Context: an optimization exercise on an open-source flow, tuned for small area, a short achievable clock period and few clock cycles per item. The choices shown serve that exercise and are no tape-out recipe. Function was checked by simulation only, so behaviour that the tests miss may differ from the original. Some runs may be left out. An edit can pass the tests and still lose a function that they never use. Power figures rest on the tool's default switching activity, not on a simulated workload.

`flow/design.v`:
```
module cache(
    clk,
    proc_reset,
    proc_read,
    proc_write,
    proc_addr,
    proc_rdata,
    proc_wdata,
    proc_stall,
    mem_read,
    mem_write,
    mem_addr,
    mem_rdata,
    mem_wdata,
    mem_ready
);
    input          clk;
    input          proc_reset;
    input          proc_read, proc_write;
    input   [29:0] proc_addr;
    input   [31:0] proc_wdata;
    output         proc_stall;
    output  [31:0] proc_rdata;
    input  [127:0] mem_rdata;
    input          mem_ready;
    output         mem_read, mem_write;
    output  [27:0] mem_addr;
    output [127:0] mem_wdata;
parameter WAYS = 2;    
parameter BLOCK_WIDTH = 128;
parameter TAG_WIDTH = 26;
parameter WORD_WIDTH = 32;
parameter LINE_NUM = 4;
localparam S_IDLE = 0, S_WB = 1, S_FETCH = 2;
genvar gen_i;
integer i;
reg                     wen_sets    [0:WAYS-1];  
reg                     update_sets [0:WAYS-1];  
wire                    valid_sets    [0:WAYS-1];
wire                    hit_sets    [0:WAYS-1];
wire                    dirty_sets    [0:WAYS-1];
wire [TAG_WIDTH-1:0]    tag_sets    [0:WAYS-1];
wire [BLOCK_WIDTH-1:0]  rdata_sets  [0:WAYS-1];  
reg                     valid_next;  
reg                     dirty_next;  
wire                    input_src;  
reg  [BLOCK_WIDTH-1:0]  wdata;       
wire [BLOCK_WIDTH-1:0]  rdata;      
wire [1:0]              index_i;
wire [1:0]              offset_i;
reg  [1:0]              state_r, state_w;
reg                     lru_lines_r [0:LINE_NUM-1], lru_lines_w   [0:LINE_NUM-1];      
reg                    replace_sel;
wire [WAYS-1:0]         hit_tmp;
wire                    hit;  
wire                    dirty;
reg                     stall;
reg                     wen;  
reg                     update;
generate
    for (gen_i = 0; gen_i < WAYS; gen_i = gen_i + 1)begin:gen_blk1
        set u0(
            .clk(clk),
            .rst(proc_reset),
            .write_i(wen_sets[gen_i]),
            .update_i(update_sets[gen_i]),
            .valid_i(valid_next),
            .dirty_i(dirty_next),
            .input_src_i(input_src),
            .wdata_i(wdata),
            .addr_i(proc_addr),
            .dirty_o(dirty_sets[gen_i]),
            .valid_o(valid_sets[gen_i]),
            .hit_o(hit_sets[gen_i]),
            .tag_o(tag_sets[gen_i]),
            .rdata_o(rdata_sets[gen_i])
        );
        assign hit_tmp[gen_i] = hit_sets[gen_i];
    end
endgenerate
assign hit = |hit_tmp;
assign index_i = proc_addr[3:2];
assign offset_i = proc_addr[1:0];
assign dirty = dirty_sets[replace_sel];
assign input_src = (state_r == S_FETCH);
assign mem_read = (state_r == S_FETCH);
assign mem_write = (state_r == S_WB);
assign mem_addr = (state_r == S_WB) ? {tag_sets[replace_sel], index_i} : proc_addr[29:2];
assign mem_wdata = (state_r == S_WB) ? rdata_sets[replace_sel] : 0;
assign proc_stall = !(state_r == S_IDLE && hit);
assign proc_rdata = rdata[WORD_WIDTH*offset_i +: WORD_WIDTH];
always @(*) begin:state_logic
    state_w = state_r;
    update = 0;
    valid_next = 0;
    dirty_next = 0;
    wen = 0;
    wdata = 0;
    for (i = 0; i < LINE_NUM; i = i + 1)
        lru_lines_w[i] = lru_lines_r[i];
    case (state_r)
        S_IDLE: begin
            if (proc_read || proc_write) begin
                if (!hit) begin
                    if (dirty) 
                        state_w = S_WB;
                    else
                        state_w = S_FETCH;
                end else begin
                    lru_lines_w[index_i] = ~replace_sel;
                    if (proc_write) begin
                        wen = 1;
                        update = 1;
                        valid_next = 1;
                        dirty_next = 1;
                        wdata = proc_wdata;
                    end
                    state_w = S_IDLE;
                end
            end else begin
                state_w = S_IDLE;
            end
        end
        S_WB: begin
            if (mem_ready) begin
                state_w = S_FETCH;
            end else begin
                state_w = S_WB;
            end
        end
        S_FETCH: begin
            if (mem_ready) begin
                lru_lines_w[index_i] = ~replace_sel;
                state_w = S_IDLE;
                wen = 1;
                update = 1;
                valid_next = 1;
                if (proc_write) begin  
                    dirty_next = 1;
                    case (offset_i)
                        2'b00: wdata = {mem_rdata[127:32], proc_wdata[31:0]};
                        2'b01: wdata = {mem_rdata[127:64], proc_wdata[31:0], mem_rdata[31:0]};
                        2'b10: wdata = {mem_rdata[127:96], proc_wdata[31:0], mem_rdata[63:0]};
                        2'b11: wdata = {proc_wdata, mem_rdata[95:0]};
                    endcase
                end else begin
                    wdata = mem_rdata;
                    dirty_next = 0;
                end
            end else begin
                state_w = S_FETCH;
            end
        end
    endcase
end
generate 
    for (gen_i = 0;gen_i < BLOCK_WIDTH; gen_i = gen_i + 1) begin:gen_blk3
        assign rdata[gen_i] = rdata_sets[0][gen_i] & hit_sets[0] | rdata_sets[1][gen_i] & hit_sets[1];
    end
endgenerate
always @(*) begin: replace
    replace_sel = 0;
    if (hit) begin
        replace_sel = hit_sets[1];
    end else if (!valid_sets[0]) begin
        replace_sel = 0;
    end else if(!valid_sets[1]) begin
        replace_sel = 1;
    end else begin
        replace_sel = lru_lines_r[index_i];
    end
end
always @(*) begin: set_control_signal
    for (i = 0; i < WAYS; i = i + 1) begin
        wen_sets[i] = (i == replace_sel) ? wen : 0;
        update_sets[i] = (i == replace_sel) ? update : 0;
    end
end
always @(posedge clk) begin
    if (proc_reset) begin
        state_r <= S_IDLE;
        for (i = 0;i < LINE_NUM; i = i + 1) begin
            lru_lines_r[i] <= 0;
        end
    end else begin
        state_r <= state_w;
        for (i = 0;i < LINE_NUM; i = i + 1) begin
            lru_lines_r[i] <= lru_lines_w[i];
        end
    end
end
endmodule
module set #(
    parameter LINE_NUM = 4,
    parameter TAG_WIDTH = 26,
    parameter BLOCK_WIDTH = 128
)(
    input clk,
    input rst,
    input write_i,
    input update_i,
    input valid_i,
    input dirty_i,
    input input_src_i,  
    input [BLOCK_WIDTH-1:0] wdata_i,
    input [29:0] addr_i,
    output        valid_o,
    output        dirty_o,
    output        hit_o, 
    output [TAG_WIDTH-1:0] tag_o,
    output [BLOCK_WIDTH-1:0] rdata_o
);
wire                      valid_lines [0:LINE_NUM-1];
wire                      dirty_lines [0:LINE_NUM-1];
wire    [TAG_WIDTH-1:0]   tag_lines   [0:LINE_NUM-1];
wire    [BLOCK_WIDTH-1:0] rdata_lines [0:LINE_NUM-1];
wire    [TAG_WIDTH-1:0]            tag_i;
wire    [1:0]             index_i;
wire    [1:0]             offset_i;
wire                      valid;
wire                      dirty;
wire                      hit;
wire    [BLOCK_WIDTH-1:0] rdata;
wire    [1:0]             offset;
reg                       wen_lines    [0:LINE_NUM-1];  
wire                      valid_next;  
wire                      dirty_next;  
reg     [BLOCK_WIDTH-1:0] wdata;       
genvar gen_i;
integer i;
assign {tag_i, index_i, offset_i} = addr_i;
assign valid = valid_lines[index_i];
assign dirty = dirty_lines[index_i];
assign rdata  = rdata_lines[index_i];
assign hit  = (valid && (tag_i == tag_lines[index_i]));
assign valid_o = valid;
assign hit_o = hit;
assign rdata_o = rdata;
assign dirty_o = dirty;
assign tag_o = tag_lines[index_i];
generate
    for (gen_i = 0; gen_i < LINE_NUM; gen_i = gen_i + 1) begin:gen_blk2
        line l(
            .clk(clk),
            .rst(rst),
            .write_i(wen_lines[gen_i]),
            .valid_i(valid_next),
            .dirty_i(dirty_next),
            .tag_i(tag_i),
            .wdata_i(wdata),
            .valid_o(valid_lines[gen_i]),
            .dirty_o(dirty_lines[gen_i]),
            .tag_o(tag_lines[gen_i]),
            .rdata_o(rdata_lines[gen_i])
        );
    end
endgenerate
always @(*) begin
    for (i = 0; i < LINE_NUM; i = i + 1) begin
        wen_lines[i] = (write_i || update_i)&& (index_i == i);
    end
    if (write_i) begin
        if (input_src_i) begin
            wdata = wdata_i;
        end else begin
            case(offset_i)
                2'b00: wdata = {rdata[127:32], wdata_i[31:0]};
                2'b01: wdata = {rdata[127:64], wdata_i[31:0], rdata[31:0]};
                2'b10: wdata = {rdata[127:96], wdata_i[31:0], rdata[63:0]};
                2'b11: wdata = {wdata_i, rdata[95:0]};
            endcase
        end
    end else begin
        wdata = rdata;
    end
end
assign valid_next = (update_i) ? valid_i : valid;
assign dirty_next = (update_i) ? dirty_i : dirty;
endmodule
module line #(
    parameter TAG_WIDTH = 26,
    parameter BLOCK_WIDTH = 128,
    parameter WORD_WIDTH = 32
)(
    input clk,
    input rst,
    input write_i,
    input valid_i,
    input dirty_i,
    input [TAG_WIDTH-1:0] tag_i,
    input [BLOCK_WIDTH-1:0] wdata_i,
    output valid_o,
    output dirty_o,
    output [TAG_WIDTH-1:0] tag_o,
    output [BLOCK_WIDTH-1:0] rdata_o
);
integer i;
reg         valid_r, valid_w;
reg         dirty_r, dirty_w;
reg [TAG_WIDTH-1:0] tag_r, tag_w;
reg [BLOCK_WIDTH-1:0]  data_r, data_w;
assign valid_o = valid_r;
assign dirty_o = dirty_r;
assign tag_o = tag_r;
assign rdata_o = data_r;
always @(*) begin:update_logic
    if (write_i) begin
        valid_w = valid_i;
        dirty_w = dirty_i;
        tag_w = tag_i;
        data_w = wdata_i;
    end else begin
        valid_w = valid_r;
        dirty_w = dirty_r;
        tag_w = tag_r;
        data_w = data_r;
    end
end
always @(posedge clk) begin
    if (rst) begin
        valid_r <= 0;
        dirty_r <= 0;
        tag_r <= 0;
        data_r <= 0;
    end else begin
        valid_r <= valid_w;
        dirty_r <= dirty_w;
        tag_r <= tag_w;
        data_r <= data_w;
    end
end
endmodule
```
`flow/run.sh`:
```
#!/bin/bash
# synth_recipe.tcl (not shown) runs the flow's synth.tcl, then flattens the netlist and writes it again
# the make line also repeats each setting of config.mk as NAME=value (left out here)
make -C /OpenROAD-flow-scripts/flow DESIGN_CONFIG=/design/flow/config.mk WORK_HOME=/design/flow/orfs CLKGATE_MAP_FILE= SYNTH_SCRIPT=/design/flow/synth_recipe.tcl finish
```
`flow/constraint.sdc`:
```
create_clock -name core_clock -period 8.0 [get_ports {clk}]
set_input_delay 1.6000 -clock core_clock [delete_from_list [all_inputs] [get_ports {clk}]]
set_output_delay 1.6000 -clock core_clock [all_outputs]
set_load 0.01 [all_outputs]
```
`flow/config.mk`:
```
export PLATFORM = sky130hd
export DESIGN_NAME = cache
export DESIGN_NICKNAME = cache
export VERILOG_FILES = /design/flow/design.v
export SDC_FILE = /design/flow/constraint.sdc
export NUM_CORES = 4
export LEC_CHECK = 0
export CAP_MARGIN = 20
export CORE_MARGIN = 2
export CORE_UTILIZATION = 40
export SETUP_SLACK_MARGIN = 0.4
export SLEW_MARGIN = 20
```
==> impl_metrics.json, run 1 <==
{
  "critPathTopFamily": "buffers and inverters",
  "firstDrtPassIters": 7,
  "ctsHtreeMaxLevel": 4,
  "seq-power_w": 0.00635,
  "drive_gt1_frac": 0.1206,
  "track_usage": 0.3446,
  "clock-sinks": 1254,
  "overflow": 0,
  "setup_viol": 0,
  "synth_adder_area_share": 0.0008011,
  "hold_viol": 0,
  "reg2reg_depth": 10,
  "async_flop_share": 0,
  "synth_top_area_share": 0.4018,
  "power_frac_comb": 0.104,
  "synth_top_family_by_area": "compound AO/OA/AOI/OAI gates",
  "cts_made_buffers": 143,
  "worst_slew_pin_slew_ns": 1.282,
  "final.min_clock_period_ns": 7.612,
  "io_buffers": 385,
  "grt_pass1_vias": 55670,
  "reg_top3": "gen_blk1.u0.gen_blk2.l.data_r (1024), gen_blk1.u0.gen_blk2.l.tag_r (208)",
  "seqPwrFrac": 0.442,
  "p_leak_nw": 23.28,
  "holdPathStages": 2,
  "clk_latency_ns": 0.82,
  "worstHoldPathType": "reg2reg",
  "syn_inst": 7070,
  "clk_path_buf_depth": 3,
  "reg2reg_to": "gen_blk1[0].u0.gen_blk2[3].l.data_r[41]",
  "cp-start-kind": "primary input",
  "clockRootBuffer": "clkbuf_16",
  "outcome": "no timing/DRC/antenna violations",
  "skew_ns": 0.03791,
  "largest_register": "gen_blk1.u0.gen_blk2.l.data_r",
  "synth_most_common_cell": "dfxtp_1",
  "postCtsHoldBufs": 0,
  "synth_flop_cell": "dfxtp_1",
  "synth_top_area_cell": "dfxtp_1",
  "power_density_nw_per_um2": 195.4,
  "drv_slew": 0,
  "gp_congestion": 0.9973,
  "postRouteWirelength_um": 283800,
  "power_w": 0.01437,
  "final_common_cell": "dfxtp_1",
  "p_comb_w": 0.00150,
  "netSwitchingFraction": 0.2660,
  "antenna_found_initial": 24,
  "power.group.top": "the clock network",
  "place_area_um2": 68680,
  "yosys_register_bits": 1254,
  "synth_edf_count": 0,
  "wl_per_cell_um": 30.51,
  "crit_buf_inv": 4,
  "io_pins": 386,
  "ant_nets": 0,
  "maxCapViolations": 0,
  "required_ns": 6.40,
  "crit_chain": "buf_16, buf_4, mux4_2, xnor2_1, nand4_1, nor3_1, nand4bb_1, nand2_4, buf_12, nand2_1, a21boi_0, clkdlybuf4s50_1",
  "synthesis.nets": 7269,
  "fin_nets": 7323,
  "whs_ns": 0.4522,
  "synth_simple_gate_area_frac": 0.1659,
  "r2r_slack_ns": 3.41,
  "stdcell_count": 9299,
  "synth.area.mux_share": 0.1184,
  "utilization": 0.4723,
  "cpPeakStageDelay_ns": 0.65,
  "final_cell_mix": "dfxtp_1 (1254), nand2_1 (1043), nor2_1 (859)",
  "min_to": "gen_blk1[1].u0.gen_blk2[2].l.data_r[10]",
  "p_clk_frac": 0.454,
  "dp.cells": 9031,
  "ys_seq_area_frac": 0.4018,
  "vias_per_cell": 6.529,
  "clock_power_w": 0.00652,
  "critical_path.max_fanout": 91,
  "crit_path_start": "proc_addr[3]",
  "cts_tree": "yes",
  "slew-limit-headroom": 0.1453,
  "max_freq_mhz": 131.4,
  "finalInstanceArea_um2": 73530,
  "ys_top_cells_by_count": "dfxtp_1 (1254), nand2_1 (1046), nor2_1 (866)",
  "crit_type": "in2out",
  "drtIter0Drc": 8861,
  "crit_end": "mem_wdata[49]",
  "p_switching_w": 0.003822,
  "internal_power_w": 0.01055,
  "fin_setup_tns_ns": 0,
  "fillers": 14841,
  "die_y_um": 399.2,
  "r2r-start": "state_r[0]",
  "synthTopCellsByArea": "dfxtp_1 (40%), mux4_2 (11%), nand2_1 (6.3%)",
  "num_vias": 60717
}
Testbench counts for the RTL of run 1, summed over its fixed seeds: cycles 99,976, requests 18,000.
run 1: area by class of cell:
class | count | area, um2 | share of cell area
diodes | 16 | 40.04 | 0.0005445
inverters | 98 | 367.9 | 0.005003
repair buffers | 655 | 6653 | 0.09048
multi-input cells | 4972 | 34220 | 0.4653
clock inverters | 35 | 376.6 | 0.005122
well taps | 2058 | 2575 | 0.03502
clock buffers | 211 | 4195 | 0.05706
flip-flops and latches | 1254 | 25100 | 0.3414
run 1: timing repair:
action | CTS | global route
endpoints found under the setup margin | 27 | 42
gates resized for setup | 11 | 17
endpoints found under the hold margin | 0 | 0
cloned | 1 | 1
pin swaps | 2 | 2
buffers inserted | 4 | 0
run 1: per-layer routing:
metal | up-vias | GRT usage | share of wire
met5 | - | 0 | 0.00034
met4 | 14 | 0.2393 | 0.081
li1 | 26342 | - | -
met3 | 845 | 0.09603 | 0.13
met1 | 29438 | 0.4490 | 0.38
met2 | 4078 | 0.4918 | 0.42
run 1: kinds of logic after synthesis:
kind of cell	Yosys count
adder cells (fa/ha/maj)	4
XOR/XNOR	35
multiplexers	358
flip-flops	1254
AND/OR/NAND/NOR	2400
AO/OA/AOI/OAI	2175
buffers and inverters	844
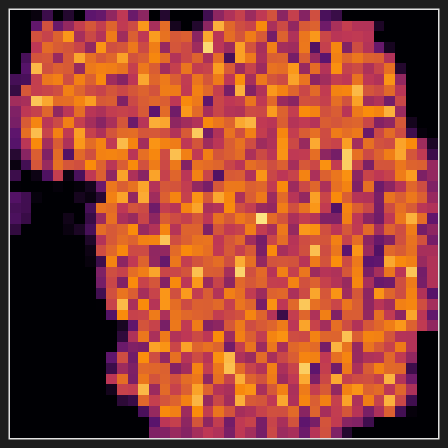
Figure 1: run 1, cell density map.
The die is cut into 40 by 40 equal tiles; black is low, pale yellow is high, 0 to 100% covered.
emptiest ninth of the die = bottom left
tiles over 75% full = 7.4%
nearly empty tiles = 19%
mean over tiles = 45%
fullest tile = 94%

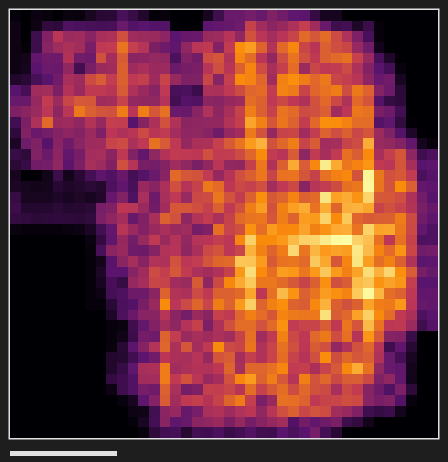
Figure 2: run 1, routed metal per tile.
The bar under the picture is 100 um long. The die is cut into 40 by 40 equal tiles; black is low, pale yellow is high, scaled to the fullest tile. Values are wire area over tile area, all layers added.
tiles over half the peak = 38%
nearly empty tiles = 17%
densest ninth of the die = right middle
fullest tile = 0.83
emptiest ninth of the die = bottom left

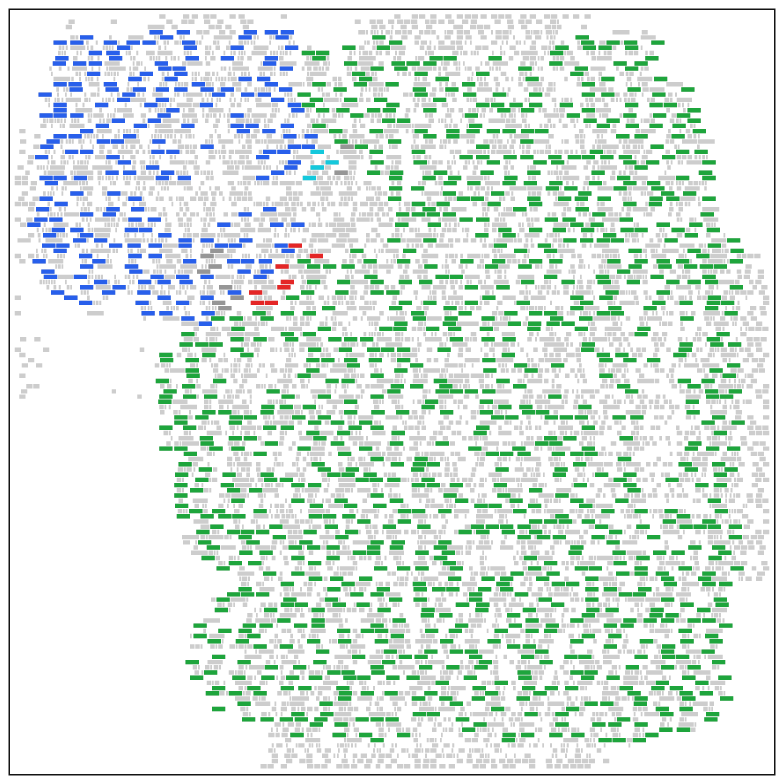
Figure 3: run 1, where the registers sit.
Other sequential cells in the stronger grey, the rest of the logic in the fainter grey.
cyan -> lru_lines_r  # flops 4, where top middle
green -> gen_blk1.u0.gen_blk2.l.data_r  # flops 1024
blue -> gen_blk1.u0.gen_blk2.l.tag_r  # flops 208, where top left
red -> gen_blk1.u0.gen_blk2.l.dirty_r  # flops 8
not coloured = 10

Figure 4. The whole layout, all layers (run 1).
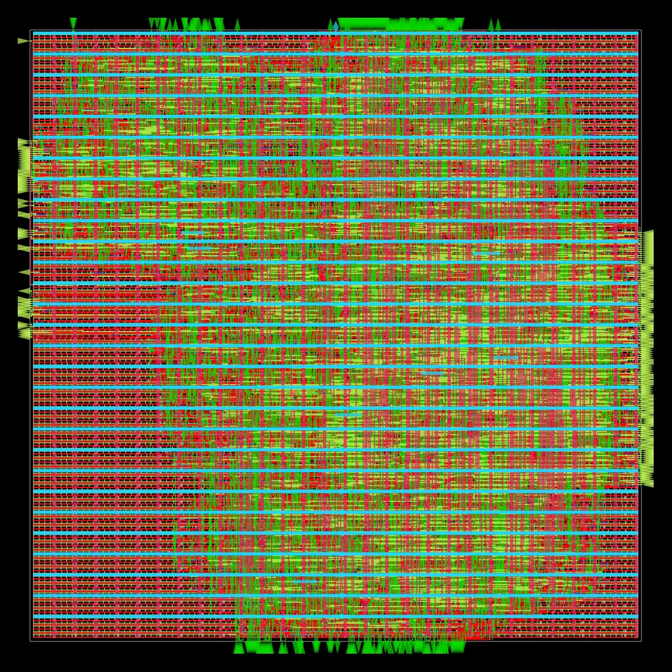

==> run 2, diff against run 1 <==
==> flow/design.v (replaced) <==
module cache(
    clk,
    proc_reset,
    proc_read,
    proc_write,
    proc_addr,
    proc_rdata,
    proc_wdata,
    proc_stall,
    mem_read,
    mem_write,
    mem_addr,
    mem_rdata,
    mem_wdata,
    mem_ready
);
    input          clk;
    input          proc_reset;
    input          proc_read, proc_write;
    input   [29:0] proc_addr;
    input   [31:0] proc_wdata;
    output         proc_stall;
    output  [31:0] proc_rdata;
    input  [127:0] mem_rdata;
    input          mem_ready;
    output         mem_read, mem_write;
    output  [27:0] mem_addr;
    output [127:0] mem_wdata;
    localparam S_IDLE = 2'd0, S_WB = 2'd1, S_RD = 2'd2;
    integer i, k;
    reg [127:0] data_r  [0:7];
    reg  [25:0] tag_r   [0:7];
    reg   [7:0] valid_r;
    reg   [7:0] dirty_r;
    reg   [3:0] lru_r;           
    reg   [1:0] state_r;
    wire  [1:0] idx    = proc_addr[3:2];
    wire  [1:0] off    = proc_addr[1:0];
    wire [25:0] tag_in = proc_addr[29:4];
    wire        req    = proc_read | proc_write;
    wire s_idle = (state_r == S_IDLE);
    wire s_wb   = (state_r == S_WB);
    wire s_rd   = (state_r == S_RD);
    wire [127:0] blk0 = data_r[{idx, 1'b0}];
    wire [127:0] blk1 = data_r[{idx, 1'b1}];
    wire  [25:0] tag0 = tag_r[{idx, 1'b0}];
    wire  [25:0] tag1 = tag_r[{idx, 1'b1}];
    wire         v0   = valid_r[{idx, 1'b0}];
    wire         v1   = valid_r[{idx, 1'b1}];
    wire         d0   = dirty_r[{idx, 1'b0}];
    wire         d1   = dirty_r[{idx, 1'b1}];
    wire hit0 = v0 & (tag0 == tag_in);
    wire hit1 = v1 & (tag1 == tag_in);
    wire hit  = hit0 | hit1;
    wire vict = v0 ? (v1 ? lru_r[idx] : 1'b1) : 1'b0;
    wire vict_dirty = vict ? (v1 & d1) : (v0 & d0);
    wire miss_start = s_idle & req & ~hit;
    wire fill = s_rd & mem_ready;
    assign mem_write = s_wb | (miss_start & vict_dirty);
    assign mem_read  = s_rd | (miss_start & ~vict_dirty);
    wire   wb_addr   = s_wb | (s_idle & vict_dirty);
    assign mem_addr  = {wb_addr ? (vict ? tag1 : tag0) : tag_in, idx};
    assign mem_wdata = vict ? blk1 : blk0;
    wire [31:0] w0 = blk0[32*off +: 32];
    wire [31:0] w1 = blk1[32*off +: 32];
    wire [31:0] wm = mem_rdata[32*off +: 32];
    assign proc_rdata = s_rd ? wm : (hit1 ? w1 : w0);
    assign proc_stall = ~((s_idle & hit) | fill);
    wire wway = s_rd ? vict : hit1;
    wire whit = s_idle & hit & proc_write;
    reg [127:0] din;
    always @(*) begin
        for (k = 0; k < 4; k = k + 1)
            din[32*k +: 32] = (s_rd & ~(proc_write & (off == k))) ? mem_rdata[32*k +: 32] : proc_wdata;
    end
    always @(posedge clk) begin
        for (i = 0; i < 8; i = i + 1) begin
            for (k = 0; k < 4; k = k + 1)
                if ((i[2:1] == idx) && (i[0] == wway) && (fill | (whit & (off == k))))
                    data_r[i][32*k +: 32] <= din[32*k +: 32];
            if ((i[2:1] == idx) && (i[0] == wway) && fill)
                tag_r[i] <= tag_in;
            if ((i[2:1] == idx) && (i[0] == wway) && (fill | whit))
                dirty_r[i] <= proc_write;
        end
        if ((s_idle & hit & req) | fill)
            lru_r[idx] <= ~wway;
    end
    always @(posedge clk) begin
        if (proc_reset) begin
            state_r <= S_IDLE;
            valid_r <= 8'd0;
        end else begin
            if (fill)
                valid_r[{idx, wway}] <= 1'b1;
            case (state_r)
                S_IDLE: if (req & ~hit) state_r <= vict_dirty ? S_WB : S_RD;
                S_WB:   if (mem_ready) state_r <= S_RD;
                S_RD:   if (mem_ready) state_r <= S_IDLE;
                default: state_r <= S_IDLE;
            endcase
        end
    end
endmodule
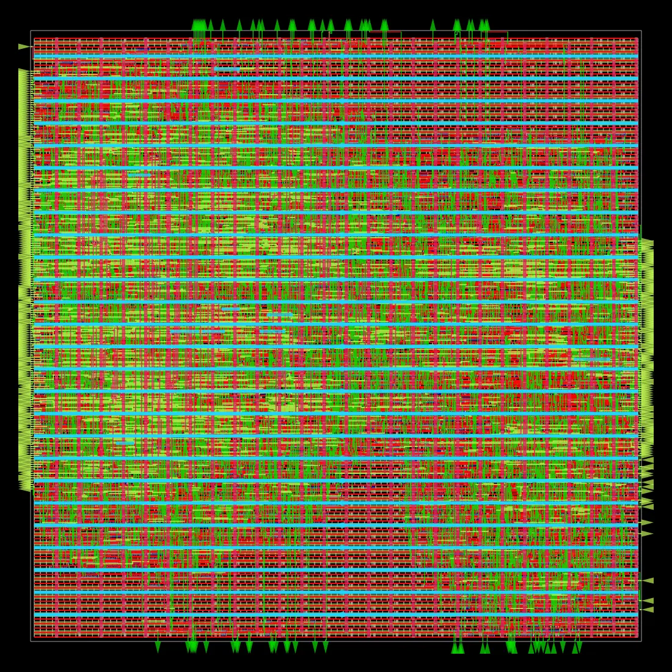
Figure 5: run 2, the whole layout, all layers.
Die ar.: 138300 um2
Finished Layout Cells: 6358
Die H: 371.9 um
Total Routed Length: 208100 um
IO Count: 386

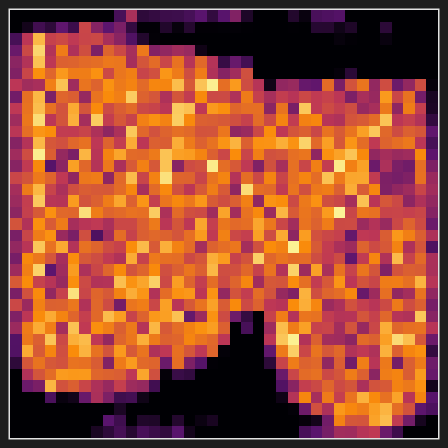
Figure 6: run 2, cell density map.
The die is cut into 37 by 37 equal tiles; black is low, pale yellow is high, 0 to 100% covered.
fullest tile = 98%
tiles over 75% full = 13%
nearly empty tiles = 17%
mean over tiles = 47%

==> run 2 against run 1 <==
Synthesized cell count shrank 45%. Critical path depth increased by 7. Clock-buffer cell count down 54. Maximum frequency is 0.80% lower. Sequential share of layout area rose by 21 points. Utilization grew 3.2 points. Power up 8.0%. Clock skew down 0.0055 ns. Setup slack worse by 0.062 ns. Highest routed layer unchanged.
==> impl_metrics.json, run 2 <==
{
  "outcome": "no timing/DRC/antenna violations",
  "firstDrtPassIters": 8,
  "synthesis.nets": 4102,
  "ys_top_cells_by_count": "edfxtp_1 (1244), o21ai_0 (338), a22oi_1 (321)",
  "rsz0062_at_grt": "true",
  "initial_core_util": 0.4042,
  "yosys_register_bits": 1254,
  "cpMostUsedCell": "buf_12",
  "final_cell_mix": "edfxtp_1 (1244), clkdlybuf4s50_1 (347), o21ai_0 (326)",
  "fin_crit_sh": 0.9592,
  "ys_seq_area_frac": 0.6937,
  "fillers": 11419,
  "synth_top_area_share": 0.6900,
  "synth_compound_area_frac": 0.1284,
  "synth_simple_gate_area_frac": 0.08116,
  "async_flop_share": 0,
  "clock-sinks": 1254,
  "well_tap_count": 1768,
  "synth_top_area_cell": "edfxtp_1",
  "pre_cts_ws_ns": -0.5873,
  "cp-start-kind": "primary input",
  "final.min_clock_period_ns": 7.673,
  "dieWidth_um": 371.9,
  "dp.cells": 6097,
  "crit_chain": "buf_2, buf_6, ha_4, or4_4, buf_6, nor2_4, o32ai_1, or4_4, or4_4, nor3_4, buf_12, buf_12, buf_12, buf_12, nor3_1, nor2_1, a22oi_1, buf_4, clkdlybuf4s50_1",
  "path_clk_slew_ns": 0.06,
  "buf_share": 0.1107,
  "syn_avg_cell_area_um2": 13.89,
  "multi_input_gates": 2313,
  "met1_usage": 0.4071,
  "multi_input_area_um2": 15880,
  "cpPeakStageDelay_ns": 0.59,
  "ctsHtreeMaxLevel": 4,
  "cp_slowest_cell": "or4_4",
  "synth.area.mux_share": 0.06653,
  "critPathTopFamily": "simple AND/OR/NAND/NOR gates",
  "place_area_um2": 62760,
  "critical_path.max_fanout": 12,
  "synth_edf_count": 1244,
  "whs_ns": 0.4771,
  "fin_nets": 4680,
  "synth_flop_cell": "edfxtp_1",
  "worst_slew_pin_slew_ns": 1.107,
  "crit_type": "in2out",
  "grt_pass1_wl_um": 288400,
  "grt_pass1_vias": 38135,
  "largest_register_ffs": 1024,
  "cts_tree": "yes",
  "synth_adder_area_share": 0.001849,
  "nNonClkBuffers": 749,
  "num-clock-buffers": 157,
  "yosysWarnings": 3,
  "num_vias": 40264,
  "skew_ns": 0.03243,
  "inverters": 23,
  "syn_inst": 3899,
  "hold_viol": 0,
  "grt_start_max_net_pins": 140,
  "fin_setup_tns_ns": 0,
  "synth-xor-area-share": 0.004206,
  "crit_buf_inv": 9,
  "drtIter0Drc": 6262,
  "num_rows": 134,
  "largest_register": "data_r",
  "grt_use_met3": 0.07923,
  "worstHoldPathType": "reg2reg",
  "dominant-cell-class": "registers",
  "clockRootBuffer": "clkbuf_16",
  "syn_area_um2": 54140,
  "io_buffers": 385,
  "reg_top3": "data_r (1024), tag_r (208)",
  "synth_top_family_by_area": "compound AO/OA/AOI/OAI gates",
  "m1WireLength_um": 81830,
  "maxCapViolations": 0,
  "p_leak_nw": 23.21,
  "wl_met3_um": 25700,
  "synth_cell_types": 68,
  "final_common_cell": "edfxtp_1",
  "power_w": 0.01552,
  "drc": 0,
  "gp_congestion": 0.9676,
  "hpwl_um": 136000,
  "ant_nets": 0,
  "seq_cell_count": 1254,
  "diodes": 5,
  "cts_made_buffers": 136,
  "max_freq_mhz": 130.3,
  "vdd_ir_drop_max_uv": 189.3,
  "track_usage": 0.2943,
  "synth_most_common_cell": "edfxtp_1",
  "drive_gt1_frac": 0.1780,
  "arrival_ns": 6.07,
  "core_um2": 134000,
  "multi_input_area_share": 0.2352,
  "power_density_nw_per_um2": 229.9,
  "slew-limit-headroom": 0.2620,
  "route.met2.wl_um": 92800,
  "clock_area_frac": 0.06339,
  "gr-max-usage-layer": "met2",
  "top_layer": "met5",
  "antenna_found_initial": 12,
  "required_ns": 6.40,
  "clk_path_buf_depth": 3,
  "use_met2": 0.4488,
  "end_kind": "output pin",
  "synthTopCellsByArea": "edfxtp_1 (69%), a22oi_1 (4.5%), mux2i_1 (3.5%)",
  "clk_latency_ns": 0.79,
  "overflow": 0,
  "r2r_slack_ns": 2.95,
  "vias_per_cell": 6.333,
  "setup_viol": 0,
  "drv_slew": 0,
  "wl_per_cell_um": 32.73
}
Testbench counts for the RTL of run 2, summed over its fixed seeds: cycles 79,804, requests 18,000.
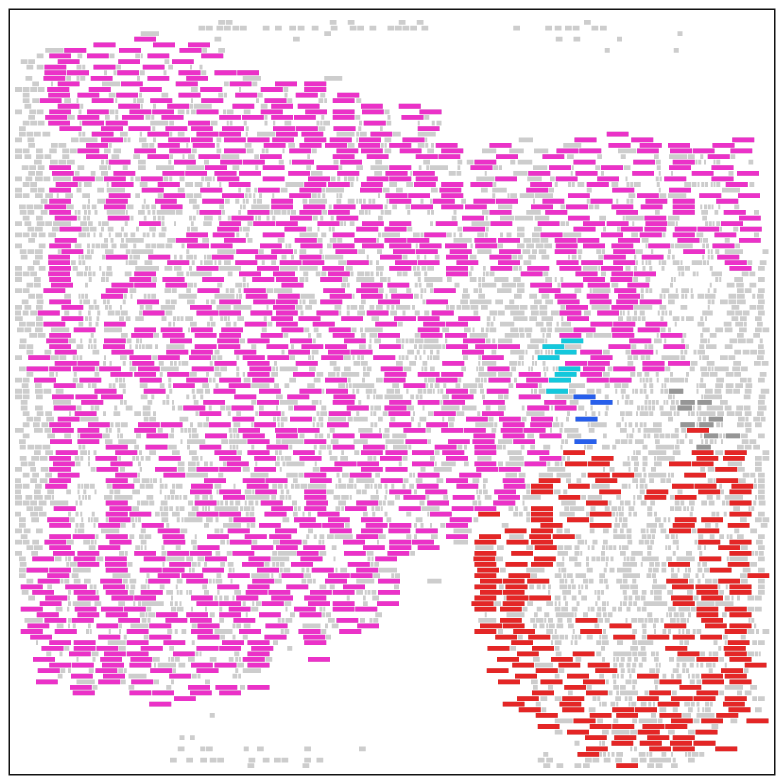
Figure 7: run 2, where the registers sit.
Other sequential cells in the stronger grey, the rest of the logic in the fainter grey.
blue -> lru_r  # flops 4, where right middle
cyan -> dirty_r  # flops 8, where right middle
red -> tag_r  # flops 208, where bottom right
magenta -> data_r  # flops 1024, where all over the die
sequential share of cell area: 0.5563
register area: 37560 um2
Seq group: 0.00738 W
Core Util, Final: 0.5039

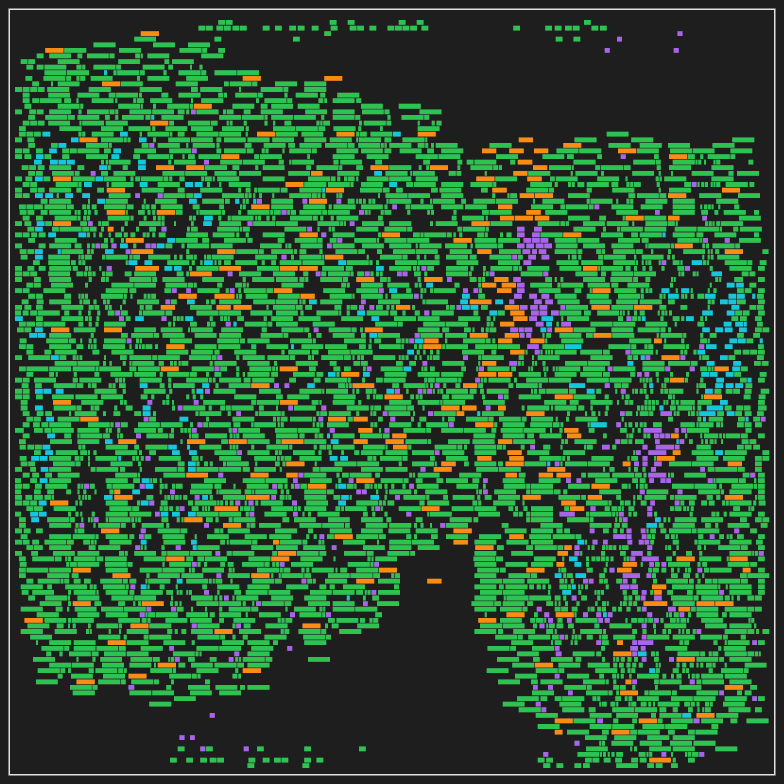
Figure 8: run 2, cell sizes after repair.
green -> _0 and _1 cells  # cells 3769
orange -> _6 and larger  # cells 236
cyan -> _2 cells  # cells 218
purple -> _3 and _4 cells  # cells 362
area grow syn2layout: 24.68%
final worst slack: 0.3266 ns
fin area: 67500 um2

run 2: cell count changes after synthesis, moves of 196 or more:
cell	delta
a21oi_1	-318
a211oi_1	-422
nand2_1	-879
o21ai_0	+236
dfxtp_1	-1244
edfxtp_1	+1244
mux4_2	-299
nor2_1	-594
a311oi_1	-387
clkbuf_1	-281
nor3_1	+196
run 2: power breakdown:
group / internal [W] / switching [W]
logic: 0.000746 / 0.00130
registers: 0.00736 / 0.0000177
clock network: 0.00343 / 0.00266
total: 0.0115 / 0.00398
run 2: cells by family after synthesis:
logic type,Yosys count
buffers and inverters,332
XOR/XNOR,26
AND/OR/NAND/NOR,935
multiplexers,336
flip-flops,1254
AO/OA/AOI/OAI,1008
adder cells (fa/ha/maj),8
run 2: what timing repair did:
item	4_1_cts	5_1_grt
setup endpoints to repair	33	31
pin swaps	16	15
gates cloned	4	0
buffers inserted	0	6
resized for setup	73	36
hold endpoints to repair	0	0
hold buffers	0	0
run 2: path summary, 6_finish.rpt:
check / start / to / depth (start not counted)
worst max-delay path: proc_addr[3] / proc_rdata[4] / 19
worst min-delay path: valid_r[6] / valid_r[6] / 2
worst max register to register: tag_r[0][9] / data_r[7][65] / 15
worst min register to register: valid_r[6] / valid_r[6] / 2
Figure 9. Routed metal per tile (run 2).
The bar under the picture is 100 um long. The die is cut into 37 by 37 equal tiles; black is low, pale yellow is high, scaled to the fullest tile. Values are wire area over tile area, all layers added.
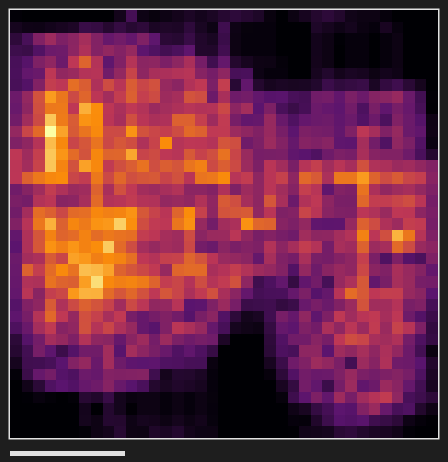

## Run 3: files that changed since run 2, shown whole
==> flow/design.v <==
module cache(
    clk,
    proc_reset,
    proc_read,
    proc_write,
    proc_addr,
    proc_rdata,
    proc_wdata,
    proc_stall,
    mem_read,
    mem_write,
    mem_addr,
    mem_rdata,
    mem_wdata,
    mem_ready
);
    input          clk;
    input          proc_reset;
    input          proc_read, proc_write;
    input   [29:0] proc_addr;
    input   [31:0] proc_wdata;
    output         proc_stall;
    output  [31:0] proc_rdata;
    input  [127:0] mem_rdata;
    input          mem_ready;
    output         mem_read, mem_write;
    output  [27:0] mem_addr;
    output [127:0] mem_wdata;
    integer i, k;
    reg [127:0] data_r  [0:7];
    reg  [25:0] tag_r   [0:7];
    reg   [7:0] valid_r;
    reg   [7:0] dirty_r;
    reg   [3:0] lru_r;           
    reg         done_r, wb_r, rd_r;
    reg         stall_r;         
    reg   [7:0] hsel_r;          
    reg  [31:0] rdata_r;
    reg  [27:0] maddr_r;
    reg [127:0] mwdata_r;
    wire  [1:0] idx    = proc_addr[3:2];
    wire  [1:0] off    = proc_addr[1:0];
    wire [25:0] tag_in = proc_addr[29:4];
    wire        req    = proc_read | proc_write;
    wire        look   = ~(done_r | wb_r | rd_r);
    wire [3:0] sset  = 4'b0001 << idx;
    wire [3:0] sword = 4'b0001 << off;
    reg [3:0] vict_set, vdirty_set;
    always @(*) begin
        for (i = 0; i < 4; i = i + 1) begin
            vict_set[i] = valid_r[2*i] ? (valid_r[2*i+1] ? lru_r[i] : 1'b1) : 1'b0;
            vdirty_set[i] = vict_set[i] ? (valid_r[2*i+1] & dirty_r[2*i+1])
                                        : (valid_r[2*i] & dirty_r[2*i]);
        end
    end
    reg [7:0] hv;        
    reg [7:0] vsel;      
    always @(*) begin
        for (i = 0; i < 8; i = i + 1) begin
            hv[i] = sset[i/2] & valid_r[i] & (tag_r[i] == tag_in);
            vsel[i] = sset[i/2] & (vict_set[i/2] == i[0]);
        end
    end
    wire hit0 = hv[0] | hv[2] | hv[4] | hv[6];
    wire hit1 = hv[1] | hv[3] | hv[5] | hv[7];
    wire hit  = hit0 | hit1;
    wire vict       = |(sset & vict_set);
    wire vict_dirty = |(sset & vdirty_set);
    reg [127:0] vblk;
    reg  [25:0] vtag;
    always @(*) begin
        vblk = 128'd0;
        vtag = 26'd0;
        for (i = 0; i < 8; i = i + 1) begin
            vblk = vblk | ({128{vsel[i]}} & data_r[i]);
            vtag = vtag | ({26{vsel[i]}} & tag_r[i]);
        end
    end
    reg [31:0] w0, w1, wm;
    always @(*) begin
        w0 = 32'd0;
        w1 = 32'd0;
        wm = 32'd0;
        for (i = 0; i < 4; i = i + 1)
            for (k = 0; k < 4; k = k + 1) begin
                w0 = w0 | ({32{sset[i] & sword[k]}} & data_r[2*i][32*k +: 32]);
                w1 = w1 | ({32{sset[i] & sword[k]}} & data_r[2*i+1][32*k +: 32]);
            end
        for (k = 0; k < 4; k = k + 1)
            wm = wm | ({32{sword[k]}} & mem_rdata[32*k +: 32]);
    end
    wire miss = look & req & ~hit;
    wire fill = rd_r & mem_ready;
    wire to_done = (look & req & hit) | fill;
    wire to_wb = (miss & vict_dirty) | (wb_r & ~mem_ready);
    wire to_rd = (miss & ~vict_dirty) | (wb_r & mem_ready) | (rd_r & ~mem_ready);
    assign proc_stall = stall_r;
    assign proc_rdata = rdata_r;
    assign mem_write  = wb_r;
    assign mem_read   = rd_r;
    assign mem_addr   = maddr_r;
    assign mem_wdata  = mwdata_r;
    reg [127:0] din;
    always @(*) begin
        for (k = 0; k < 4; k = k + 1)
            din[32*k +: 32] = (rd_r & ~(proc_write & sword[k])) ? mem_rdata[32*k +: 32] : proc_wdata;
    end
    wire whit = done_r & proc_write;
    always @(posedge clk) begin
        hsel_r   <= hv;
        rdata_r  <= ({32{hit0}} & w0) | ({32{hit1}} & w1) | ({32{rd_r}} & wm);
        maddr_r  <= {((look & vict_dirty) | (wb_r & ~mem_ready)) ? vtag : tag_in, idx};
        mwdata_r <= vblk;
        for (i = 0; i < 8; i = i + 1) begin
            for (k = 0; k < 4; k = k + 1)
                if ((vsel[i] & fill) | (hsel_r[i] & whit & sword[k]))
                    data_r[i][32*k +: 32] <= din[32*k +: 32];
            if (vsel[i] & fill)
                tag_r[i] <= tag_in;
            if ((vsel[i] & fill) | (hsel_r[i] & whit))
                dirty_r[i] <= proc_write;
        end
        for (i = 0; i < 4; i = i + 1) begin
            if (sset[i] & fill)
                lru_r[i] <= ~vict;
            if (done_r & (hsel_r[2*i] | hsel_r[2*i+1]))
                lru_r[i] <= hsel_r[2*i];
        end
    end
    always @(posedge clk) begin
        if (proc_reset) begin
            done_r  <= 1'b0;
            wb_r    <= 1'b0;
            rd_r    <= 1'b0;
            stall_r <= 1'b1;
            valid_r <= 8'd0;
        end else begin
            done_r  <= to_done;
            wb_r    <= to_wb;
            rd_r    <= to_rd;
            stall_r <= ~to_done;
            for (i = 0; i < 8; i = i + 1)
                if (vsel[i] & fill)
                    valid_r[i] <= 1'b1;
        end
    end
endmodule
==> flow/config.mk <==
export PLATFORM = sky130hd
export DESIGN_NAME = cache
export DESIGN_NICKNAME = cache
export VERILOG_FILES = /design/flow/design.v
export SDC_FILE = /design/flow/constraint.sdc
export NUM_CORES = 4
export LEC_CHECK = 0
export CAP_MARGIN = 20
export CORE_MARGIN = 2
export CORE_UTILIZATION = 60
export SETUP_SLACK_MARGIN = 5.0
export SLEW_MARGIN = 20
export TNS_END_PERCENT = 5
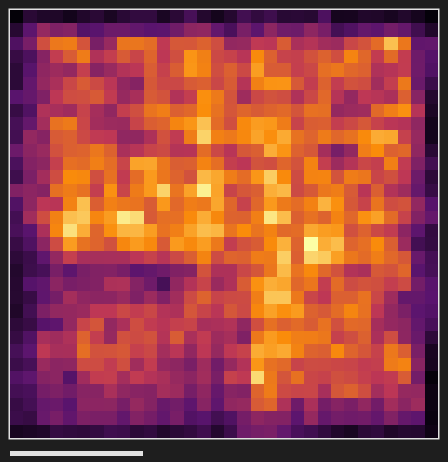
Figure 10: run 3, routed metal per tile.
The bar under the picture is 100 um long. The die is cut into 32 by 32 equal tiles; black is low, pale yellow is high, scaled to the fullest tile. Values are wire area over tile area, all layers added.
emptiest ninth of the die = bottom left
nearly empty tiles = 0.30%
densest ninth of the die = middle
tiles over half the peak = 53%
fullest tile = 0.93
via count: 46188
Total Routed Length: 249500 um
overall global routing resource usage: 0.4758

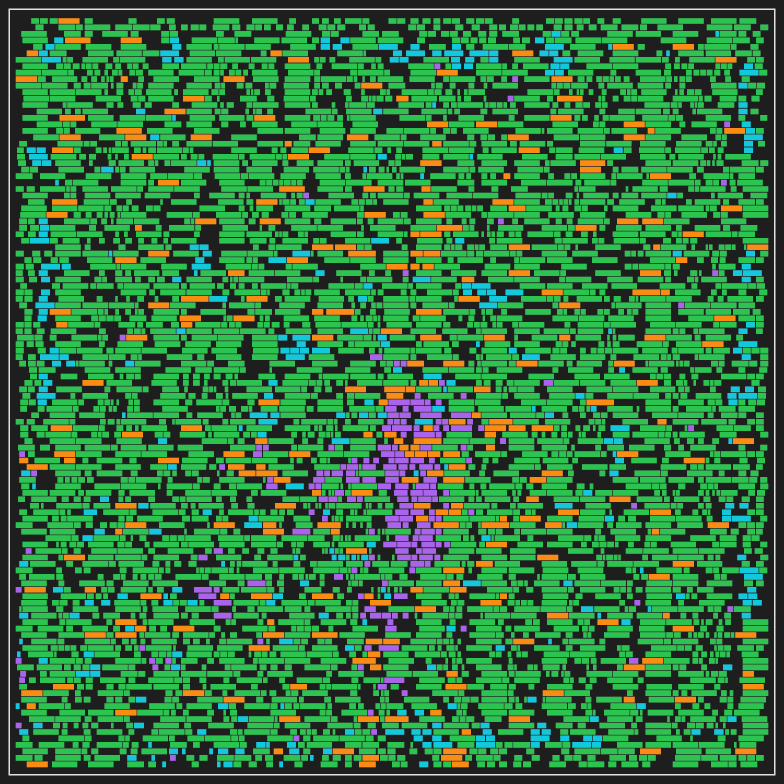
Figure 11: run 3, cell sizes after repair.
orange -> _6 and larger  # cells 276
cyan -> _2 cells  # cells 333
purple -> _3 and _4 cells  # cells 197
green -> _0 and _1 cells  # cells 3697

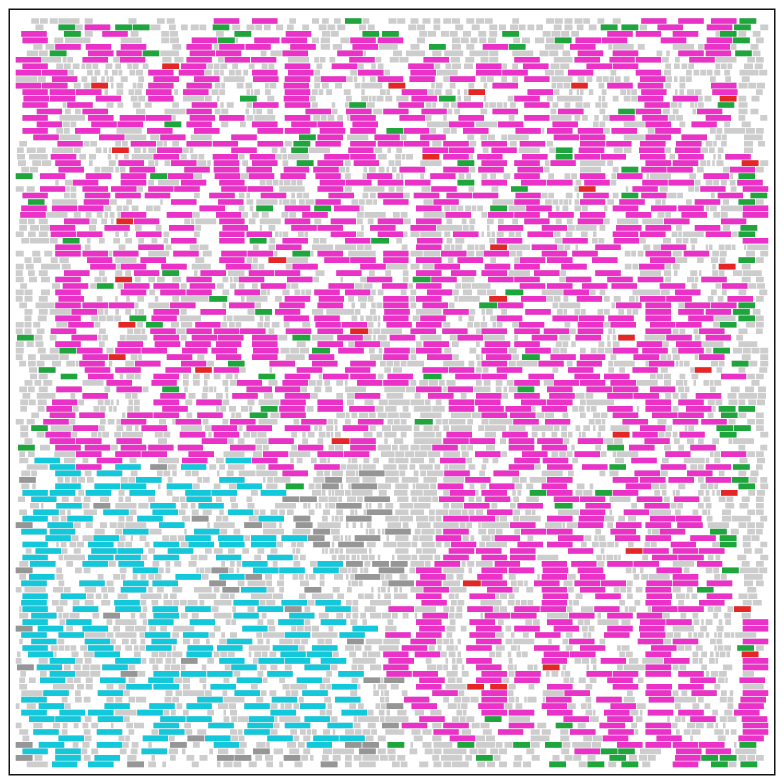
Figure 12: run 3, where the registers sit.
Other sequential cells in the stronger grey, the rest of the logic in the fainter grey.
magenta -> data_r  # flops 1024, where all over the die
red -> rdata_r  # flops 32, where all over the die
green -> mwdata_r  # flops 128, where all over the die
cyan -> tag_r  # flops 208, where bottom left

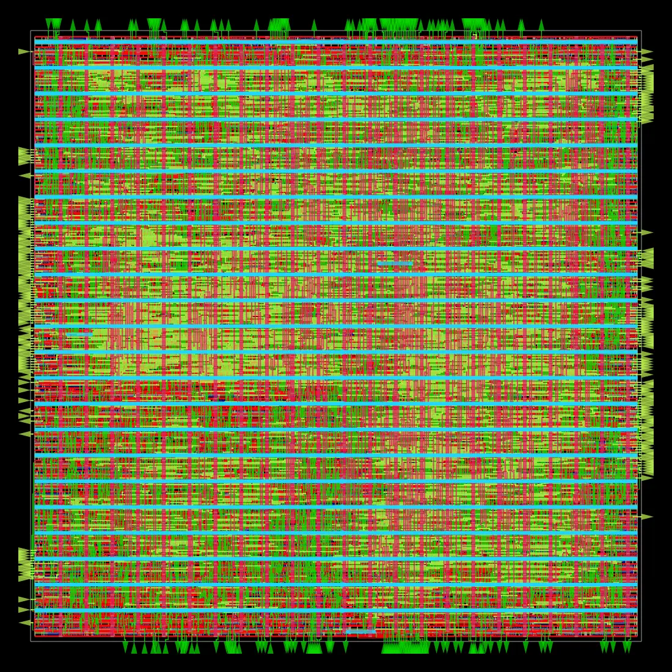
Figure 13: run 3, the whole layout, all layers.
Finished Layout Cells: 5812
Die H: 321.5 um
Core Util, Final: 0.7213
Die ar.: 103400 um2

==> run 3 against run 2 <==
Combinational power is 18% lower. Routed wire length is 20% higher. Synthesized cell count is 1.8% higher. Sequential cell count is 198 higher. Sequential power is 17% higher. Final cell count is 8.6% lower. Still clean. Clock skew is 0.0014 ns lower. Largest cell class unchanged. Via count is 15% higher. Cell area is 6.9% higher.
==> impl_metrics.json, run 3 <==
{
  "fin_crit_sh": 0.4152,
  "crit_end": "data_r[7][60]",
  "cts_tree": "yes",
  "worst_slew_pin_slew_ns": 1.322,
  "ant_nets": 0,
  "crit_buf_inv": 3,
  "end_kind": "flop",
  "finalInstanceArea_um2": 72140,
  "reg2reg_depth": 8,
  "dp.cells": 5440,
  "crit_path_start": "proc_write",
  "critPathTopFamily": "buffers and inverters",
  "cts-resized-gates": 431,
  "ys_top_cells_by_count": "edfxtp_1 (1244), a22oi_1 (744), dfxtp_1 (208)",
  "rsz0062_at_grt": "true",
  "place_area_um2": 65720,
  "fin_nets": 4572,
  "reg_top3": "data_r (1024), tag_r (208), mwdata_r (128)",
  "synth_top_area_share": 0.6176,
  "num_rows": 116,
  "cts_setup_buffers": 52,
  "worstHoldPathType": "reg2reg",
  "grt_pass1_vias": 44100,
  "final.min_clock_period_ns": 3.322,
  "arrival_ns": 3.78,
  "path_depth": 6,
  "yosysWarnings": 3,
  "synth_top_area_cell": "edfxtp_1",
  "drive_gt1_frac": 0.1790,
  "final_cell_mix": "edfxtp_1 (1244), a22oi_1 (744), clkdlybuf4s50_1 (256)",
  "clock-sinks": 1452,
  "maxCapViolations": 0,
  "grt_start_max_net_pins": 96,
  "hold_viol": 0,
  "vias_per_cell": 7.947,
  "max_freq_mhz": 301.0,
  "cpMostUsedCell": "buf_4",
  "path_clk_slew_ns": 0.06,
  "clk_path_buf_depth": 3,
  "dieWidth_um": 321.5,
  "setup_viol": 0,
  "syn_avg_cell_area_um2": 15.24,
  "final_common_cell": "edfxtp_1",
  "crit_type": "in2reg",
  "io_pins": 386,
  "ctsHtreeMaxLevel": 4,
  "yosys_register_bits": 1452,
  "largest_register": "data_r",
  "required_ns": 8.45,
  "drc": 0,
  "postCtsHoldBufs": 0,
  "syn_area_um2": 60480,
  "syn_inst": 3969,
  "pre_cts_ws_ns": 2.879,
  "power_density_nw_per_um2": 240.0,
  "synthTopCellsByArea": "edfxtp_1 (62%), a22oi_1 (9.2%), dfxtp_1 (6.9%)",
  "finalWorstSetupSlack_ns": 4.678,
  "io_buffers": 385,
  "overflow": 0,
  "grt_pass1_wl_um": 339200,
  "whs_ns": 0.5162,
  "cpPeakStageDelay_ns": 0.51,
  "holdPathStages": 2,
  "synth_most_common_cell": "edfxtp_1",
  "synth_edf_count": 1244,
  "core_um2": 100000,
  "synthesis.nets": 4164,
  "reg2reg_to": "mwdata_r[71]",
  "ys_seq_area_frac": 0.6865,
  "drv_slew": 0,
  "gp_congestion": 0.9080,
  "cts_made_buffers": 150,
  "synth_flop_cell": "edfxtp_1",
  "vdd_ir_drop_max_uv": 212.1,
  "outcome": "no timing/DRC/antenna violations",
  "wl_per_cell_um": 42.93,
  "power_w": 0.01731,
  "fin_setup_tns_ns": 0,
  "worstHoldStart": "data_r[2][78]",
  "clk_latency_ns": 0.79,
  "area_growth_pct": 19.27,
  "skew_ns": 0.03101,
  "antenna_found_initial": 12,
  "r2r_slack_ns": 5.00,
  "crit_chain": "clkdlybuf4s15_2, and2_1, nand2_1, o21ai_4, buf_4, buf_4",
  "cp_slowest_cell": "o21ai_4",
  "initial_core_util": 0.6048,
  "critical_path.max_fanout": 11,
  "slew-limit-headroom": 0.1188,
  "drtIter0Drc": 10307,
  "hpwl_um": 130600,
  "cp-start-kind": "primary input",
  "synth_cell_types": 58,
  "clockRootBuffer": "clkbuf_16",
  "min_to": "mwdata_r[78]",
  "largest_register_ffs": 1024,
  "p_leak_nw": 24.04,
  "firstDrtPassIters": 10,
  "async_flop_share": 0,
  "r2r-start": "valid_r[5]"
}
Testbench counts for the RTL of run 3, summed over its fixed seeds: cycles 107,890, requests 18,000.
-- run 3: changes by cell type in the layout (fill, tap and decap cells not counted), moves of 172 or more --
cell	previous run	this run
a22oi_1	312	744
mux2i_1	190	18
nor3_1	201	5
o21ai_0	326	8
dfxtp_1	10	187
xor2_1	0	187
buf_4	296	97
-- run 3: logic make-up after synthesis --
family | share of synthesized area
compound gates | 0.1556
xor+xnor | 0.03024
buf+inv | 0.02799
flops | 0.6865
mux | 0.05101
simple gates | 0.04868
-- run 3: metal layers --
metal / global-route usage / routed length (um) / vias up
li1: - / - / 17369
met1: 0.6096 / 80220 / 22357
met2: 0.6758 / 103700 / 5156
met3: 0.1858 / 44730 / 1300
met4: 0.3092 / 20870 / 6
met5: 0 / 42 / -
-- run 3: final cells by class --
type                    instances  area (um2)
diodes                         11       27.53
clock buffers                 205        4173
clock inverters                73       700.7
fillers                      6604       27870
inverters                      13       63.81
multi-input cells            2206       18250
flip-flops and latches       1452       41550
well taps                    1298        1624
repair buffers                550        5722
repair inverters                4       30.03
-- run 3: report_power, final --
part	total, W	switching (W)	internal [W]
logic	0.00169	0.00108	0.000612
clock network	0.00700	0.00298	0.00402
registers	0.00862	0.000110	0.00851
total	0.0173	0.00417	0.0131
Figure 14. Cell density map (run 3).
The die is cut into 32 by 32 equal tiles; black is low, pale yellow is high, 0 to 100% covered.
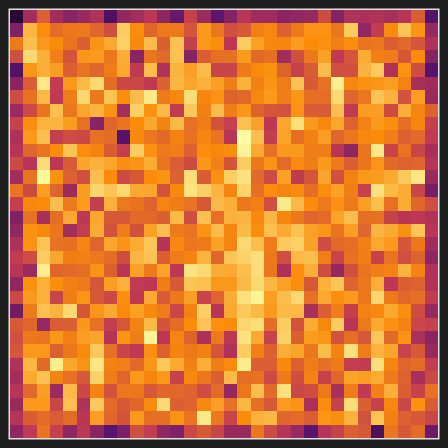

==> run 4, diff against run 3 <==
--- a/flow/config.mk
+++ b/flow/config.mk
@@ -9,5 +9,5 @@
 export CORE_MARGIN = 2
 export CORE_UTILIZATION = 60
-export SETUP_SLACK_MARGIN = 5.0
+export SETUP_SLACK_MARGIN = 4.8
 export SLEW_MARGIN = 20
-export TNS_END_PERCENT = 5
+export TNS_END_PERCENT = 20
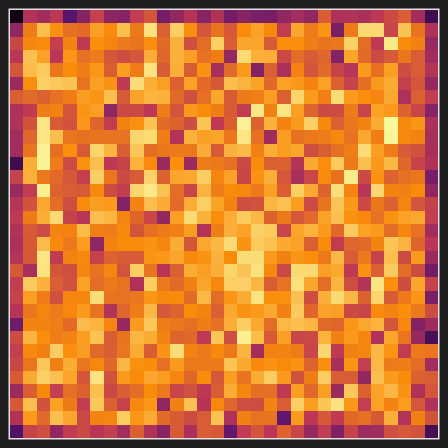
Figure 15: run 4, cell density map.
The die is cut into 32 by 32 equal tiles; black is low, pale yellow is high, 0 to 100% covered.
tiles over 75% full = 36%
mean over tiles = 68%
fullest tile = 99%

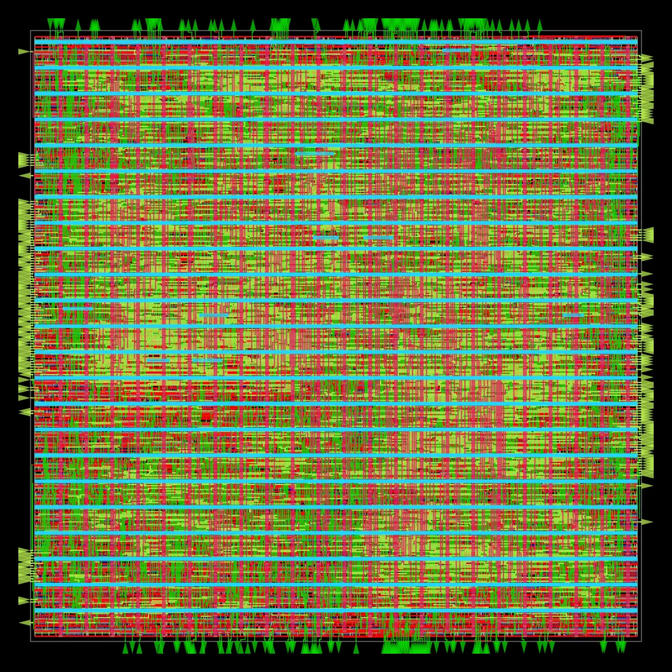
Figure 16: run 4, the whole layout, all layers.
Core Util, Final: 0.7224
Finished Layout Cells: 5811
row count: 116
Die X: 321.5 um
Total Routed Length: 248000 um

==> run 4 against run 3 <==
Still clean. Critical path depth fell by 5. Routed wire length decreased by 0.62%. Synthesized cell count did not move. Setup slack got worse by 0.12 ns. Final cell count hardly changed. Via count shrank 0.22%. Largest power group unchanged.
==> impl_metrics.json, run 4 <==
{
  "reg_top3": "data_r (1024), tag_r (208), mwdata_r (128)",
  "drc": 0,
  "r2r_slack_ns": 4.64,
  "final_common_cell": "edfxtp_1",
  "power_density_nw_per_um2": 237.5,
  "hpwl_um": 130400,
  "synthTopCellsByArea": "edfxtp_1 (62%), a22oi_1 (9.2%), dfxtp_1 (6.9%)",
  "overflow": 0,
  "synth_top_family_by_area": "compound AO/OA/AOI/OAI gates",
  "clockRootBuffer": "clkbuf_16",
  "fin_setup_tns_ns": 0,
  "drv_slew": 0,
  "critical_path.max_fanout": 1,
  "cts_made_buffers": 147,
  "cpPeakStageDelay_ns": 0.60,
  "max_freq_mhz": 290.7,
  "grt_start_max_net_pins": 123,
  "maxCapViolations": 0,
  "crit_end": "mem_wdata[38]",
  "whs_ns": 0.5062,
  "setup_viol": 0,
  "io_pins": 386,
  "synth_compound_area_frac": 0.1556,
  "crit_path_start": "mwdata_r[38]",
  "finalInstanceArea_um2": 72240,
  "synth_top_area_share": 0.6176,
  "io_buffers": 385,
  "synth.area.mux_share": 0.05101,
  "skew_ns": 0.03364,
  "ys_top_cells_by_count": "edfxtp_1 (1244), a22oi_1 (744), dfxtp_1 (208)",
  "fin_crit_sh": 0.4300,
  "syn_avg_cell_area_um2": 15.24,
  "fin_nets": 4581,
  "r2r-start": "valid_r[1]",
  "cts_tree": "yes",
  "p_leak_nw": 23.83,
  "yosys_register_bits": 1452,
  "rsz0062_at_grt": "true",
  "drtIter0Drc": 10109,
  "holdPathStages": 2,
  "core_um2": 100000,
  "synth_cell_types": 58,
  "syn_area_um2": 60480,
  "vias_per_cell": 7.931,
  "reg2reg_depth": 8,
  "final.min_clock_period_ns": 3.440,
  "gp_congestion": 0.9145,
  "synth_most_common_cell": "edfxtp_1",
  "crit_type": "reg2out",
  "crit_buf_inv": 1,
  "dieArea_um2": 103400,
  "worstHoldPathType": "reg2reg",
  "postCtsHoldBufs": 0,
  "end_kind": "output pin",
  "power_w": 0.01716,
  "largest_register": "data_r",
  "final_cell_mix": "edfxtp_1 (1244), a22oi_1 (744), clkdlybuf4s50_1 (351)",
  "antenna_found_initial": 13,
  "worst_slew_pin_slew_ns": 1.339,
  "cp-start-kind": "flop",
  "dp.cells": 5437,
  "syn_inst": 3969,
  "synth_edf_count": 1244,
  "ys_seq_area_frac": 0.6865,
  "path_depth": 1,
  "clk_latency_ns": 0.78,
  "finalWorstSetupSlack_ns": 4.560,
  "synthesis.nets": 4164,
  "clk_path_buf_depth": 3,
  "arrival_ns": 1.84,
  "grt_pass1_vias": 44842,
  "required_ns": 6.40,
  "worstHoldStart": "data_r[5][127]",
  "area_growth_pct": 19.45,
  "drive_gt1_frac": 0.1799,
  "synth_adder_area_share": 0,
  "largest_register_ffs": 1024,
  "outcome": "no timing/DRC/antenna violations",
  "grt_pass1_wl_um": 341500,
  "ctsHtreeMaxLevel": 4,
  "clock-sinks": 1452,
  "synth_simple_gate_area_frac": 0.04868,
  "pre_cts_ws_ns": 2.857,
  "cp_slowest_cell": "clkdlybuf4s50_1",
  "async_flop_share": 0,
  "synth-xor-area-share": 0.03024,
  "min_to": "mwdata_r[127]",
  "crit_chain": "clkdlybuf4s50_1",
  "place_area_um2": 65750,
  "path_clk_slew_ns": 0.06,
  "synth_flop_cell": "edfxtp_1",
  "initial_core_util": 0.6048,
  "synth_top_area_cell": "edfxtp_1",
  "hold_viol": 0,
  "yosysWarnings": 3,
  "vdd_ir_drop_max_uv": 202.9,
  "critPathTopFamily": "buffers and inverters",
  "firstDrtPassIters": 9,
  "ant_nets": 0,
  "reg2reg_to": "mwdata_r[118]",
  "slew-limit-headroom": 0.1076
}
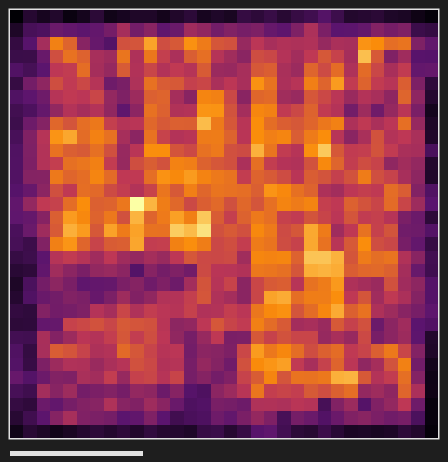
Figure 17: run 4, routed metal per tile.
The bar under the picture is 100 um long. The die is cut into 32 by 32 equal tiles; black is low, pale yellow is high, scaled to the fullest tile. Values are wire area over tile area, all layers added.
fullest tile = 0.98
tiles over half the peak = 45%
nearly empty tiles = 0.30%
emptiest ninth of the die = bottom left
densest ninth of the die = middle
mean over tiles = 0.45
DR WL/cell: 42.67 um
overall global routing resource usage: 0.4765
via count: 46087

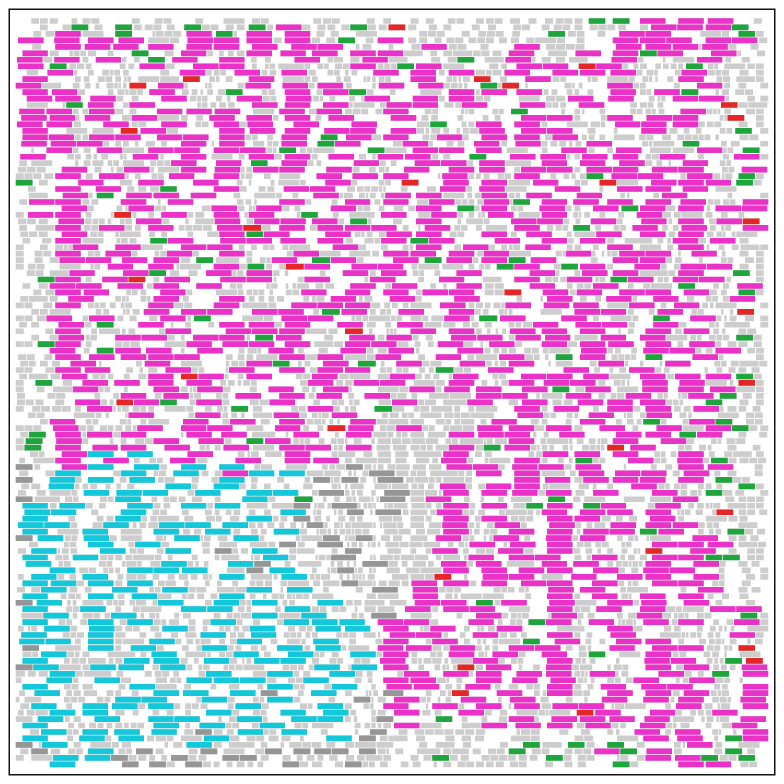
Figure 18: run 4, where the registers sit.
Other sequential cells in the stronger grey, the rest of the logic in the fainter grey.
green -> mwdata_r  # flops 128, where all over the die
magenta -> data_r  # flops 1024, where all over the die
cyan -> tag_r  # flops 208, where bottom left
red -> rdata_r  # flops 32, where all over the die

-- run 4: cell counts after synthesis --
No cell type changed its count.
-- run 4: per-layer routing --
metal,global-route usage,vias to the layer above,part of all wire,wire (um)
met3,0.1917,1341,0.18,43900
met2,0.6667,5210,0.41,102700
met4,0.3323,18,0.086,21270
met5,0,-,0.00047,117
met1,0.6063,22151,0.32,80020
li1,-,17367,-,-
-- run 4: power by group --
| part | internal (W) | leakage (nW) | switching, W |
|---|---|---|---|
| logic | 0.000650 | 8.55 | 0.00108 |
| clock network | 0.00390 | 2.33 | 0.00291 |
| registers | 0.00850 | 13.0 | 0.000114 |
| total | 0.0131 | 23.8 | 0.00411 |
-- run 4: timing repair --
| item | CTS | global route |
|---|---|---|
| setup endpoints to repair | 2580 | 1706 |
| pin swaps | 50 | 21 |
| buffers inserted | 60 | 5 |
| gates resized for setup | 262 | 107 |
| gates cloned | 33 | 0 |
| hold endpoints to repair | 0 | 0 |
-- run 4: layout make-up --
cell class              count  area, um2
flip-flops and latches   1452      41540
fillers                  6513      27760
multi-input cells        2209      18280
repair buffers            559       5971
clock buffers             202       4155
well taps                1298       1624
clock inverters            69      564.3
inverters                  13      67.56
repair inverters            4      30.03
diodes                      5      12.51
Figure 19. Cell sizes after repair (run 4).
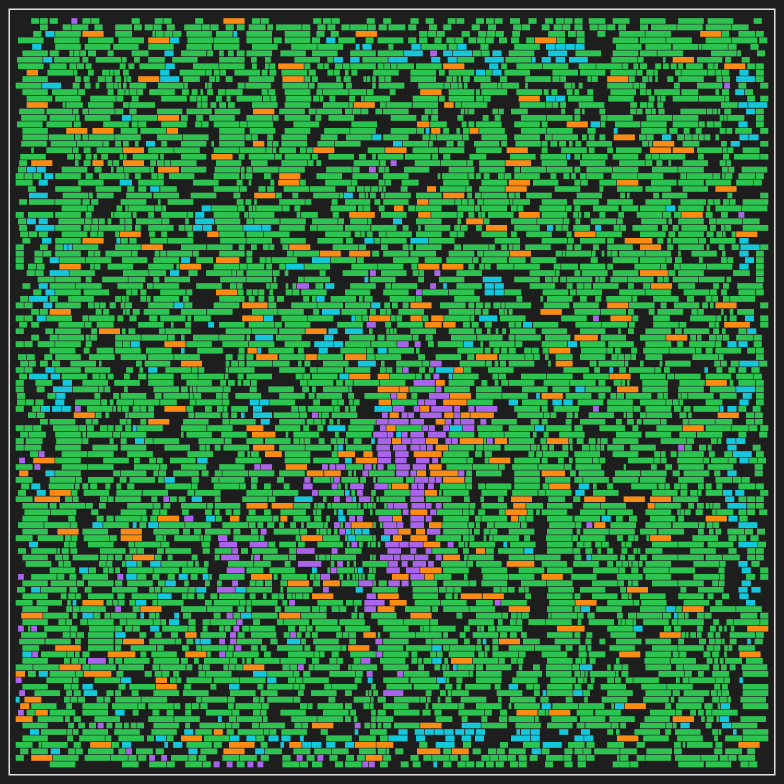

==> run 5, diff against run 4 <==
--- a/flow/design.v
+++ b/flow/design.v
@@ -35,5 +35,5 @@
     reg         done_r, wb_r, rd_r;
     reg         stall_r;         
-    reg   [7:0] hsel_r;          
+    reg   [7:0] hw_r;            
     reg  [31:0] rdata_r;
     reg  [27:0] maddr_r;
@@ -43,5 +43,5 @@
     wire [25:0] tag_in = proc_addr[29:4];
     wire        req    = proc_read | proc_write;
-    wire        look   = ~(done_r | wb_r | rd_r);
+    wire        look   = ~(done_r | rd_r);
     wire [3:0] sset  = 4'b0001 << idx;
     wire [3:0] sword = 4'b0001 << off;
@@ -67,14 +67,18 @@
     wire vict       = |(sset & vict_set);
     wire vict_dirty = |(sset & vdirty_set);
-    reg [127:0] vblk;
+    reg [127:0] blk0, blk1;
     reg  [25:0] vtag;
     always @(*) begin
-        vblk = 128'd0;
+        blk0 = 128'd0;
+        blk1 = 128'd0;
         vtag = 26'd0;
-        for (i = 0; i < 8; i = i + 1) begin
-            vblk = vblk | ({128{vsel[i]}} & data_r[i]);
+        for (i = 0; i < 4; i = i + 1) begin
+            blk0 = blk0 | ({128{sset[i]}} & data_r[2*i]);
+            blk1 = blk1 | ({128{sset[i]}} & data_r[2*i+1]);
+        end
+        for (i = 0; i < 8; i = i + 1)
             vtag = vtag | ({26{vsel[i]}} & tag_r[i]);
-        end
     end
+    wire [127:0] vblk = vict ? blk1 : blk0;
     reg [31:0] w0, w1, wm;
     always @(*) begin
@@ -82,17 +86,16 @@
         w1 = 32'd0;
         wm = 32'd0;
-        for (i = 0; i < 4; i = i + 1)
-            for (k = 0; k < 4; k = k + 1) begin
-                w0 = w0 | ({32{sset[i] & sword[k]}} & data_r[2*i][32*k +: 32]);
-                w1 = w1 | ({32{sset[i] & sword[k]}} & data_r[2*i+1][32*k +: 32]);
-            end
-        for (k = 0; k < 4; k = k + 1)
+        for (k = 0; k < 4; k = k + 1) begin
+            w0 = w0 | ({32{sword[k]}} & blk0[32*k +: 32]);
+            w1 = w1 | ({32{sword[k]}} & blk1[32*k +: 32]);
             wm = wm | ({32{sword[k]}} & mem_rdata[32*k +: 32]);
+        end
     end
+    wire wb_busy = wb_r & ~mem_ready;    
     wire miss = look & req & ~hit;
     wire fill = rd_r & mem_ready;
     wire to_done = (look & req & hit) | fill;
-    wire to_wb = (miss & vict_dirty) | (wb_r & ~mem_ready);
-    wire to_rd = (miss & ~vict_dirty) | (wb_r & mem_ready) | (rd_r & ~mem_ready);
+    wire to_rd = (miss & ~wb_busy) | (rd_r & ~mem_ready);
+    wire to_wb = (fill & vict_dirty) | wb_busy;
     assign proc_stall = stall_r;
     assign proc_rdata = rdata_r;
@@ -106,17 +109,19 @@
             din[32*k +: 32] = (rd_r & ~(proc_write & sword[k])) ? mem_rdata[32*k +: 32] : proc_wdata;
     end
-    wire whit = done_r & proc_write;
+    wire whit = done_r;
     always @(posedge clk) begin
-        hsel_r   <= hv;
+        hw_r     <= hv & {8{proc_write}};
         rdata_r  <= ({32{hit0}} & w0) | ({32{hit1}} & w1) | ({32{rd_r}} & wm);
-        maddr_r  <= {((look & vict_dirty) | (wb_r & ~mem_ready)) ? vtag : tag_in, idx};
-        mwdata_r <= vblk;
+        if (fill | (~rd_r & ~wb_busy))
+            maddr_r <= {rd_r ? vtag : tag_in, idx};
+        if (fill)
+            mwdata_r <= vblk;
         for (i = 0; i < 8; i = i + 1) begin
             for (k = 0; k < 4; k = k + 1)
-                if ((vsel[i] & fill) | (hsel_r[i] & whit & sword[k]))
+                if ((vsel[i] & fill) | (hw_r[i] & whit & sword[k]))
                     data_r[i][32*k +: 32] <= din[32*k +: 32];
             if (vsel[i] & fill)
                 tag_r[i] <= tag_in;
-            if ((vsel[i] & fill) | (hsel_r[i] & whit))
+            if ((vsel[i] & fill) | (hw_r[i] & whit))
                 dirty_r[i] <= proc_write;
         end
@@ -124,6 +129,6 @@
             if (sset[i] & fill)
                 lru_r[i] <= ~vict;
-            if (done_r & (hsel_r[2*i] | hsel_r[2*i+1]))
-                lru_r[i] <= hsel_r[2*i];
+            if (look & req & (hv[2*i] | hv[2*i+1]))
+                lru_r[i] <= hv[2*i];
         end
     end
--- a/flow/config.mk
+++ b/flow/config.mk
@@ -9,5 +9,7 @@
 export CORE_MARGIN = 2
 export CORE_UTILIZATION = 60
-export SETUP_SLACK_MARGIN = 4.8
+export CTS_CLUSTER_DIAMETER = 100
+export CTS_CLUSTER_SIZE = 25
+export SETUP_SLACK_MARGIN = 5.0
 export SLEW_MARGIN = 20
-export TNS_END_PERCENT = 20
+export TNS_END_PERCENT = 5
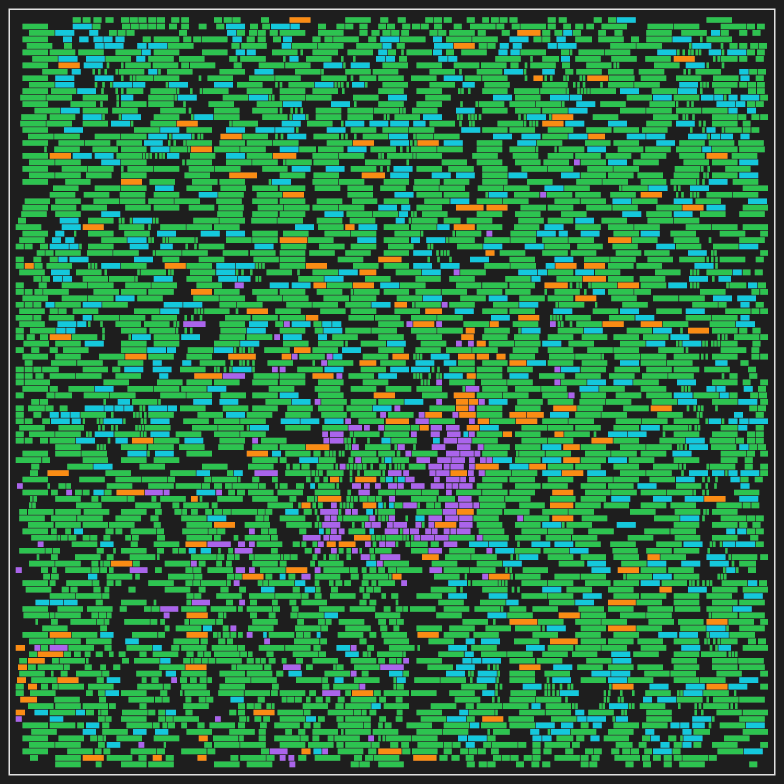
Figure 20: run 5, cell sizes after repair.
purple -> _3 and _4 cells  # cells 203
green -> _0 and _1 cells  # cells 2814
orange -> _6 and larger  # cells 162
cyan -> _2 cells  # cells 574
final worst slack: 4.645 ns
area grow syn2layout: 16.34%
non-clock buffer count: 563

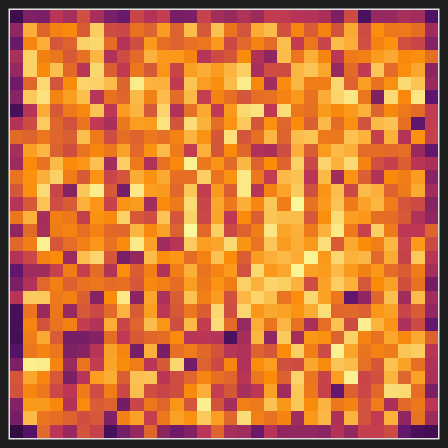
Figure 21: run 5, cell density map.
The die is cut into 32 by 32 equal tiles; black is low, pale yellow is high, 0 to 100% covered.
mean over tiles = 67%
tiles over 75% full = 35%
fullest tile = 99%
Core Util, Final: 0.7028
Core Box Area: 99860 um2

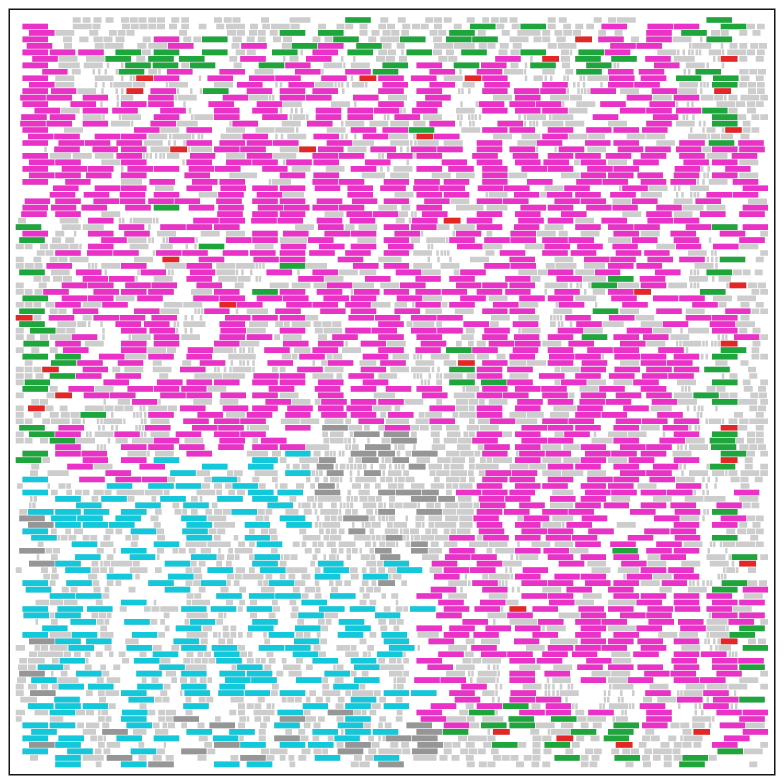
Figure 22: run 5, where the registers sit.
Other sequential cells in the stronger grey, the rest of the logic in the fainter grey.
magenta -> data_r  # flops 1024, where all over the die
red -> rdata_r  # flops 32, where all over the die
green -> mwdata_r  # flops 128, where all over the die
cyan -> tag_r  # flops 208

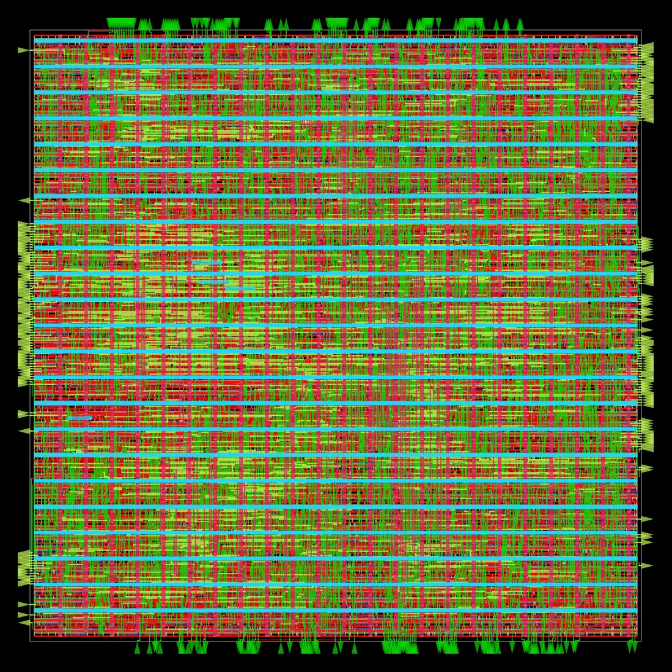
Figure 23: run 5, the whole layout, all layers.
Finished Layout Cells: 5053
Die ar.: 103100 um2
Total Routed Length: 187300 um

==> run 5 against run 4 <==
First-iteration DRC count shrank 50%. Worst hold slack gained 0.052 ns. Register-to-register slack gained 0.19 ns. Routed wire length shrank 24%. Critical path depth is the same. Final cell count shrank 13%. Via count shrank 24%. Global-route usage shrank 11 points.
==> impl_metrics.json, run 5 <==
{
  "synth_simple_gate_area_frac": 0.04385,
  "worst_slew_pin_slew_ns": 1.020,
  "num_rows": 116,
  "ys_seq_area_frac": 0.7141,
  "outcome": "no timing/DRC/antenna violations",
  "cts_tree": "yes",
  "end_kind": "output pin",
  "io_buffers": 385,
  "wl_per_cell_um": 37.07,
  "finalInstanceArea_um2": 70180,
  "synthesis.nets": 3453,
  "route.met2.wl_um": 88320,
  "initial_core_util": 0.6041,
  "track_usage": 0.3617,
  "critPathTopFamily": "buffers and inverters",
  "final_cell_mix": "edfxtp_1 (1400), nand2_1 (445), mux4_2 (355)",
  "cp_slowest_cell": "clkdlybuf4s50_1",
  "crit_chain": "clkdlybuf4s50_1",
  "gr-max-usage-layer": "met2",
  "skew_ns": 0.02519,
  "antenna_found_initial": 6,
  "dp.cells": 4826,
  "arrival_ns": 1.75,
  "path_clk_slew_ns": 0.10,
  "clockRootBuffer": "clkbuf_16",
  "cts_setup_buffers": 68,
  "syn_area_um2": 60330,
  "rsz0062_at_grt": "true",
  "required_ns": 6.40,
  "whs_ns": 0.5579,
  "met1_usage": 0.5083,
  "grt_pass1_wl_um": 258700,
  "drv_slew": 0,
  "vias_per_cell": 6.907,
  "ant_nets": 0,
  "worstHoldPathType": "reg2reg",
  "cts-resized-gates": 338,
  "gp_congestion": 0.8885,
  "largest_register_ffs": 1024,
  "final.min_clock_period_ns": 3.355,
  "yosys_register_bits": 1452,
  "grt_use_met3": 0.07701,
  "grt_pass1_vias": 34264,
  "place_area_um2": 65910,
  "crit_buf_inv": 1,
  "critical_path.max_fanout": 1,
  "io_pins": 386,
  "drc": 0,
  "maxCapViolations": 0,
  "slew-limit-headroom": 0.3199,
  "cpPeakStageDelay_ns": 0.60,
  "overflow": 0,
  "fin_setup_tns_ns": 0,
  "clock-sinks": 1452,
  "fin_nets": 3904,
  "power_density_nw_per_um2": 200.1,
  "setup_viol": 0,
  "yosysWarnings": 3,
  "ctsHtreeMaxLevel": 3,
  "num_vias": 34901,
  "clk_latency_ns": 0.68,
  "synth-xor-area-share": 0.03020,
  "final_common_cell": "edfxtp_1",
  "hold_viol": 0,
  "synth_cell_types": 51,
  "reg_top3": "data_r (1024), tag_r (208), mwdata_r (128)",
  "drive_gt1_frac": 0.2502,
  "max_freq_mhz": 298.1,
  "synth_top_area_share": 0.6969,
  "drtIter0Drc": 5058,
  "synth.area.mux_share": 0.1628,
  "dieWidth_um": 321.1,
  "vdd_ir_drop_max_uv": 162.0,
  "wl_met3_um": 22640,
  "m1WireLength_um": 68740,
  "synthTopCellsByArea": "edfxtp_1 (70%), mux4_2 (13%), nand2_1 (2.8%)",
  "power_w": 0.01404,
  "synth_edf_count": 1400,
  "use_met2": 0.5688,
  "postCtsHoldBufs": 0,
  "top_layer": "met5",
  "clk_path_buf_depth": 3,
  "hpwl_um": 109100,
  "synth_compound_area_frac": 0.02713,
  "syn_avg_cell_area_um2": 18.52,
  "synth_top_area_cell": "edfxtp_1",
  "fin_crit_sh": 0.4193,
  "synth_top_family_by_area": "multiplexers",
  "p_leak_nw": 22.97,
  "firstDrtPassIters": 6,
  "ys_top_cells_by_count": "edfxtp_1 (1400), nand2_1 (451), mux4_2 (355)",
  "cp-start-kind": "flop",
  "crit_type": "reg2out",
  "synth_flop_cell": "edfxtp_1",
  "syn_inst": 3258,
  "synth_adder_area_share": 0,
  "die_y_um": 321.1,
  "pre_cts_ws_ns": 2.206,
  "async_flop_share": 0,
  "cts_made_buffers": 68,
  "synth_most_common_cell": "edfxtp_1",
  "grt_start_max_net_pins": 133,
  "largest_register": "data_r"
}
Testbench counts for the RTL of run 5, summed over its fixed seeds: cycles 94,456, requests 18,000.
-- run 5: report_power, final --
group	internal (W)	switching [W]	leakage (nW)
clock network	0.00168	0.00231	0.939
registers	0.00852	0.0000433	13.1
logic	0.000620	0.000869	8.95
-- run 5: worst paths after layout --
kind	start	endpoint	slack [ns]	cells after the start
hold / removal	valid_r[3]	valid_r[3]	0.56	2
setup / recovery	mwdata_r[32]	mem_wdata[32]	4.65	1
hold reg to reg	valid_r[3]	valid_r[3]	0.56	2
setup reg to reg	valid_r[7]	mwdata_r[34]	4.83	10
-- run 5: layout make-up --
| cell class | instances | area [um2] |
|---|---|---|
| clock buffers | 112 | 1931 |
| well taps | 1298 | 1624 |
| flip-flops and latches | 1452 | 43090 |
| fillers | 6241 | 29670 |
| repair inverters | 4 | 25.02 |
| repair buffers | 563 | 6165 |
| multi-input cells | 1538 | 16970 |
| clock inverters | 2 | 38.79 |
| diodes | 2 | 5.005 |
| inverters | 82 | 340.3 |
Figure 24. Routed metal per tile (run 5).
The bar under the picture is 100 um long. The die is cut into 32 by 32 equal tiles; black is low, pale yellow is high, scaled to the fullest tile. Values are wire area over tile area, all layers added.
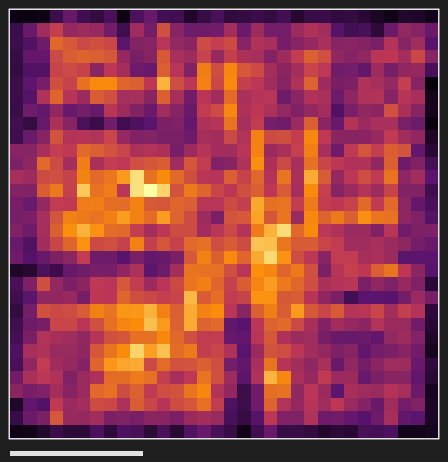

==> run 6, diff against run 5 <==
==> flow/flow/run.sh (new file) <==
#!/bin/bash
# The standard layout, with three changes: ports are buffered with buf_2
# cells instead of the default delay-buffer cells; the resizer may swap cells
# across footprints (so those buffers can be resized like any other cell);
# and clock tree synthesis adds no dummy loads.
set -euo pipefail
bash standard.sh MATCH_CELL_FOOTPRINT=0 \
  "BUFFER_PORTS_ARGS=-buffer_cell sky130_fd_sc_hd__buf_2" \
  "CTS_ARGS=-sink_clustering_enable -repair_clock_nets -sink_clustering_size 25 -sink_clustering_max_diameter 100 -dont_use_dummy_load" \
  finish > standard.log 2>&1
==> flow/standard.sh (new file) <==
#!/bin/bash
# synth_recipe.tcl (not shown) runs the flow's synth.tcl, then flattens the netlist and writes it again
# the make line also repeats each setting of config.mk as NAME=value (left out here)
make -C /OpenROAD-flow-scripts/flow DESIGN_CONFIG=/design/flow/config.mk WORK_HOME=/design/flow/orfs CLKGATE_MAP_FILE= SYNTH_SCRIPT=/design/flow/synth_recipe.tcl "${@:-finish}"
removed: flow/run.sh
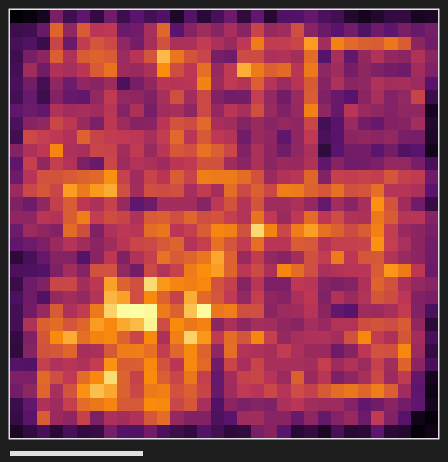
Figure 25: run 6, routed metal per tile.
The bar under the picture is 100 um long. The die is cut into 32 by 32 equal tiles; black is low, pale yellow is high, scaled to the fullest tile. Values are wire area over tile area, all layers added.
mean over tiles = 0.30
nearly empty tiles = 0.30%
fullest tile = 0.65
tiles over half the peak = 39%
DR WL/cell: 36.13 um
via count: 34266
overall global routing resource usage: 0.3440
Total Routed Length: 181300 um

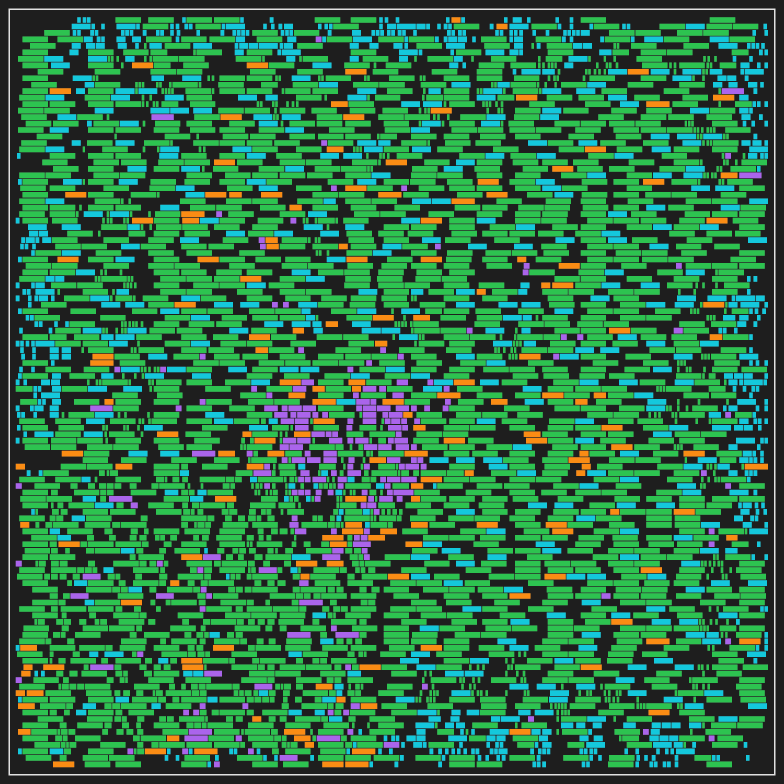
Figure 26: run 6, cell sizes after repair.
purple -> _3 and _4 cells  # cells 209
cyan -> _2 cells  # cells 920
orange -> _6 and larger  # cells 168
green -> _0 and _1 cells  # cells 2419

==> run 6 against run 5 <==
Still clean on timing, DRC and antenna. Utilization fell by 1.9 points. Setup slack improved by 0.069 ns. Register-to-register slack better by 0.23 ns. Power down 2.4%. Area after synthesis stayed put. Clock-buffer cell count decreased by 44. Non-clock buffer count increased by 9. Combinational power fell by 7%. Cell area is 2.6% lower. First-iteration DRC count is 2.0% lower. Maximum frequency grew 2.1%.
==> impl_metrics.json, run 6 <==
{
  "p_clk_frac": 0.275,
  "holdPathStages": 2,
  "buf_share": 0.06599,
  "cts_setup_buffers": 48,
  "power_w": 0.01370,
  "crit_type": "in2reg",
  "well_tap_count": 1298,
  "cts-resized-gates": 166,
  "maxCapViolations": 0,
  "seqPwrFrac": 0.624,
  "cpPeakStageDelay_ns": 0.54,
  "r2r-start": "lru_r[0]",
  "pre_cts_ws_ns": 2.467,
  "largest_register": "data_r",
  "ys_top_cells_by_count": "edfxtp_1 (1400), nand2_1 (451), mux4_2 (355)",
  "synth_cell_types": 51,
  "final_cell_mix": "edfxtp_1 (1400), nand2_1 (444), mux4_2 (355), buf_2 (355), mux2_2 (138)",
  "async_flop_share": 0,
  "reg2reg_to": "mwdata_r[92]",
  "yosys_register_bits": 1452,
  "drv_slew": 0,
  "multi_input_gates": 1538,
  "yosysWarnings": 3,
  "synth_most_common_cell": "edfxtp_1",
  "multi_input_area_um2": 17040,
  "clk_path_buf_depth": 3,
  "place_area_um2": 64020,
  "vdd_ir_drop_max_uv": 179.6,
  "skew_ns": 0.09107,
  "end_kind": "flop",
  "p_leak_nw": 22.96,
  "syn_area_um2": 60330,
  "io_pins": 386,
  "synth_top_area_cell": "edfxtp_1",
  "worstHoldPathType": "reg2reg",
  "p_switching_w": 0.003134,
  "outcome": "no timing/DRC/antenna violations",
  "power_frac_comb": 0.101,
  "io_buffers": 385,
  "r2r_slack_ns": 5.06,
  "synth_top_area_share": 0.6969,
  "multi_input_area_share": 0.2494,
  "netSwitchingFraction": 0.2288,
  "initial_core_util": 0.6041,
  "antenna_found_initial": 5,
  "met1_usage": 0.4952,
  "cp_slowest_cell": "nor4_4",
  "firstDrtPassIters": 7,
  "drtIter0Drc": 4955,
  "dp.cells": 4826,
  "clock_area_frac": 0.02490,
  "crit_end": "rdata_r[14]",
  "cts_made_buffers": 68,
  "stdcell_count": 5018,
  "grt_use_met3": 0.06189,
  "required_ns": 8.56,
  "syn_inst": 3258,
  "overflow": 0,
  "num-clock-buffers": 68,
  "cp-start-kind": "primary input",
  "final.min_clock_period_ns": 3.285,
  "setup_viol": 0,
  "hpwl_um": 108900,
  "synth_edf_count": 1400,
  "syn_avg_cell_area_um2": 18.52,
  "ys_seq_area_frac": 0.7141,
  "reg2reg_depth": 8,
  "area_growth_pct": 13.27,
  "use_met2": 0.5429,
  "hold_viol": 0,
  "largest_register_ffs": 1024,
  "arrival_ns": 3.85,
  "critical_path.max_fanout": 11,
  "ant_nets": 0,
  "path_clk_slew_ns": 0.10,
  "whs_ns": 0.5357,
  "slew-limit-headroom": 0.3085,
  "gp_congestion": 0.9081,
  "worstHoldStart": "valid_r[3]",
  "fin_setup_tns_ns": 0,
  "fin_nets": 3913,
  "grt_pass1_vias": 33538,
  "cts_tree": "yes",
  "max_freq_mhz": 304.4,
  "clock-sinks": 1452,
  "nNonClkBuffers": 572,
  "synthTopCellsByArea": "edfxtp_1 (70%), mux4_2 (13%), nand2_1 (2.8%)",
  "worst_slew_pin_slew_ns": 1.034,
  "synth_flop_cell": "edfxtp_1",
  "crit_chain": "buf_16, xnor2_4, nand4_1, nor4_4, nand4_1, and4_4, buf_16, buf_4, o221ai_4",
  "clockRootBuffer": "clkbuf_16",
  "num_rows": 116,
  "inverters": 86,
  "gr-max-usage-layer": "met2",
  "final_common_cell": "edfxtp_1",
  "grt_start_max_net_pins": 150,
  "ctsHtreeMaxLevel": 3,
  "reg_top3": "data_r (1024), tag_r (208), mwdata_r (128)",
  "seq_cell_count": 1452,
  "clk_latency_ns": 0.68,
  "power_density_nw_per_um2": 200.5,
  "fillers": 6644,
  "grt_pass1_wl_um": 246600,
  "min_to": "hw_r[3]",
  "core_um2": 99860,
  "dominant-cell-class": "registers",
  "fin_crit_sh": 0.4107,
  "crit_path_start": "proc_addr[19]",
  "rsz0062_at_grt": "true",
  "synthesis.nets": 3453,
  "diodes": 4,
  "vias_per_cell": 6.829,
  "drive_gt1_frac": 0.3490,
  "drc": 0,
  "internal_power_w": 0.01057,
  "postCtsHoldBufs": 0,
  "finalWorstSetupSlack_ns": 4.715,
  "dieArea_um2": 103100
}
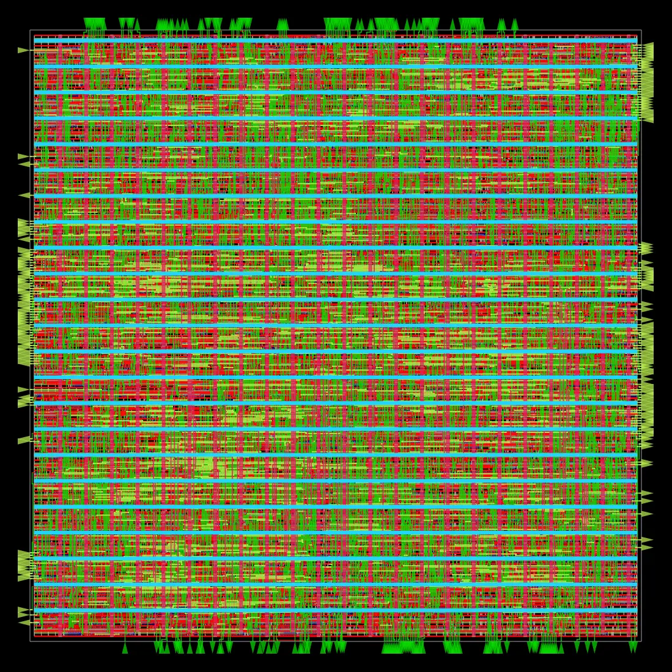
Figure 27: run 6, the whole layout, all layers.
Core Util, Final: 0.6843
Die X: 321.1 um
fin area: 68330 um2

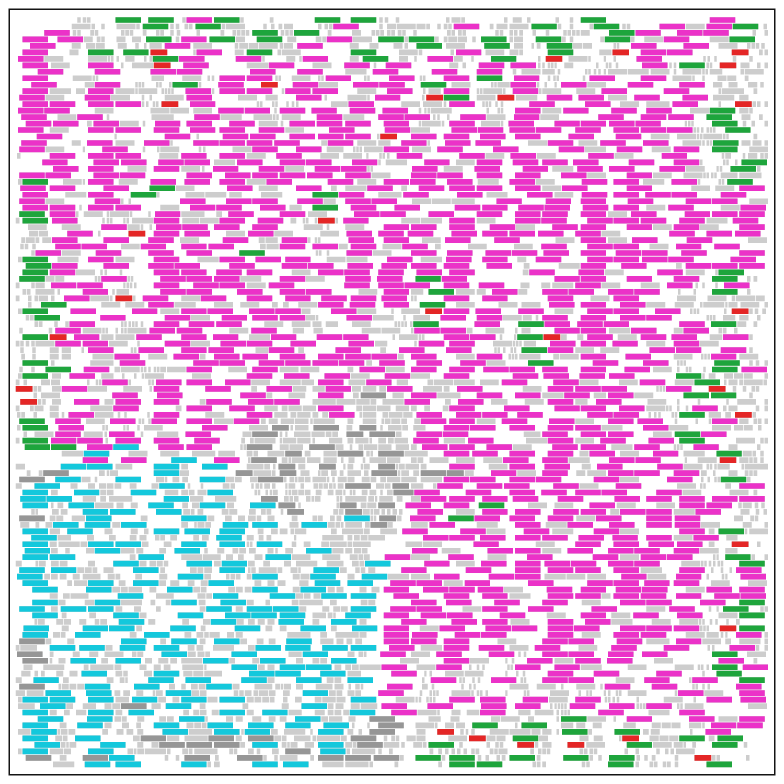
Figure 28: run 6, where the registers sit.
Other sequential cells in the stronger grey, the rest of the logic in the fainter grey.
cyan -> tag_r  # flops 208
red -> rdata_r  # flops 32, where all over the die
green -> mwdata_r  # flops 128, where all over the die
magenta -> data_r  # flops 1024, where all over the die
not coloured = 60
sequential share of cell area: 0.6306
register area: 43090 um2
Seq group: 0.00856 W

run 6: cell counts after synthesis:
No cell type changed its count.
run 6: critical path, delay by kind of cell:
kind / cells / cell delay (ns)
XOR/XNOR: 1 / 0.17
buffers and inverters: 3 / 0.50
AO/OA/AOI/OAI: 1 / 0.13
AND/OR/NAND/NOR: 4 / 1.41
run 6: logic make-up (layout without fill, tap and decap cells):
family / Yosys count / after routing / synth area share
muxes: 520 / 520 / 0.1628
xor gates and xnor gates: 208 / 208 / 0.03020
other: 0 / 4 / 0
DFF: 1452 / 1452 / 0.7141
and+or+nand+nor: 615 / 617 / 0.04385
AOI/OAI and AO/OA: 193 / 193 / 0.02713
buffers and inverters: 270 / 726 / 0.02190
run 6: power groups by stage:
stage               Sequential (W)  Clock (W)  Combinational (W)
floorplan                  0.00875          0           0.000733
CTS                        0.00856    0.00381            0.00132
finish                     0.00856    0.00377            0.00138
global route               0.00856    0.00405            0.00145
detailed placement         0.00874          0            0.00125
global placement           0.00873          0            0.00123
run 6: metal layers:
metal / wire, um / up-vias
li1: - / 13730
met1: 67820 / 18030
met2: 86640 / 2222
met3: 20360 / 284
met4: 6480 / 0
met5: 0 / -
Figure 29. Cell density map (run 6).
The die is cut into 32 by 32 equal tiles; black is low, pale yellow is high, 0 to 100% covered.
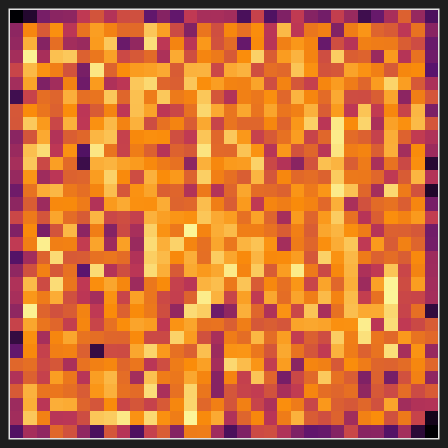

==> run 7, diff against run 6 <==
--- a/flow/design.v
+++ b/flow/design.v
@@ -36,4 +36,7 @@
     reg         stall_r;         
     reg   [7:0] hw_r;            
+    reg   [7:0] vs_r;            
+    reg   [3:0] sw_r;            
+    reg         way_r;           
     reg  [31:0] rdata_r;
     reg  [27:0] maddr_r;
@@ -107,10 +110,13 @@
     always @(*) begin
         for (k = 0; k < 4; k = k + 1)
-            din[32*k +: 32] = (rd_r & ~(proc_write & sword[k])) ? mem_rdata[32*k +: 32] : proc_wdata;
+            din[32*k +: 32] = sw_r[k] ? proc_wdata : mem_rdata[32*k +: 32];
     end
     wire whit = done_r;
     always @(posedge clk) begin
         hw_r     <= hv & {8{proc_write}};
-        rdata_r  <= ({32{hit0}} & w0) | ({32{hit1}} & w1) | ({32{rd_r}} & wm);
+        rdata_r  <= hit1 ? w1 : (rd_r ? wm : w0);
+        vs_r     <= vsel;
+        sw_r     <= sword & {4{proc_write}};
+        way_r    <= rd_r ? vict : hit1;
         if (fill | (~rd_r & ~wb_busy))
             maddr_r <= {rd_r ? vtag : tag_in, idx};
@@ -119,17 +125,14 @@
         for (i = 0; i < 8; i = i + 1) begin
             for (k = 0; k < 4; k = k + 1)
-                if ((vsel[i] & fill) | (hw_r[i] & whit & sword[k]))
+                if ((vs_r[i] & fill) | (hw_r[i] & whit & sw_r[k]))
                     data_r[i][32*k +: 32] <= din[32*k +: 32];
-            if (vsel[i] & fill)
+            if (vs_r[i] & fill)
                 tag_r[i] <= tag_in;
-            if ((vsel[i] & fill) | (hw_r[i] & whit))
+            if ((vs_r[i] & fill) | (hw_r[i] & whit))
                 dirty_r[i] <= proc_write;
         end
-        for (i = 0; i < 4; i = i + 1) begin
-            if (sset[i] & fill)
-                lru_r[i] <= ~vict;
-            if (look & req & (hv[2*i] | hv[2*i+1]))
-                lru_r[i] <= hv[2*i];
-        end
+        for (i = 0; i < 4; i = i + 1)
+            if (sset[i] & done_r)
+                lru_r[i] <= ~way_r;
     end
     always @(posedge clk) begin
@@ -146,5 +149,5 @@
             stall_r <= ~to_done;
             for (i = 0; i < 8; i = i + 1)
-                if (vsel[i] & fill)
+                if (vs_r[i] & fill)
                     valid_r[i] <= 1'b1;
         end
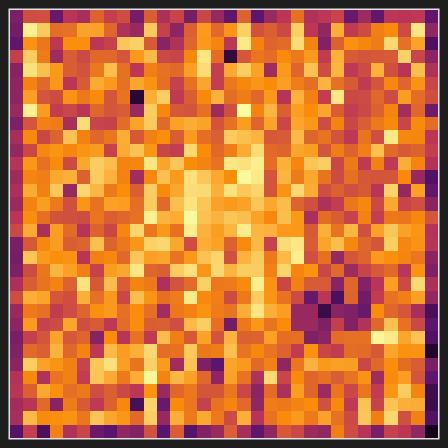
Figure 30: run 7, cell density map.
The die is cut into 32 by 32 equal tiles; black is low, pale yellow is high, 0 to 100% covered.
tiles over 75% full = 33%
fullest tile = 99%
densest ninth of the die = middle
mean over tiles = 66%
Core Util, Final: 0.6972
starting density of the core: 0.6047

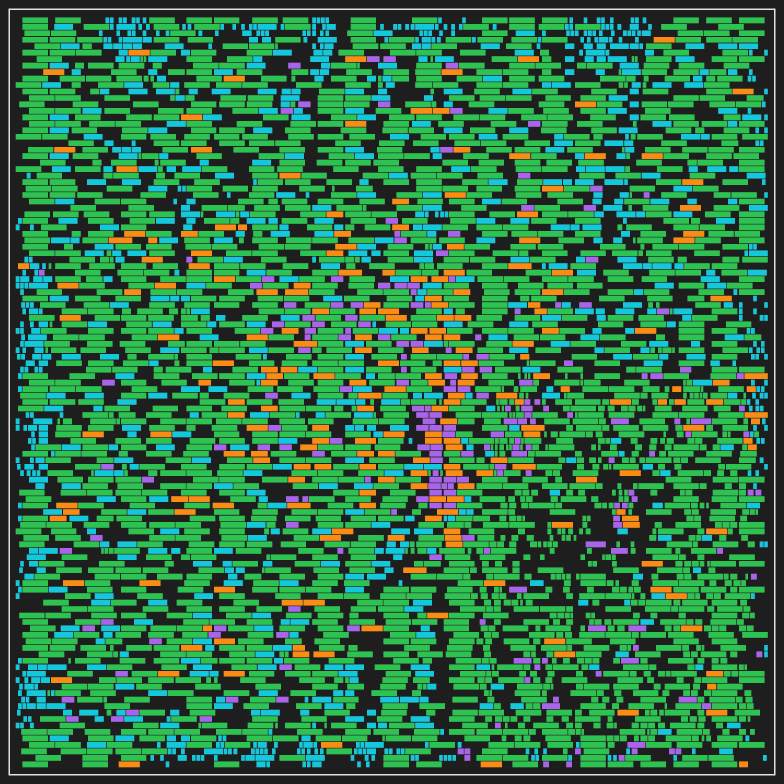
Figure 31: run 7, cell sizes after repair.
purple -> _3 and _4 cells  # cells 206
green -> _0 and _1 cells  # cells 2116
orange -> _6 and larger  # cells 225
cyan -> _2 cells  # cells 964
non-clock buffer count: 583
final worst slack: 4.702 ns

==> run 7 against run 6 <==
Sequential cell count grew 13. Clock power grew 1%. Still clean. Utilization is 1.3 points higher.
==> impl_metrics.json, run 7 <==
{
  "dominant-cell-class": "registers",
  "ys_seq_area_frac": 0.7178,
  "netSwitchingFraction": 0.2288,
  "synth_most_common_cell": "edfxtp_1",
  "arrival_ns": 3.61,
  "cp_slowest_cell": "dfxtp_4",
  "synth_top_area_share": 0.6963,
  "cts-resized-gates": 250,
  "end_kind": "flop",
  "clk_latency_ns": 0.68,
  "hpwl_um": 99530,
  "worst_slew_pin_slew_ns": 1.181,
  "dieWidth_um": 321.2,
  "p_clk_frac": 0.277,
  "gr-max-usage-layer": "met2",
  "regArea_um2": 43350,
  "synthTopCellsByArea": "edfxtp_1 (70%), mux4_2 (12%), mux2_2 (4.6%)",
  "dieArea_um2": 103200,
  "synth_flop_cell": "edfxtp_1",
  "die_y_um": 321.2,
  "ctsHtreeMaxLevel": 3,
  "io_buffers": 385,
  "maxCapViolations": 0,
  "multi_input_area_share": 0.2482,
  "finalInstanceArea_um2": 69620,
  "fin_crit_sh": 0.4123,
  "postRouteWirelength_um": 199600,
  "p_switching_w": 0.003156,
  "clk_path_buf_depth": 3,
  "gp_congestion": 0.9252,
  "critPathTopFamily": "compound AO/OA/AOI/OAI gates",
  "seq_share": 0.6227,
  "use_met2": 0.6020,
  "num-clock-buffers": 68,
  "synth_cell_types": 45,
  "hold_viol": 0,
  "dp.cells": 4546,
  "grt_pass1_wl_um": 268700,
  "syn_area_um2": 60380,
  "grt_use_met3": 0.08374,
  "worstHoldPathType": "reg2reg",
  "synthesis.nets": 3212,
  "seq-power_w": 0.00862,
  "seqPwrFrac": 0.625,
  "power.group.top": "sequential cells",
  "p_comb_w": 0.00134,
  "postCtsHoldBufs": 0,
  "cts_tree": "yes",
  "crit_buf_inv": 2,
  "syn_inst": 3017,
  "vias_per_cell": 7.251,
  "yosysWarnings": 3,
  "num_rows": 116,
  "seq_cell_count": 1465,
  "internal_power_w": 0.01063,
  "yosys_register_bits": 1465,
  "final_cell_mix": "edfxtp_1 (1400), buf_2 (355), mux4_2 (320)",
  "crit_type": "reg2reg",
  "io_pins": 386,
  "vdd_ir_drop_max_uv": 167.0,
  "diodes": 5,
  "async_flop_share": 0,
  "largest_register_ffs": 1024,
  "place_area_um2": 63680,
  "fillers": 6257,
  "clock_area_frac": 0.02444,
  "outcome": "no timing/DRC/antenna violations",
  "multi_input_gates": 1360,
  "clock_power_w": 0.00382,
  "well_tap_count": 1298,
  "fin_setup_tns_ns": 0,
  "core_um2": 99860,
  "fin_nets": 3708,
  "grt_pass1_vias": 33211,
  "synth_top_area_cell": "edfxtp_1",
  "cts_made_buffers": 68,
  "r2r_slack_ns": 4.70,
  "max_freq_mhz": 303.2,
  "overflow": 0,
  "cts_setup_buffers": 92,
  "cpPeakStageDelay_ns": 0.69,
  "syn_avg_cell_area_um2": 20.01,
  "drv_slew": 0,
  "largest_register": "data_r",
  "power_density_nw_per_um2": 198.1,
  "area_growth_pct": 15.30,
  "clockRootBuffer": "clkbuf_16",
  "path_clk_slew_ns": 0.11,
  "setup_viol": 0,
  "antenna_found_initial": 9,
  "skew_ns": 0.03401,
  "num_vias": 34905,
  "final_common_cell": "edfxtp_1",
  "stdcell_count": 4814,
  "p_leak_nw": 22.82,
  "rsz0062_at_grt": "true",
  "drc": 0,
  "drtIter0Drc": 5940,
  "crit_chain": "buf_8, and3_1, buf_6, a21o_2, o21a_4",
  "required_ns": 8.32,
  "grt_start_max_net_pins": 63,
  "clock-sinks": 1465,
  "power_frac_comb": 0.098,
  "synth_edf_count": 1400,
  "critical_path.max_fanout": 39,
  "reg_top3": "data_r (1024), tag_r (208), mwdata_r (128)",
  "final.min_clock_period_ns": 3.298,
  "ys_top_cells_by_count": "edfxtp_1 (1400), mux4_2 (320), mux2_2 (246)",
  "inverters": 35,
  "multi_input_area_um2": 17280,
  "ant_nets": 0,
  "met1_usage": 0.5351,
  "firstDrtPassIters": 6,
  "drive_gt1_frac": 0.3973,
  "power_w": 0.01379,
  "slew-limit-headroom": 0.2107,
  "buf_share": 0.07927,
  "cp-start-kind": "flop"
}
Testbench counts for the RTL of run 7, summed over its fixed seeds: cycles 94,456, requests 18,000.
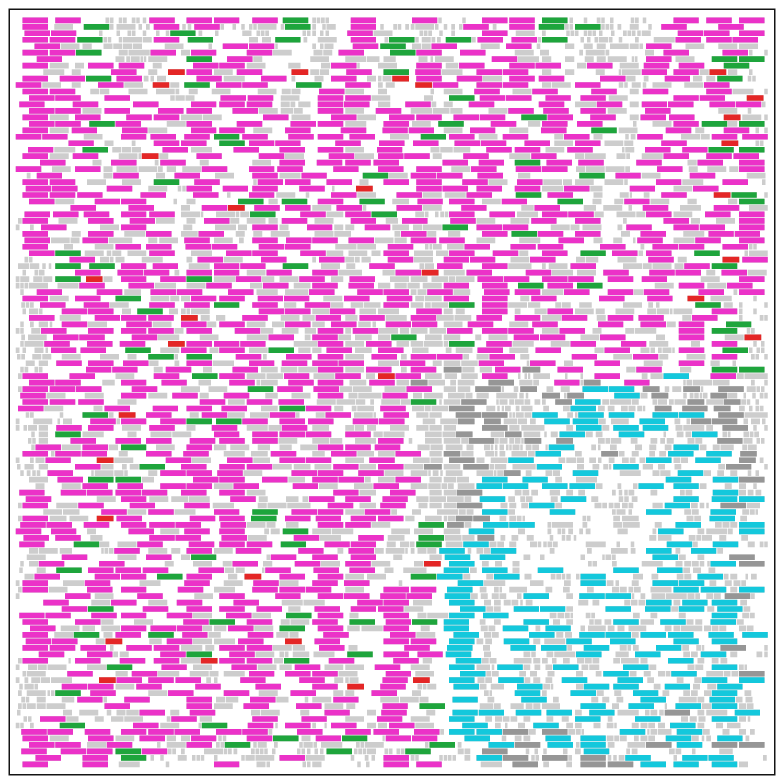
Figure 32: run 7, where the registers sit.
Other sequential cells in the stronger grey, the rest of the logic in the fainter grey.
magenta -> data_r  # flops 1024, where all over the die
red -> rdata_r  # flops 32, where all over the die
cyan -> tag_r  # flops 208, where bottom right
green -> mwdata_r  # flops 128, where all over the die

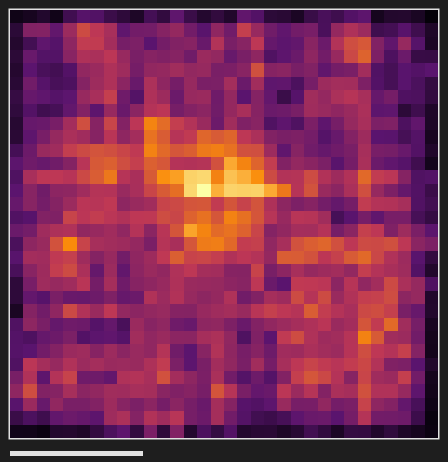
Figure 33: run 7, routed metal per tile.
The bar under the picture is 100 um long. The die is cut into 32 by 32 equal tiles; black is low, pale yellow is high, scaled to the fullest tile. Values are wire area over tile area, all layers added.
mean over tiles = 0.33
nearly empty tiles = 0.10%
fullest tile = 0.88
overall global routing resource usage: 0.3839
DR WL/cell: 41.46 um

==> run 7: logic make-up (layout without fill, tap and decap cells) <==
family	Yosys count	count (layout)	synth area share
XOR/XNOR	208	208	0.03017
AND/OR/NAND/NOR	191	193	0.01708
multiplexers	677	677	0.1859
buffers and inverters	226	686	0.01830
AO/OA/AOI/OAI	250	282	0.03075
flip-flops	1465	1465	0.7178
other	0	5	0
==> run 7: path summary, 6_finish.rpt <==
| check | start | endpoint | cells past startpoint |
|---|---|---|---|
| max | rd_r | data_r[0][102] | 5 |
| min | valid_r[0] | valid_r[0] | 2 |
| max reg2reg | rd_r | data_r[0][102] | 5 |
| min reg2reg | valid_r[0] | valid_r[0] | 2 |
==> run 7: metrics by stage <==
step,setup WS (ns),hold slack [ns]
global route,4.785,0.5699
global placement,2.614,0.4878
CTS,4.725,0.5377
floorplan,4.540,0.4593
detailed placement,2.593,0.5156
finish,4.702,0.5529
==> run 7: routing by layer <==
metal / part of all wire / vias to the layer above
li1: - / 13367
met1: 0.36 / 18515
met2: 0.47 / 2602
met3: 0.12 / 415
met4: 0.044 / 6
met5: 0.00049 / -
Figure 34. The whole layout, all layers (run 7).
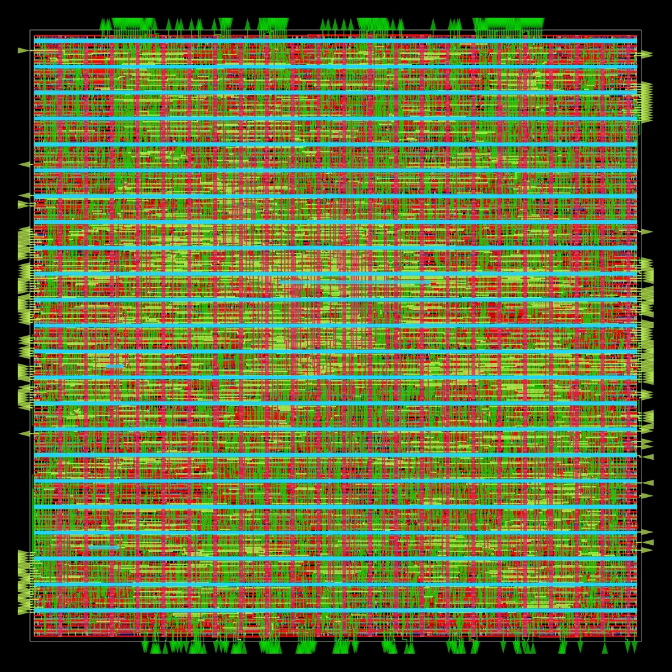

==> run 8, diff against run 7 <==
--- a/flow/config.mk
+++ b/flow/config.mk
@@ -8,5 +8,5 @@
 export CAP_MARGIN = 20
 export CORE_MARGIN = 2
-export CORE_UTILIZATION = 60
+export CORE_UTILIZATION = 70
 export CTS_CLUSTER_DIAMETER = 100
 export CTS_CLUSTER_SIZE = 25
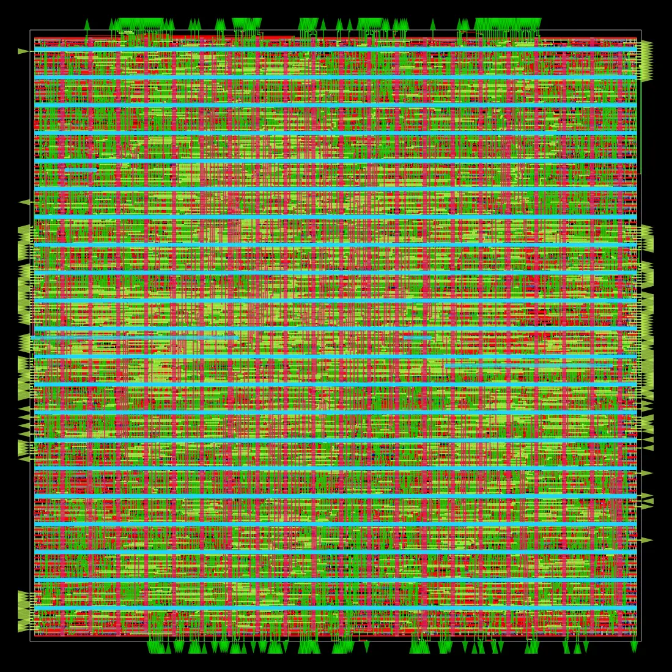
Figure 35: run 8, the whole layout, all layers.
row count: 107
fin area: 68730 um2
Die ar.: 88620 um2
Total Routed Length: 197000 um
Finished Layout Cells: 4644

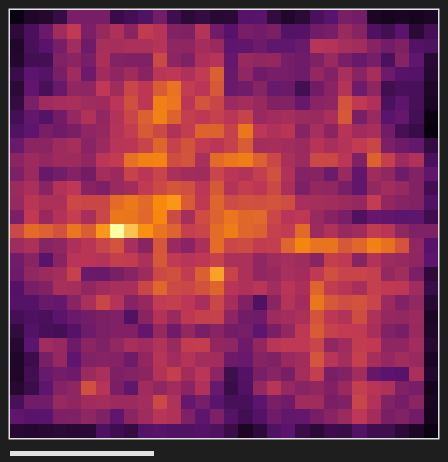
Figure 36: run 8, routed metal per tile.
The bar under the picture is 100 um long. The die is cut into 30 by 30 equal tiles; black is low, pale yellow is high, scaled to the fullest tile. Values are wire area over tile area, all layers added.
tiles over half the peak = 23%
fullest tile = 1.0
mean over tiles = 0.40
overall global routing resource usage: 0.4312
via count: 35571
DR WL/cell: 42.42 um

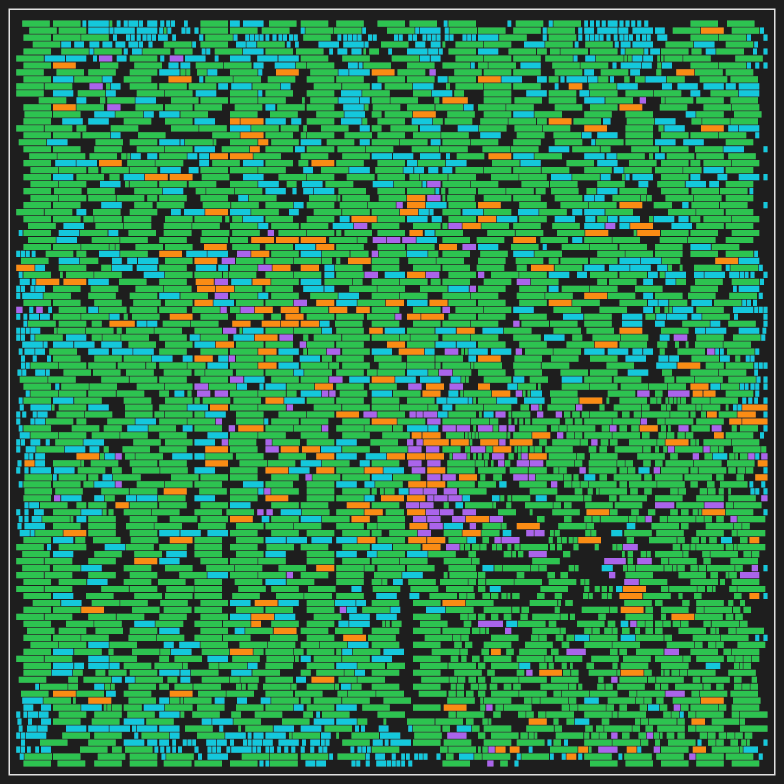
Figure 37: run 8, cell sizes after repair.
purple -> _3 and _4 cells  # cells 176
green -> _0 and _1 cells  # cells 2155
orange -> _6 and larger  # cells 202
cyan -> _2 cells  # cells 962

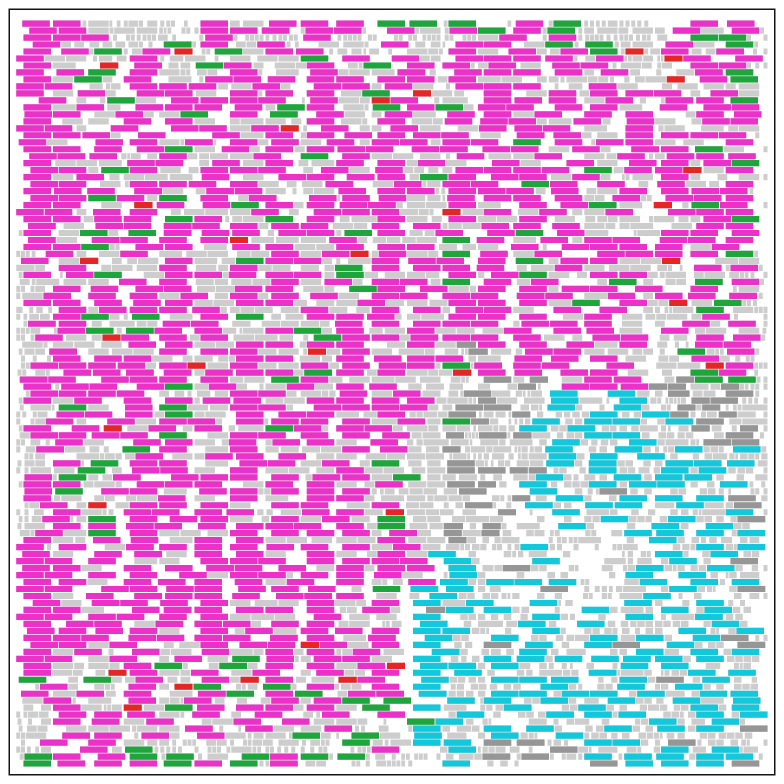
Figure 38: run 8, where the registers sit.
Other sequential cells in the stronger grey, the rest of the logic in the fainter grey.
cyan -> tag_r  # flops 208, where bottom right
magenta -> data_r  # flops 1024, where all over the die
green -> mwdata_r  # flops 128, where all over the die
red -> rdata_r  # flops 32, where all over the die
not coloured = 73
Core Util, Final: 0.8060
register area: 43350 um2

==> run 8 against run 7 <==
Still clean on timing, DRC and antenna. Global-route usage rose by 4.7 points. Combinational power about the same. Routed wire length decreased by 1.3%. Largest cell class unchanged. Highest routed layer unchanged.
==> impl_metrics.json, run 8 <==
{
  "place_area_um2": 63420,
  "setup_viol": 0,
  "synth.area.mux_share": 0.1859,
  "max_freq_mhz": 297.0,
  "use_met2": 0.6657,
  "final.min_clock_period_ns": 3.367,
  "crit_buf_inv": 3,
  "grt_start_max_net_pins": 66,
  "synth_adder_area_share": 0,
  "synth-xor-area-share": 0.03017,
  "ctsHtreeMaxLevel": 3,
  "synth_flop_cell": "edfxtp_1",
  "postCtsHoldBufs": 0,
  "antenna_found_initial": 8,
  "gp_congestion": 0.9312,
  "fillers": 4186,
  "synth_simple_gate_area_frac": 0.01707,
  "drc": 0,
  "fin_setup_tns_ns": 0,
  "reg2reg_depth": 4,
  "power_density_nw_per_um2": 199.5,
  "path_clk_slew_ns": 0.10,
  "outcome": "no timing/DRC/antenna violations",
  "fin_crit_sh": 0.4208,
  "netSwitchingFraction": 0.2261,
  "syn_avg_cell_area_um2": 20.01,
  "power.group.top": "sequential cells",
  "synth_most_common_cell": "edfxtp_1",
  "p_clk_frac": 0.275,
  "largest_register_ffs": 1024,
  "p_comb_w": 0.00131,
  "synth_edf_count": 1400,
  "cpPeakStageDelay_ns": 0.39,
  "holdPathStages": 2,
  "firstDrtPassIters": 9,
  "path_depth": 8,
  "hpwl_um": 96560,
  "grt_use_met3": 0.1121,
  "dp.cells": 4399,
  "grt_pass1_vias": 34468,
  "ys_seq_area_frac": 0.7178,
  "m1WireLength_um": 61800,
  "worst_slew_pin_slew_ns": 1.139,
  "seqPwrFrac": 0.630,
  "slew-limit-headroom": 0.2406,
  "required_ns": 8.54,
  "met1_usage": 0.5814,
  "maxCapViolations": 0,
  "critical_path.max_fanout": 61,
  "ant_nets": 0,
  "die_y_um": 297.7,
  "initial_core_util": 0.7080,
  "clock_power_w": 0.00377,
  "drv_slew": 0,
  "final_cell_mix": "edfxtp_1 (1400), buf_2 (355), mux4_2 (320)",
  "end_kind": "flop",
  "gr-max-usage-layer": "met2",
  "vdd_ir_drop_max_uv": 267.0,
  "grt_pass1_wl_um": 262100,
  "io_pins": 386,
  "p_switching_w": 0.003100,
  "largest_register": "data_r",
  "p_leak_nw": 22.47,
  "overflow": 0,
  "yosysWarnings": 3,
  "synthTopCellsByArea": "edfxtp_1 (70%), mux4_2 (12%), mux2_2 (4.6%)",
  "clock-sinks": 1465,
  "cpMostUsedCell": "mux2_2",
  "synth_compound_area_frac": 0.03075,
  "async_flop_share": 0,
  "final_common_cell": "edfxtp_1",
  "cts_setup_buffers": 56,
  "synth_cell_types": 45,
  "cts_tree": "yes",
  "vias_per_cell": 7.660
}
-- run 8: cell count changes in the layout (fill, tap and decap cells not counted), sizes merged --
cell | previous run | this run
clkbuf | 117 | 102
o21a | 64 | 58
a21oi | 37 | 41
buf | 534 | 532
and2 | 4 | 5
or2 | 2 | 3
or4 | 3 | 4
-- run 8: path summary, 6_finish.rpt --
path	from	endpoint	slack, ns
setup / recovery	proc_addr[3]	rdata_r[15]	4.63
hold / removal	valid_r[0]	valid_r[0]	0.53
hold reg to reg	valid_r[0]	valid_r[0]	0.53
setup reg to reg	rd_r	data_r[2][62]	5.10
-- run 8: per-stage QoR --
stage	setup slack, ns	util
floorplan	4.540	-
global placement	2.597	0.7437
detailed placement	2.507	0.7437
CTS	4.753	0.7919
global route	4.682	0.8059
finish	4.633	0.8060
-- run 8: cell type report --
cell class,count,area [um2],area share
clock buffers,68,1702,0.02476
flip-flops and latches,1465,43350,0.6307
repair buffers,566,4985,0.07252
diodes,5,12.51,0.0001820
inverters,35,131.4,0.001911
multi-input cells,1361,17120,0.2491
well taps,1144,1431,0.02082

-- static timing again, ports no longer ideal --
The flow's constraints put no driver on any port. The routed layouts listed below were extracted and timed again, unchanged, in two steps. Step 1 sets driving cells, clkbuf_16 on the clock port and buf_2 on the other inputs (assumed; they add their load-dependent delay and slew). Step 2 times the ports against the registers' clock, not the clock port: input delays grow and output delays shrink by t, the midpoint of the rising clock arrivals with the driver on. a / b / c = ideal ports / drivers / drivers and shift; a / b = the first two.
run	t, ns	slack for setup (ns)	worst setup path at the end	latest minus earliest clock arrival (ns)
run 1	0.874	0.388 / 0.298 / 0.298	input to output	0.038 / 0.038
run 2	0.855	0.327 / 0.300 / 0.300	input to output	0.035 / 0.035
run 3	0.853	4.678 / 4.641 / 3.788	input to register	0.032 / 0.032
run 4	0.842	4.560 / 4.484 / 3.838	input to register	0.037 / 0.036
run 5	0.740	4.645 / 4.566 / 3.849	input to register	0.029 / 0.030
run 6	0.718	4.715 / 4.675 / 3.957	input to register	0.091 / 0.092
run 7	0.743	4.702 / 4.443 / 3.700	input to register	0.036 / 0.036
run 8	0.705	4.633 / 4.343 / 3.638	input to register	0.058 / 0.058
After both steps every run listed still meets setup and hold. For run 7, which loses most, drivers alone change the setup slack by -0.259 ns; drivers and shift together by -1.002 ns.
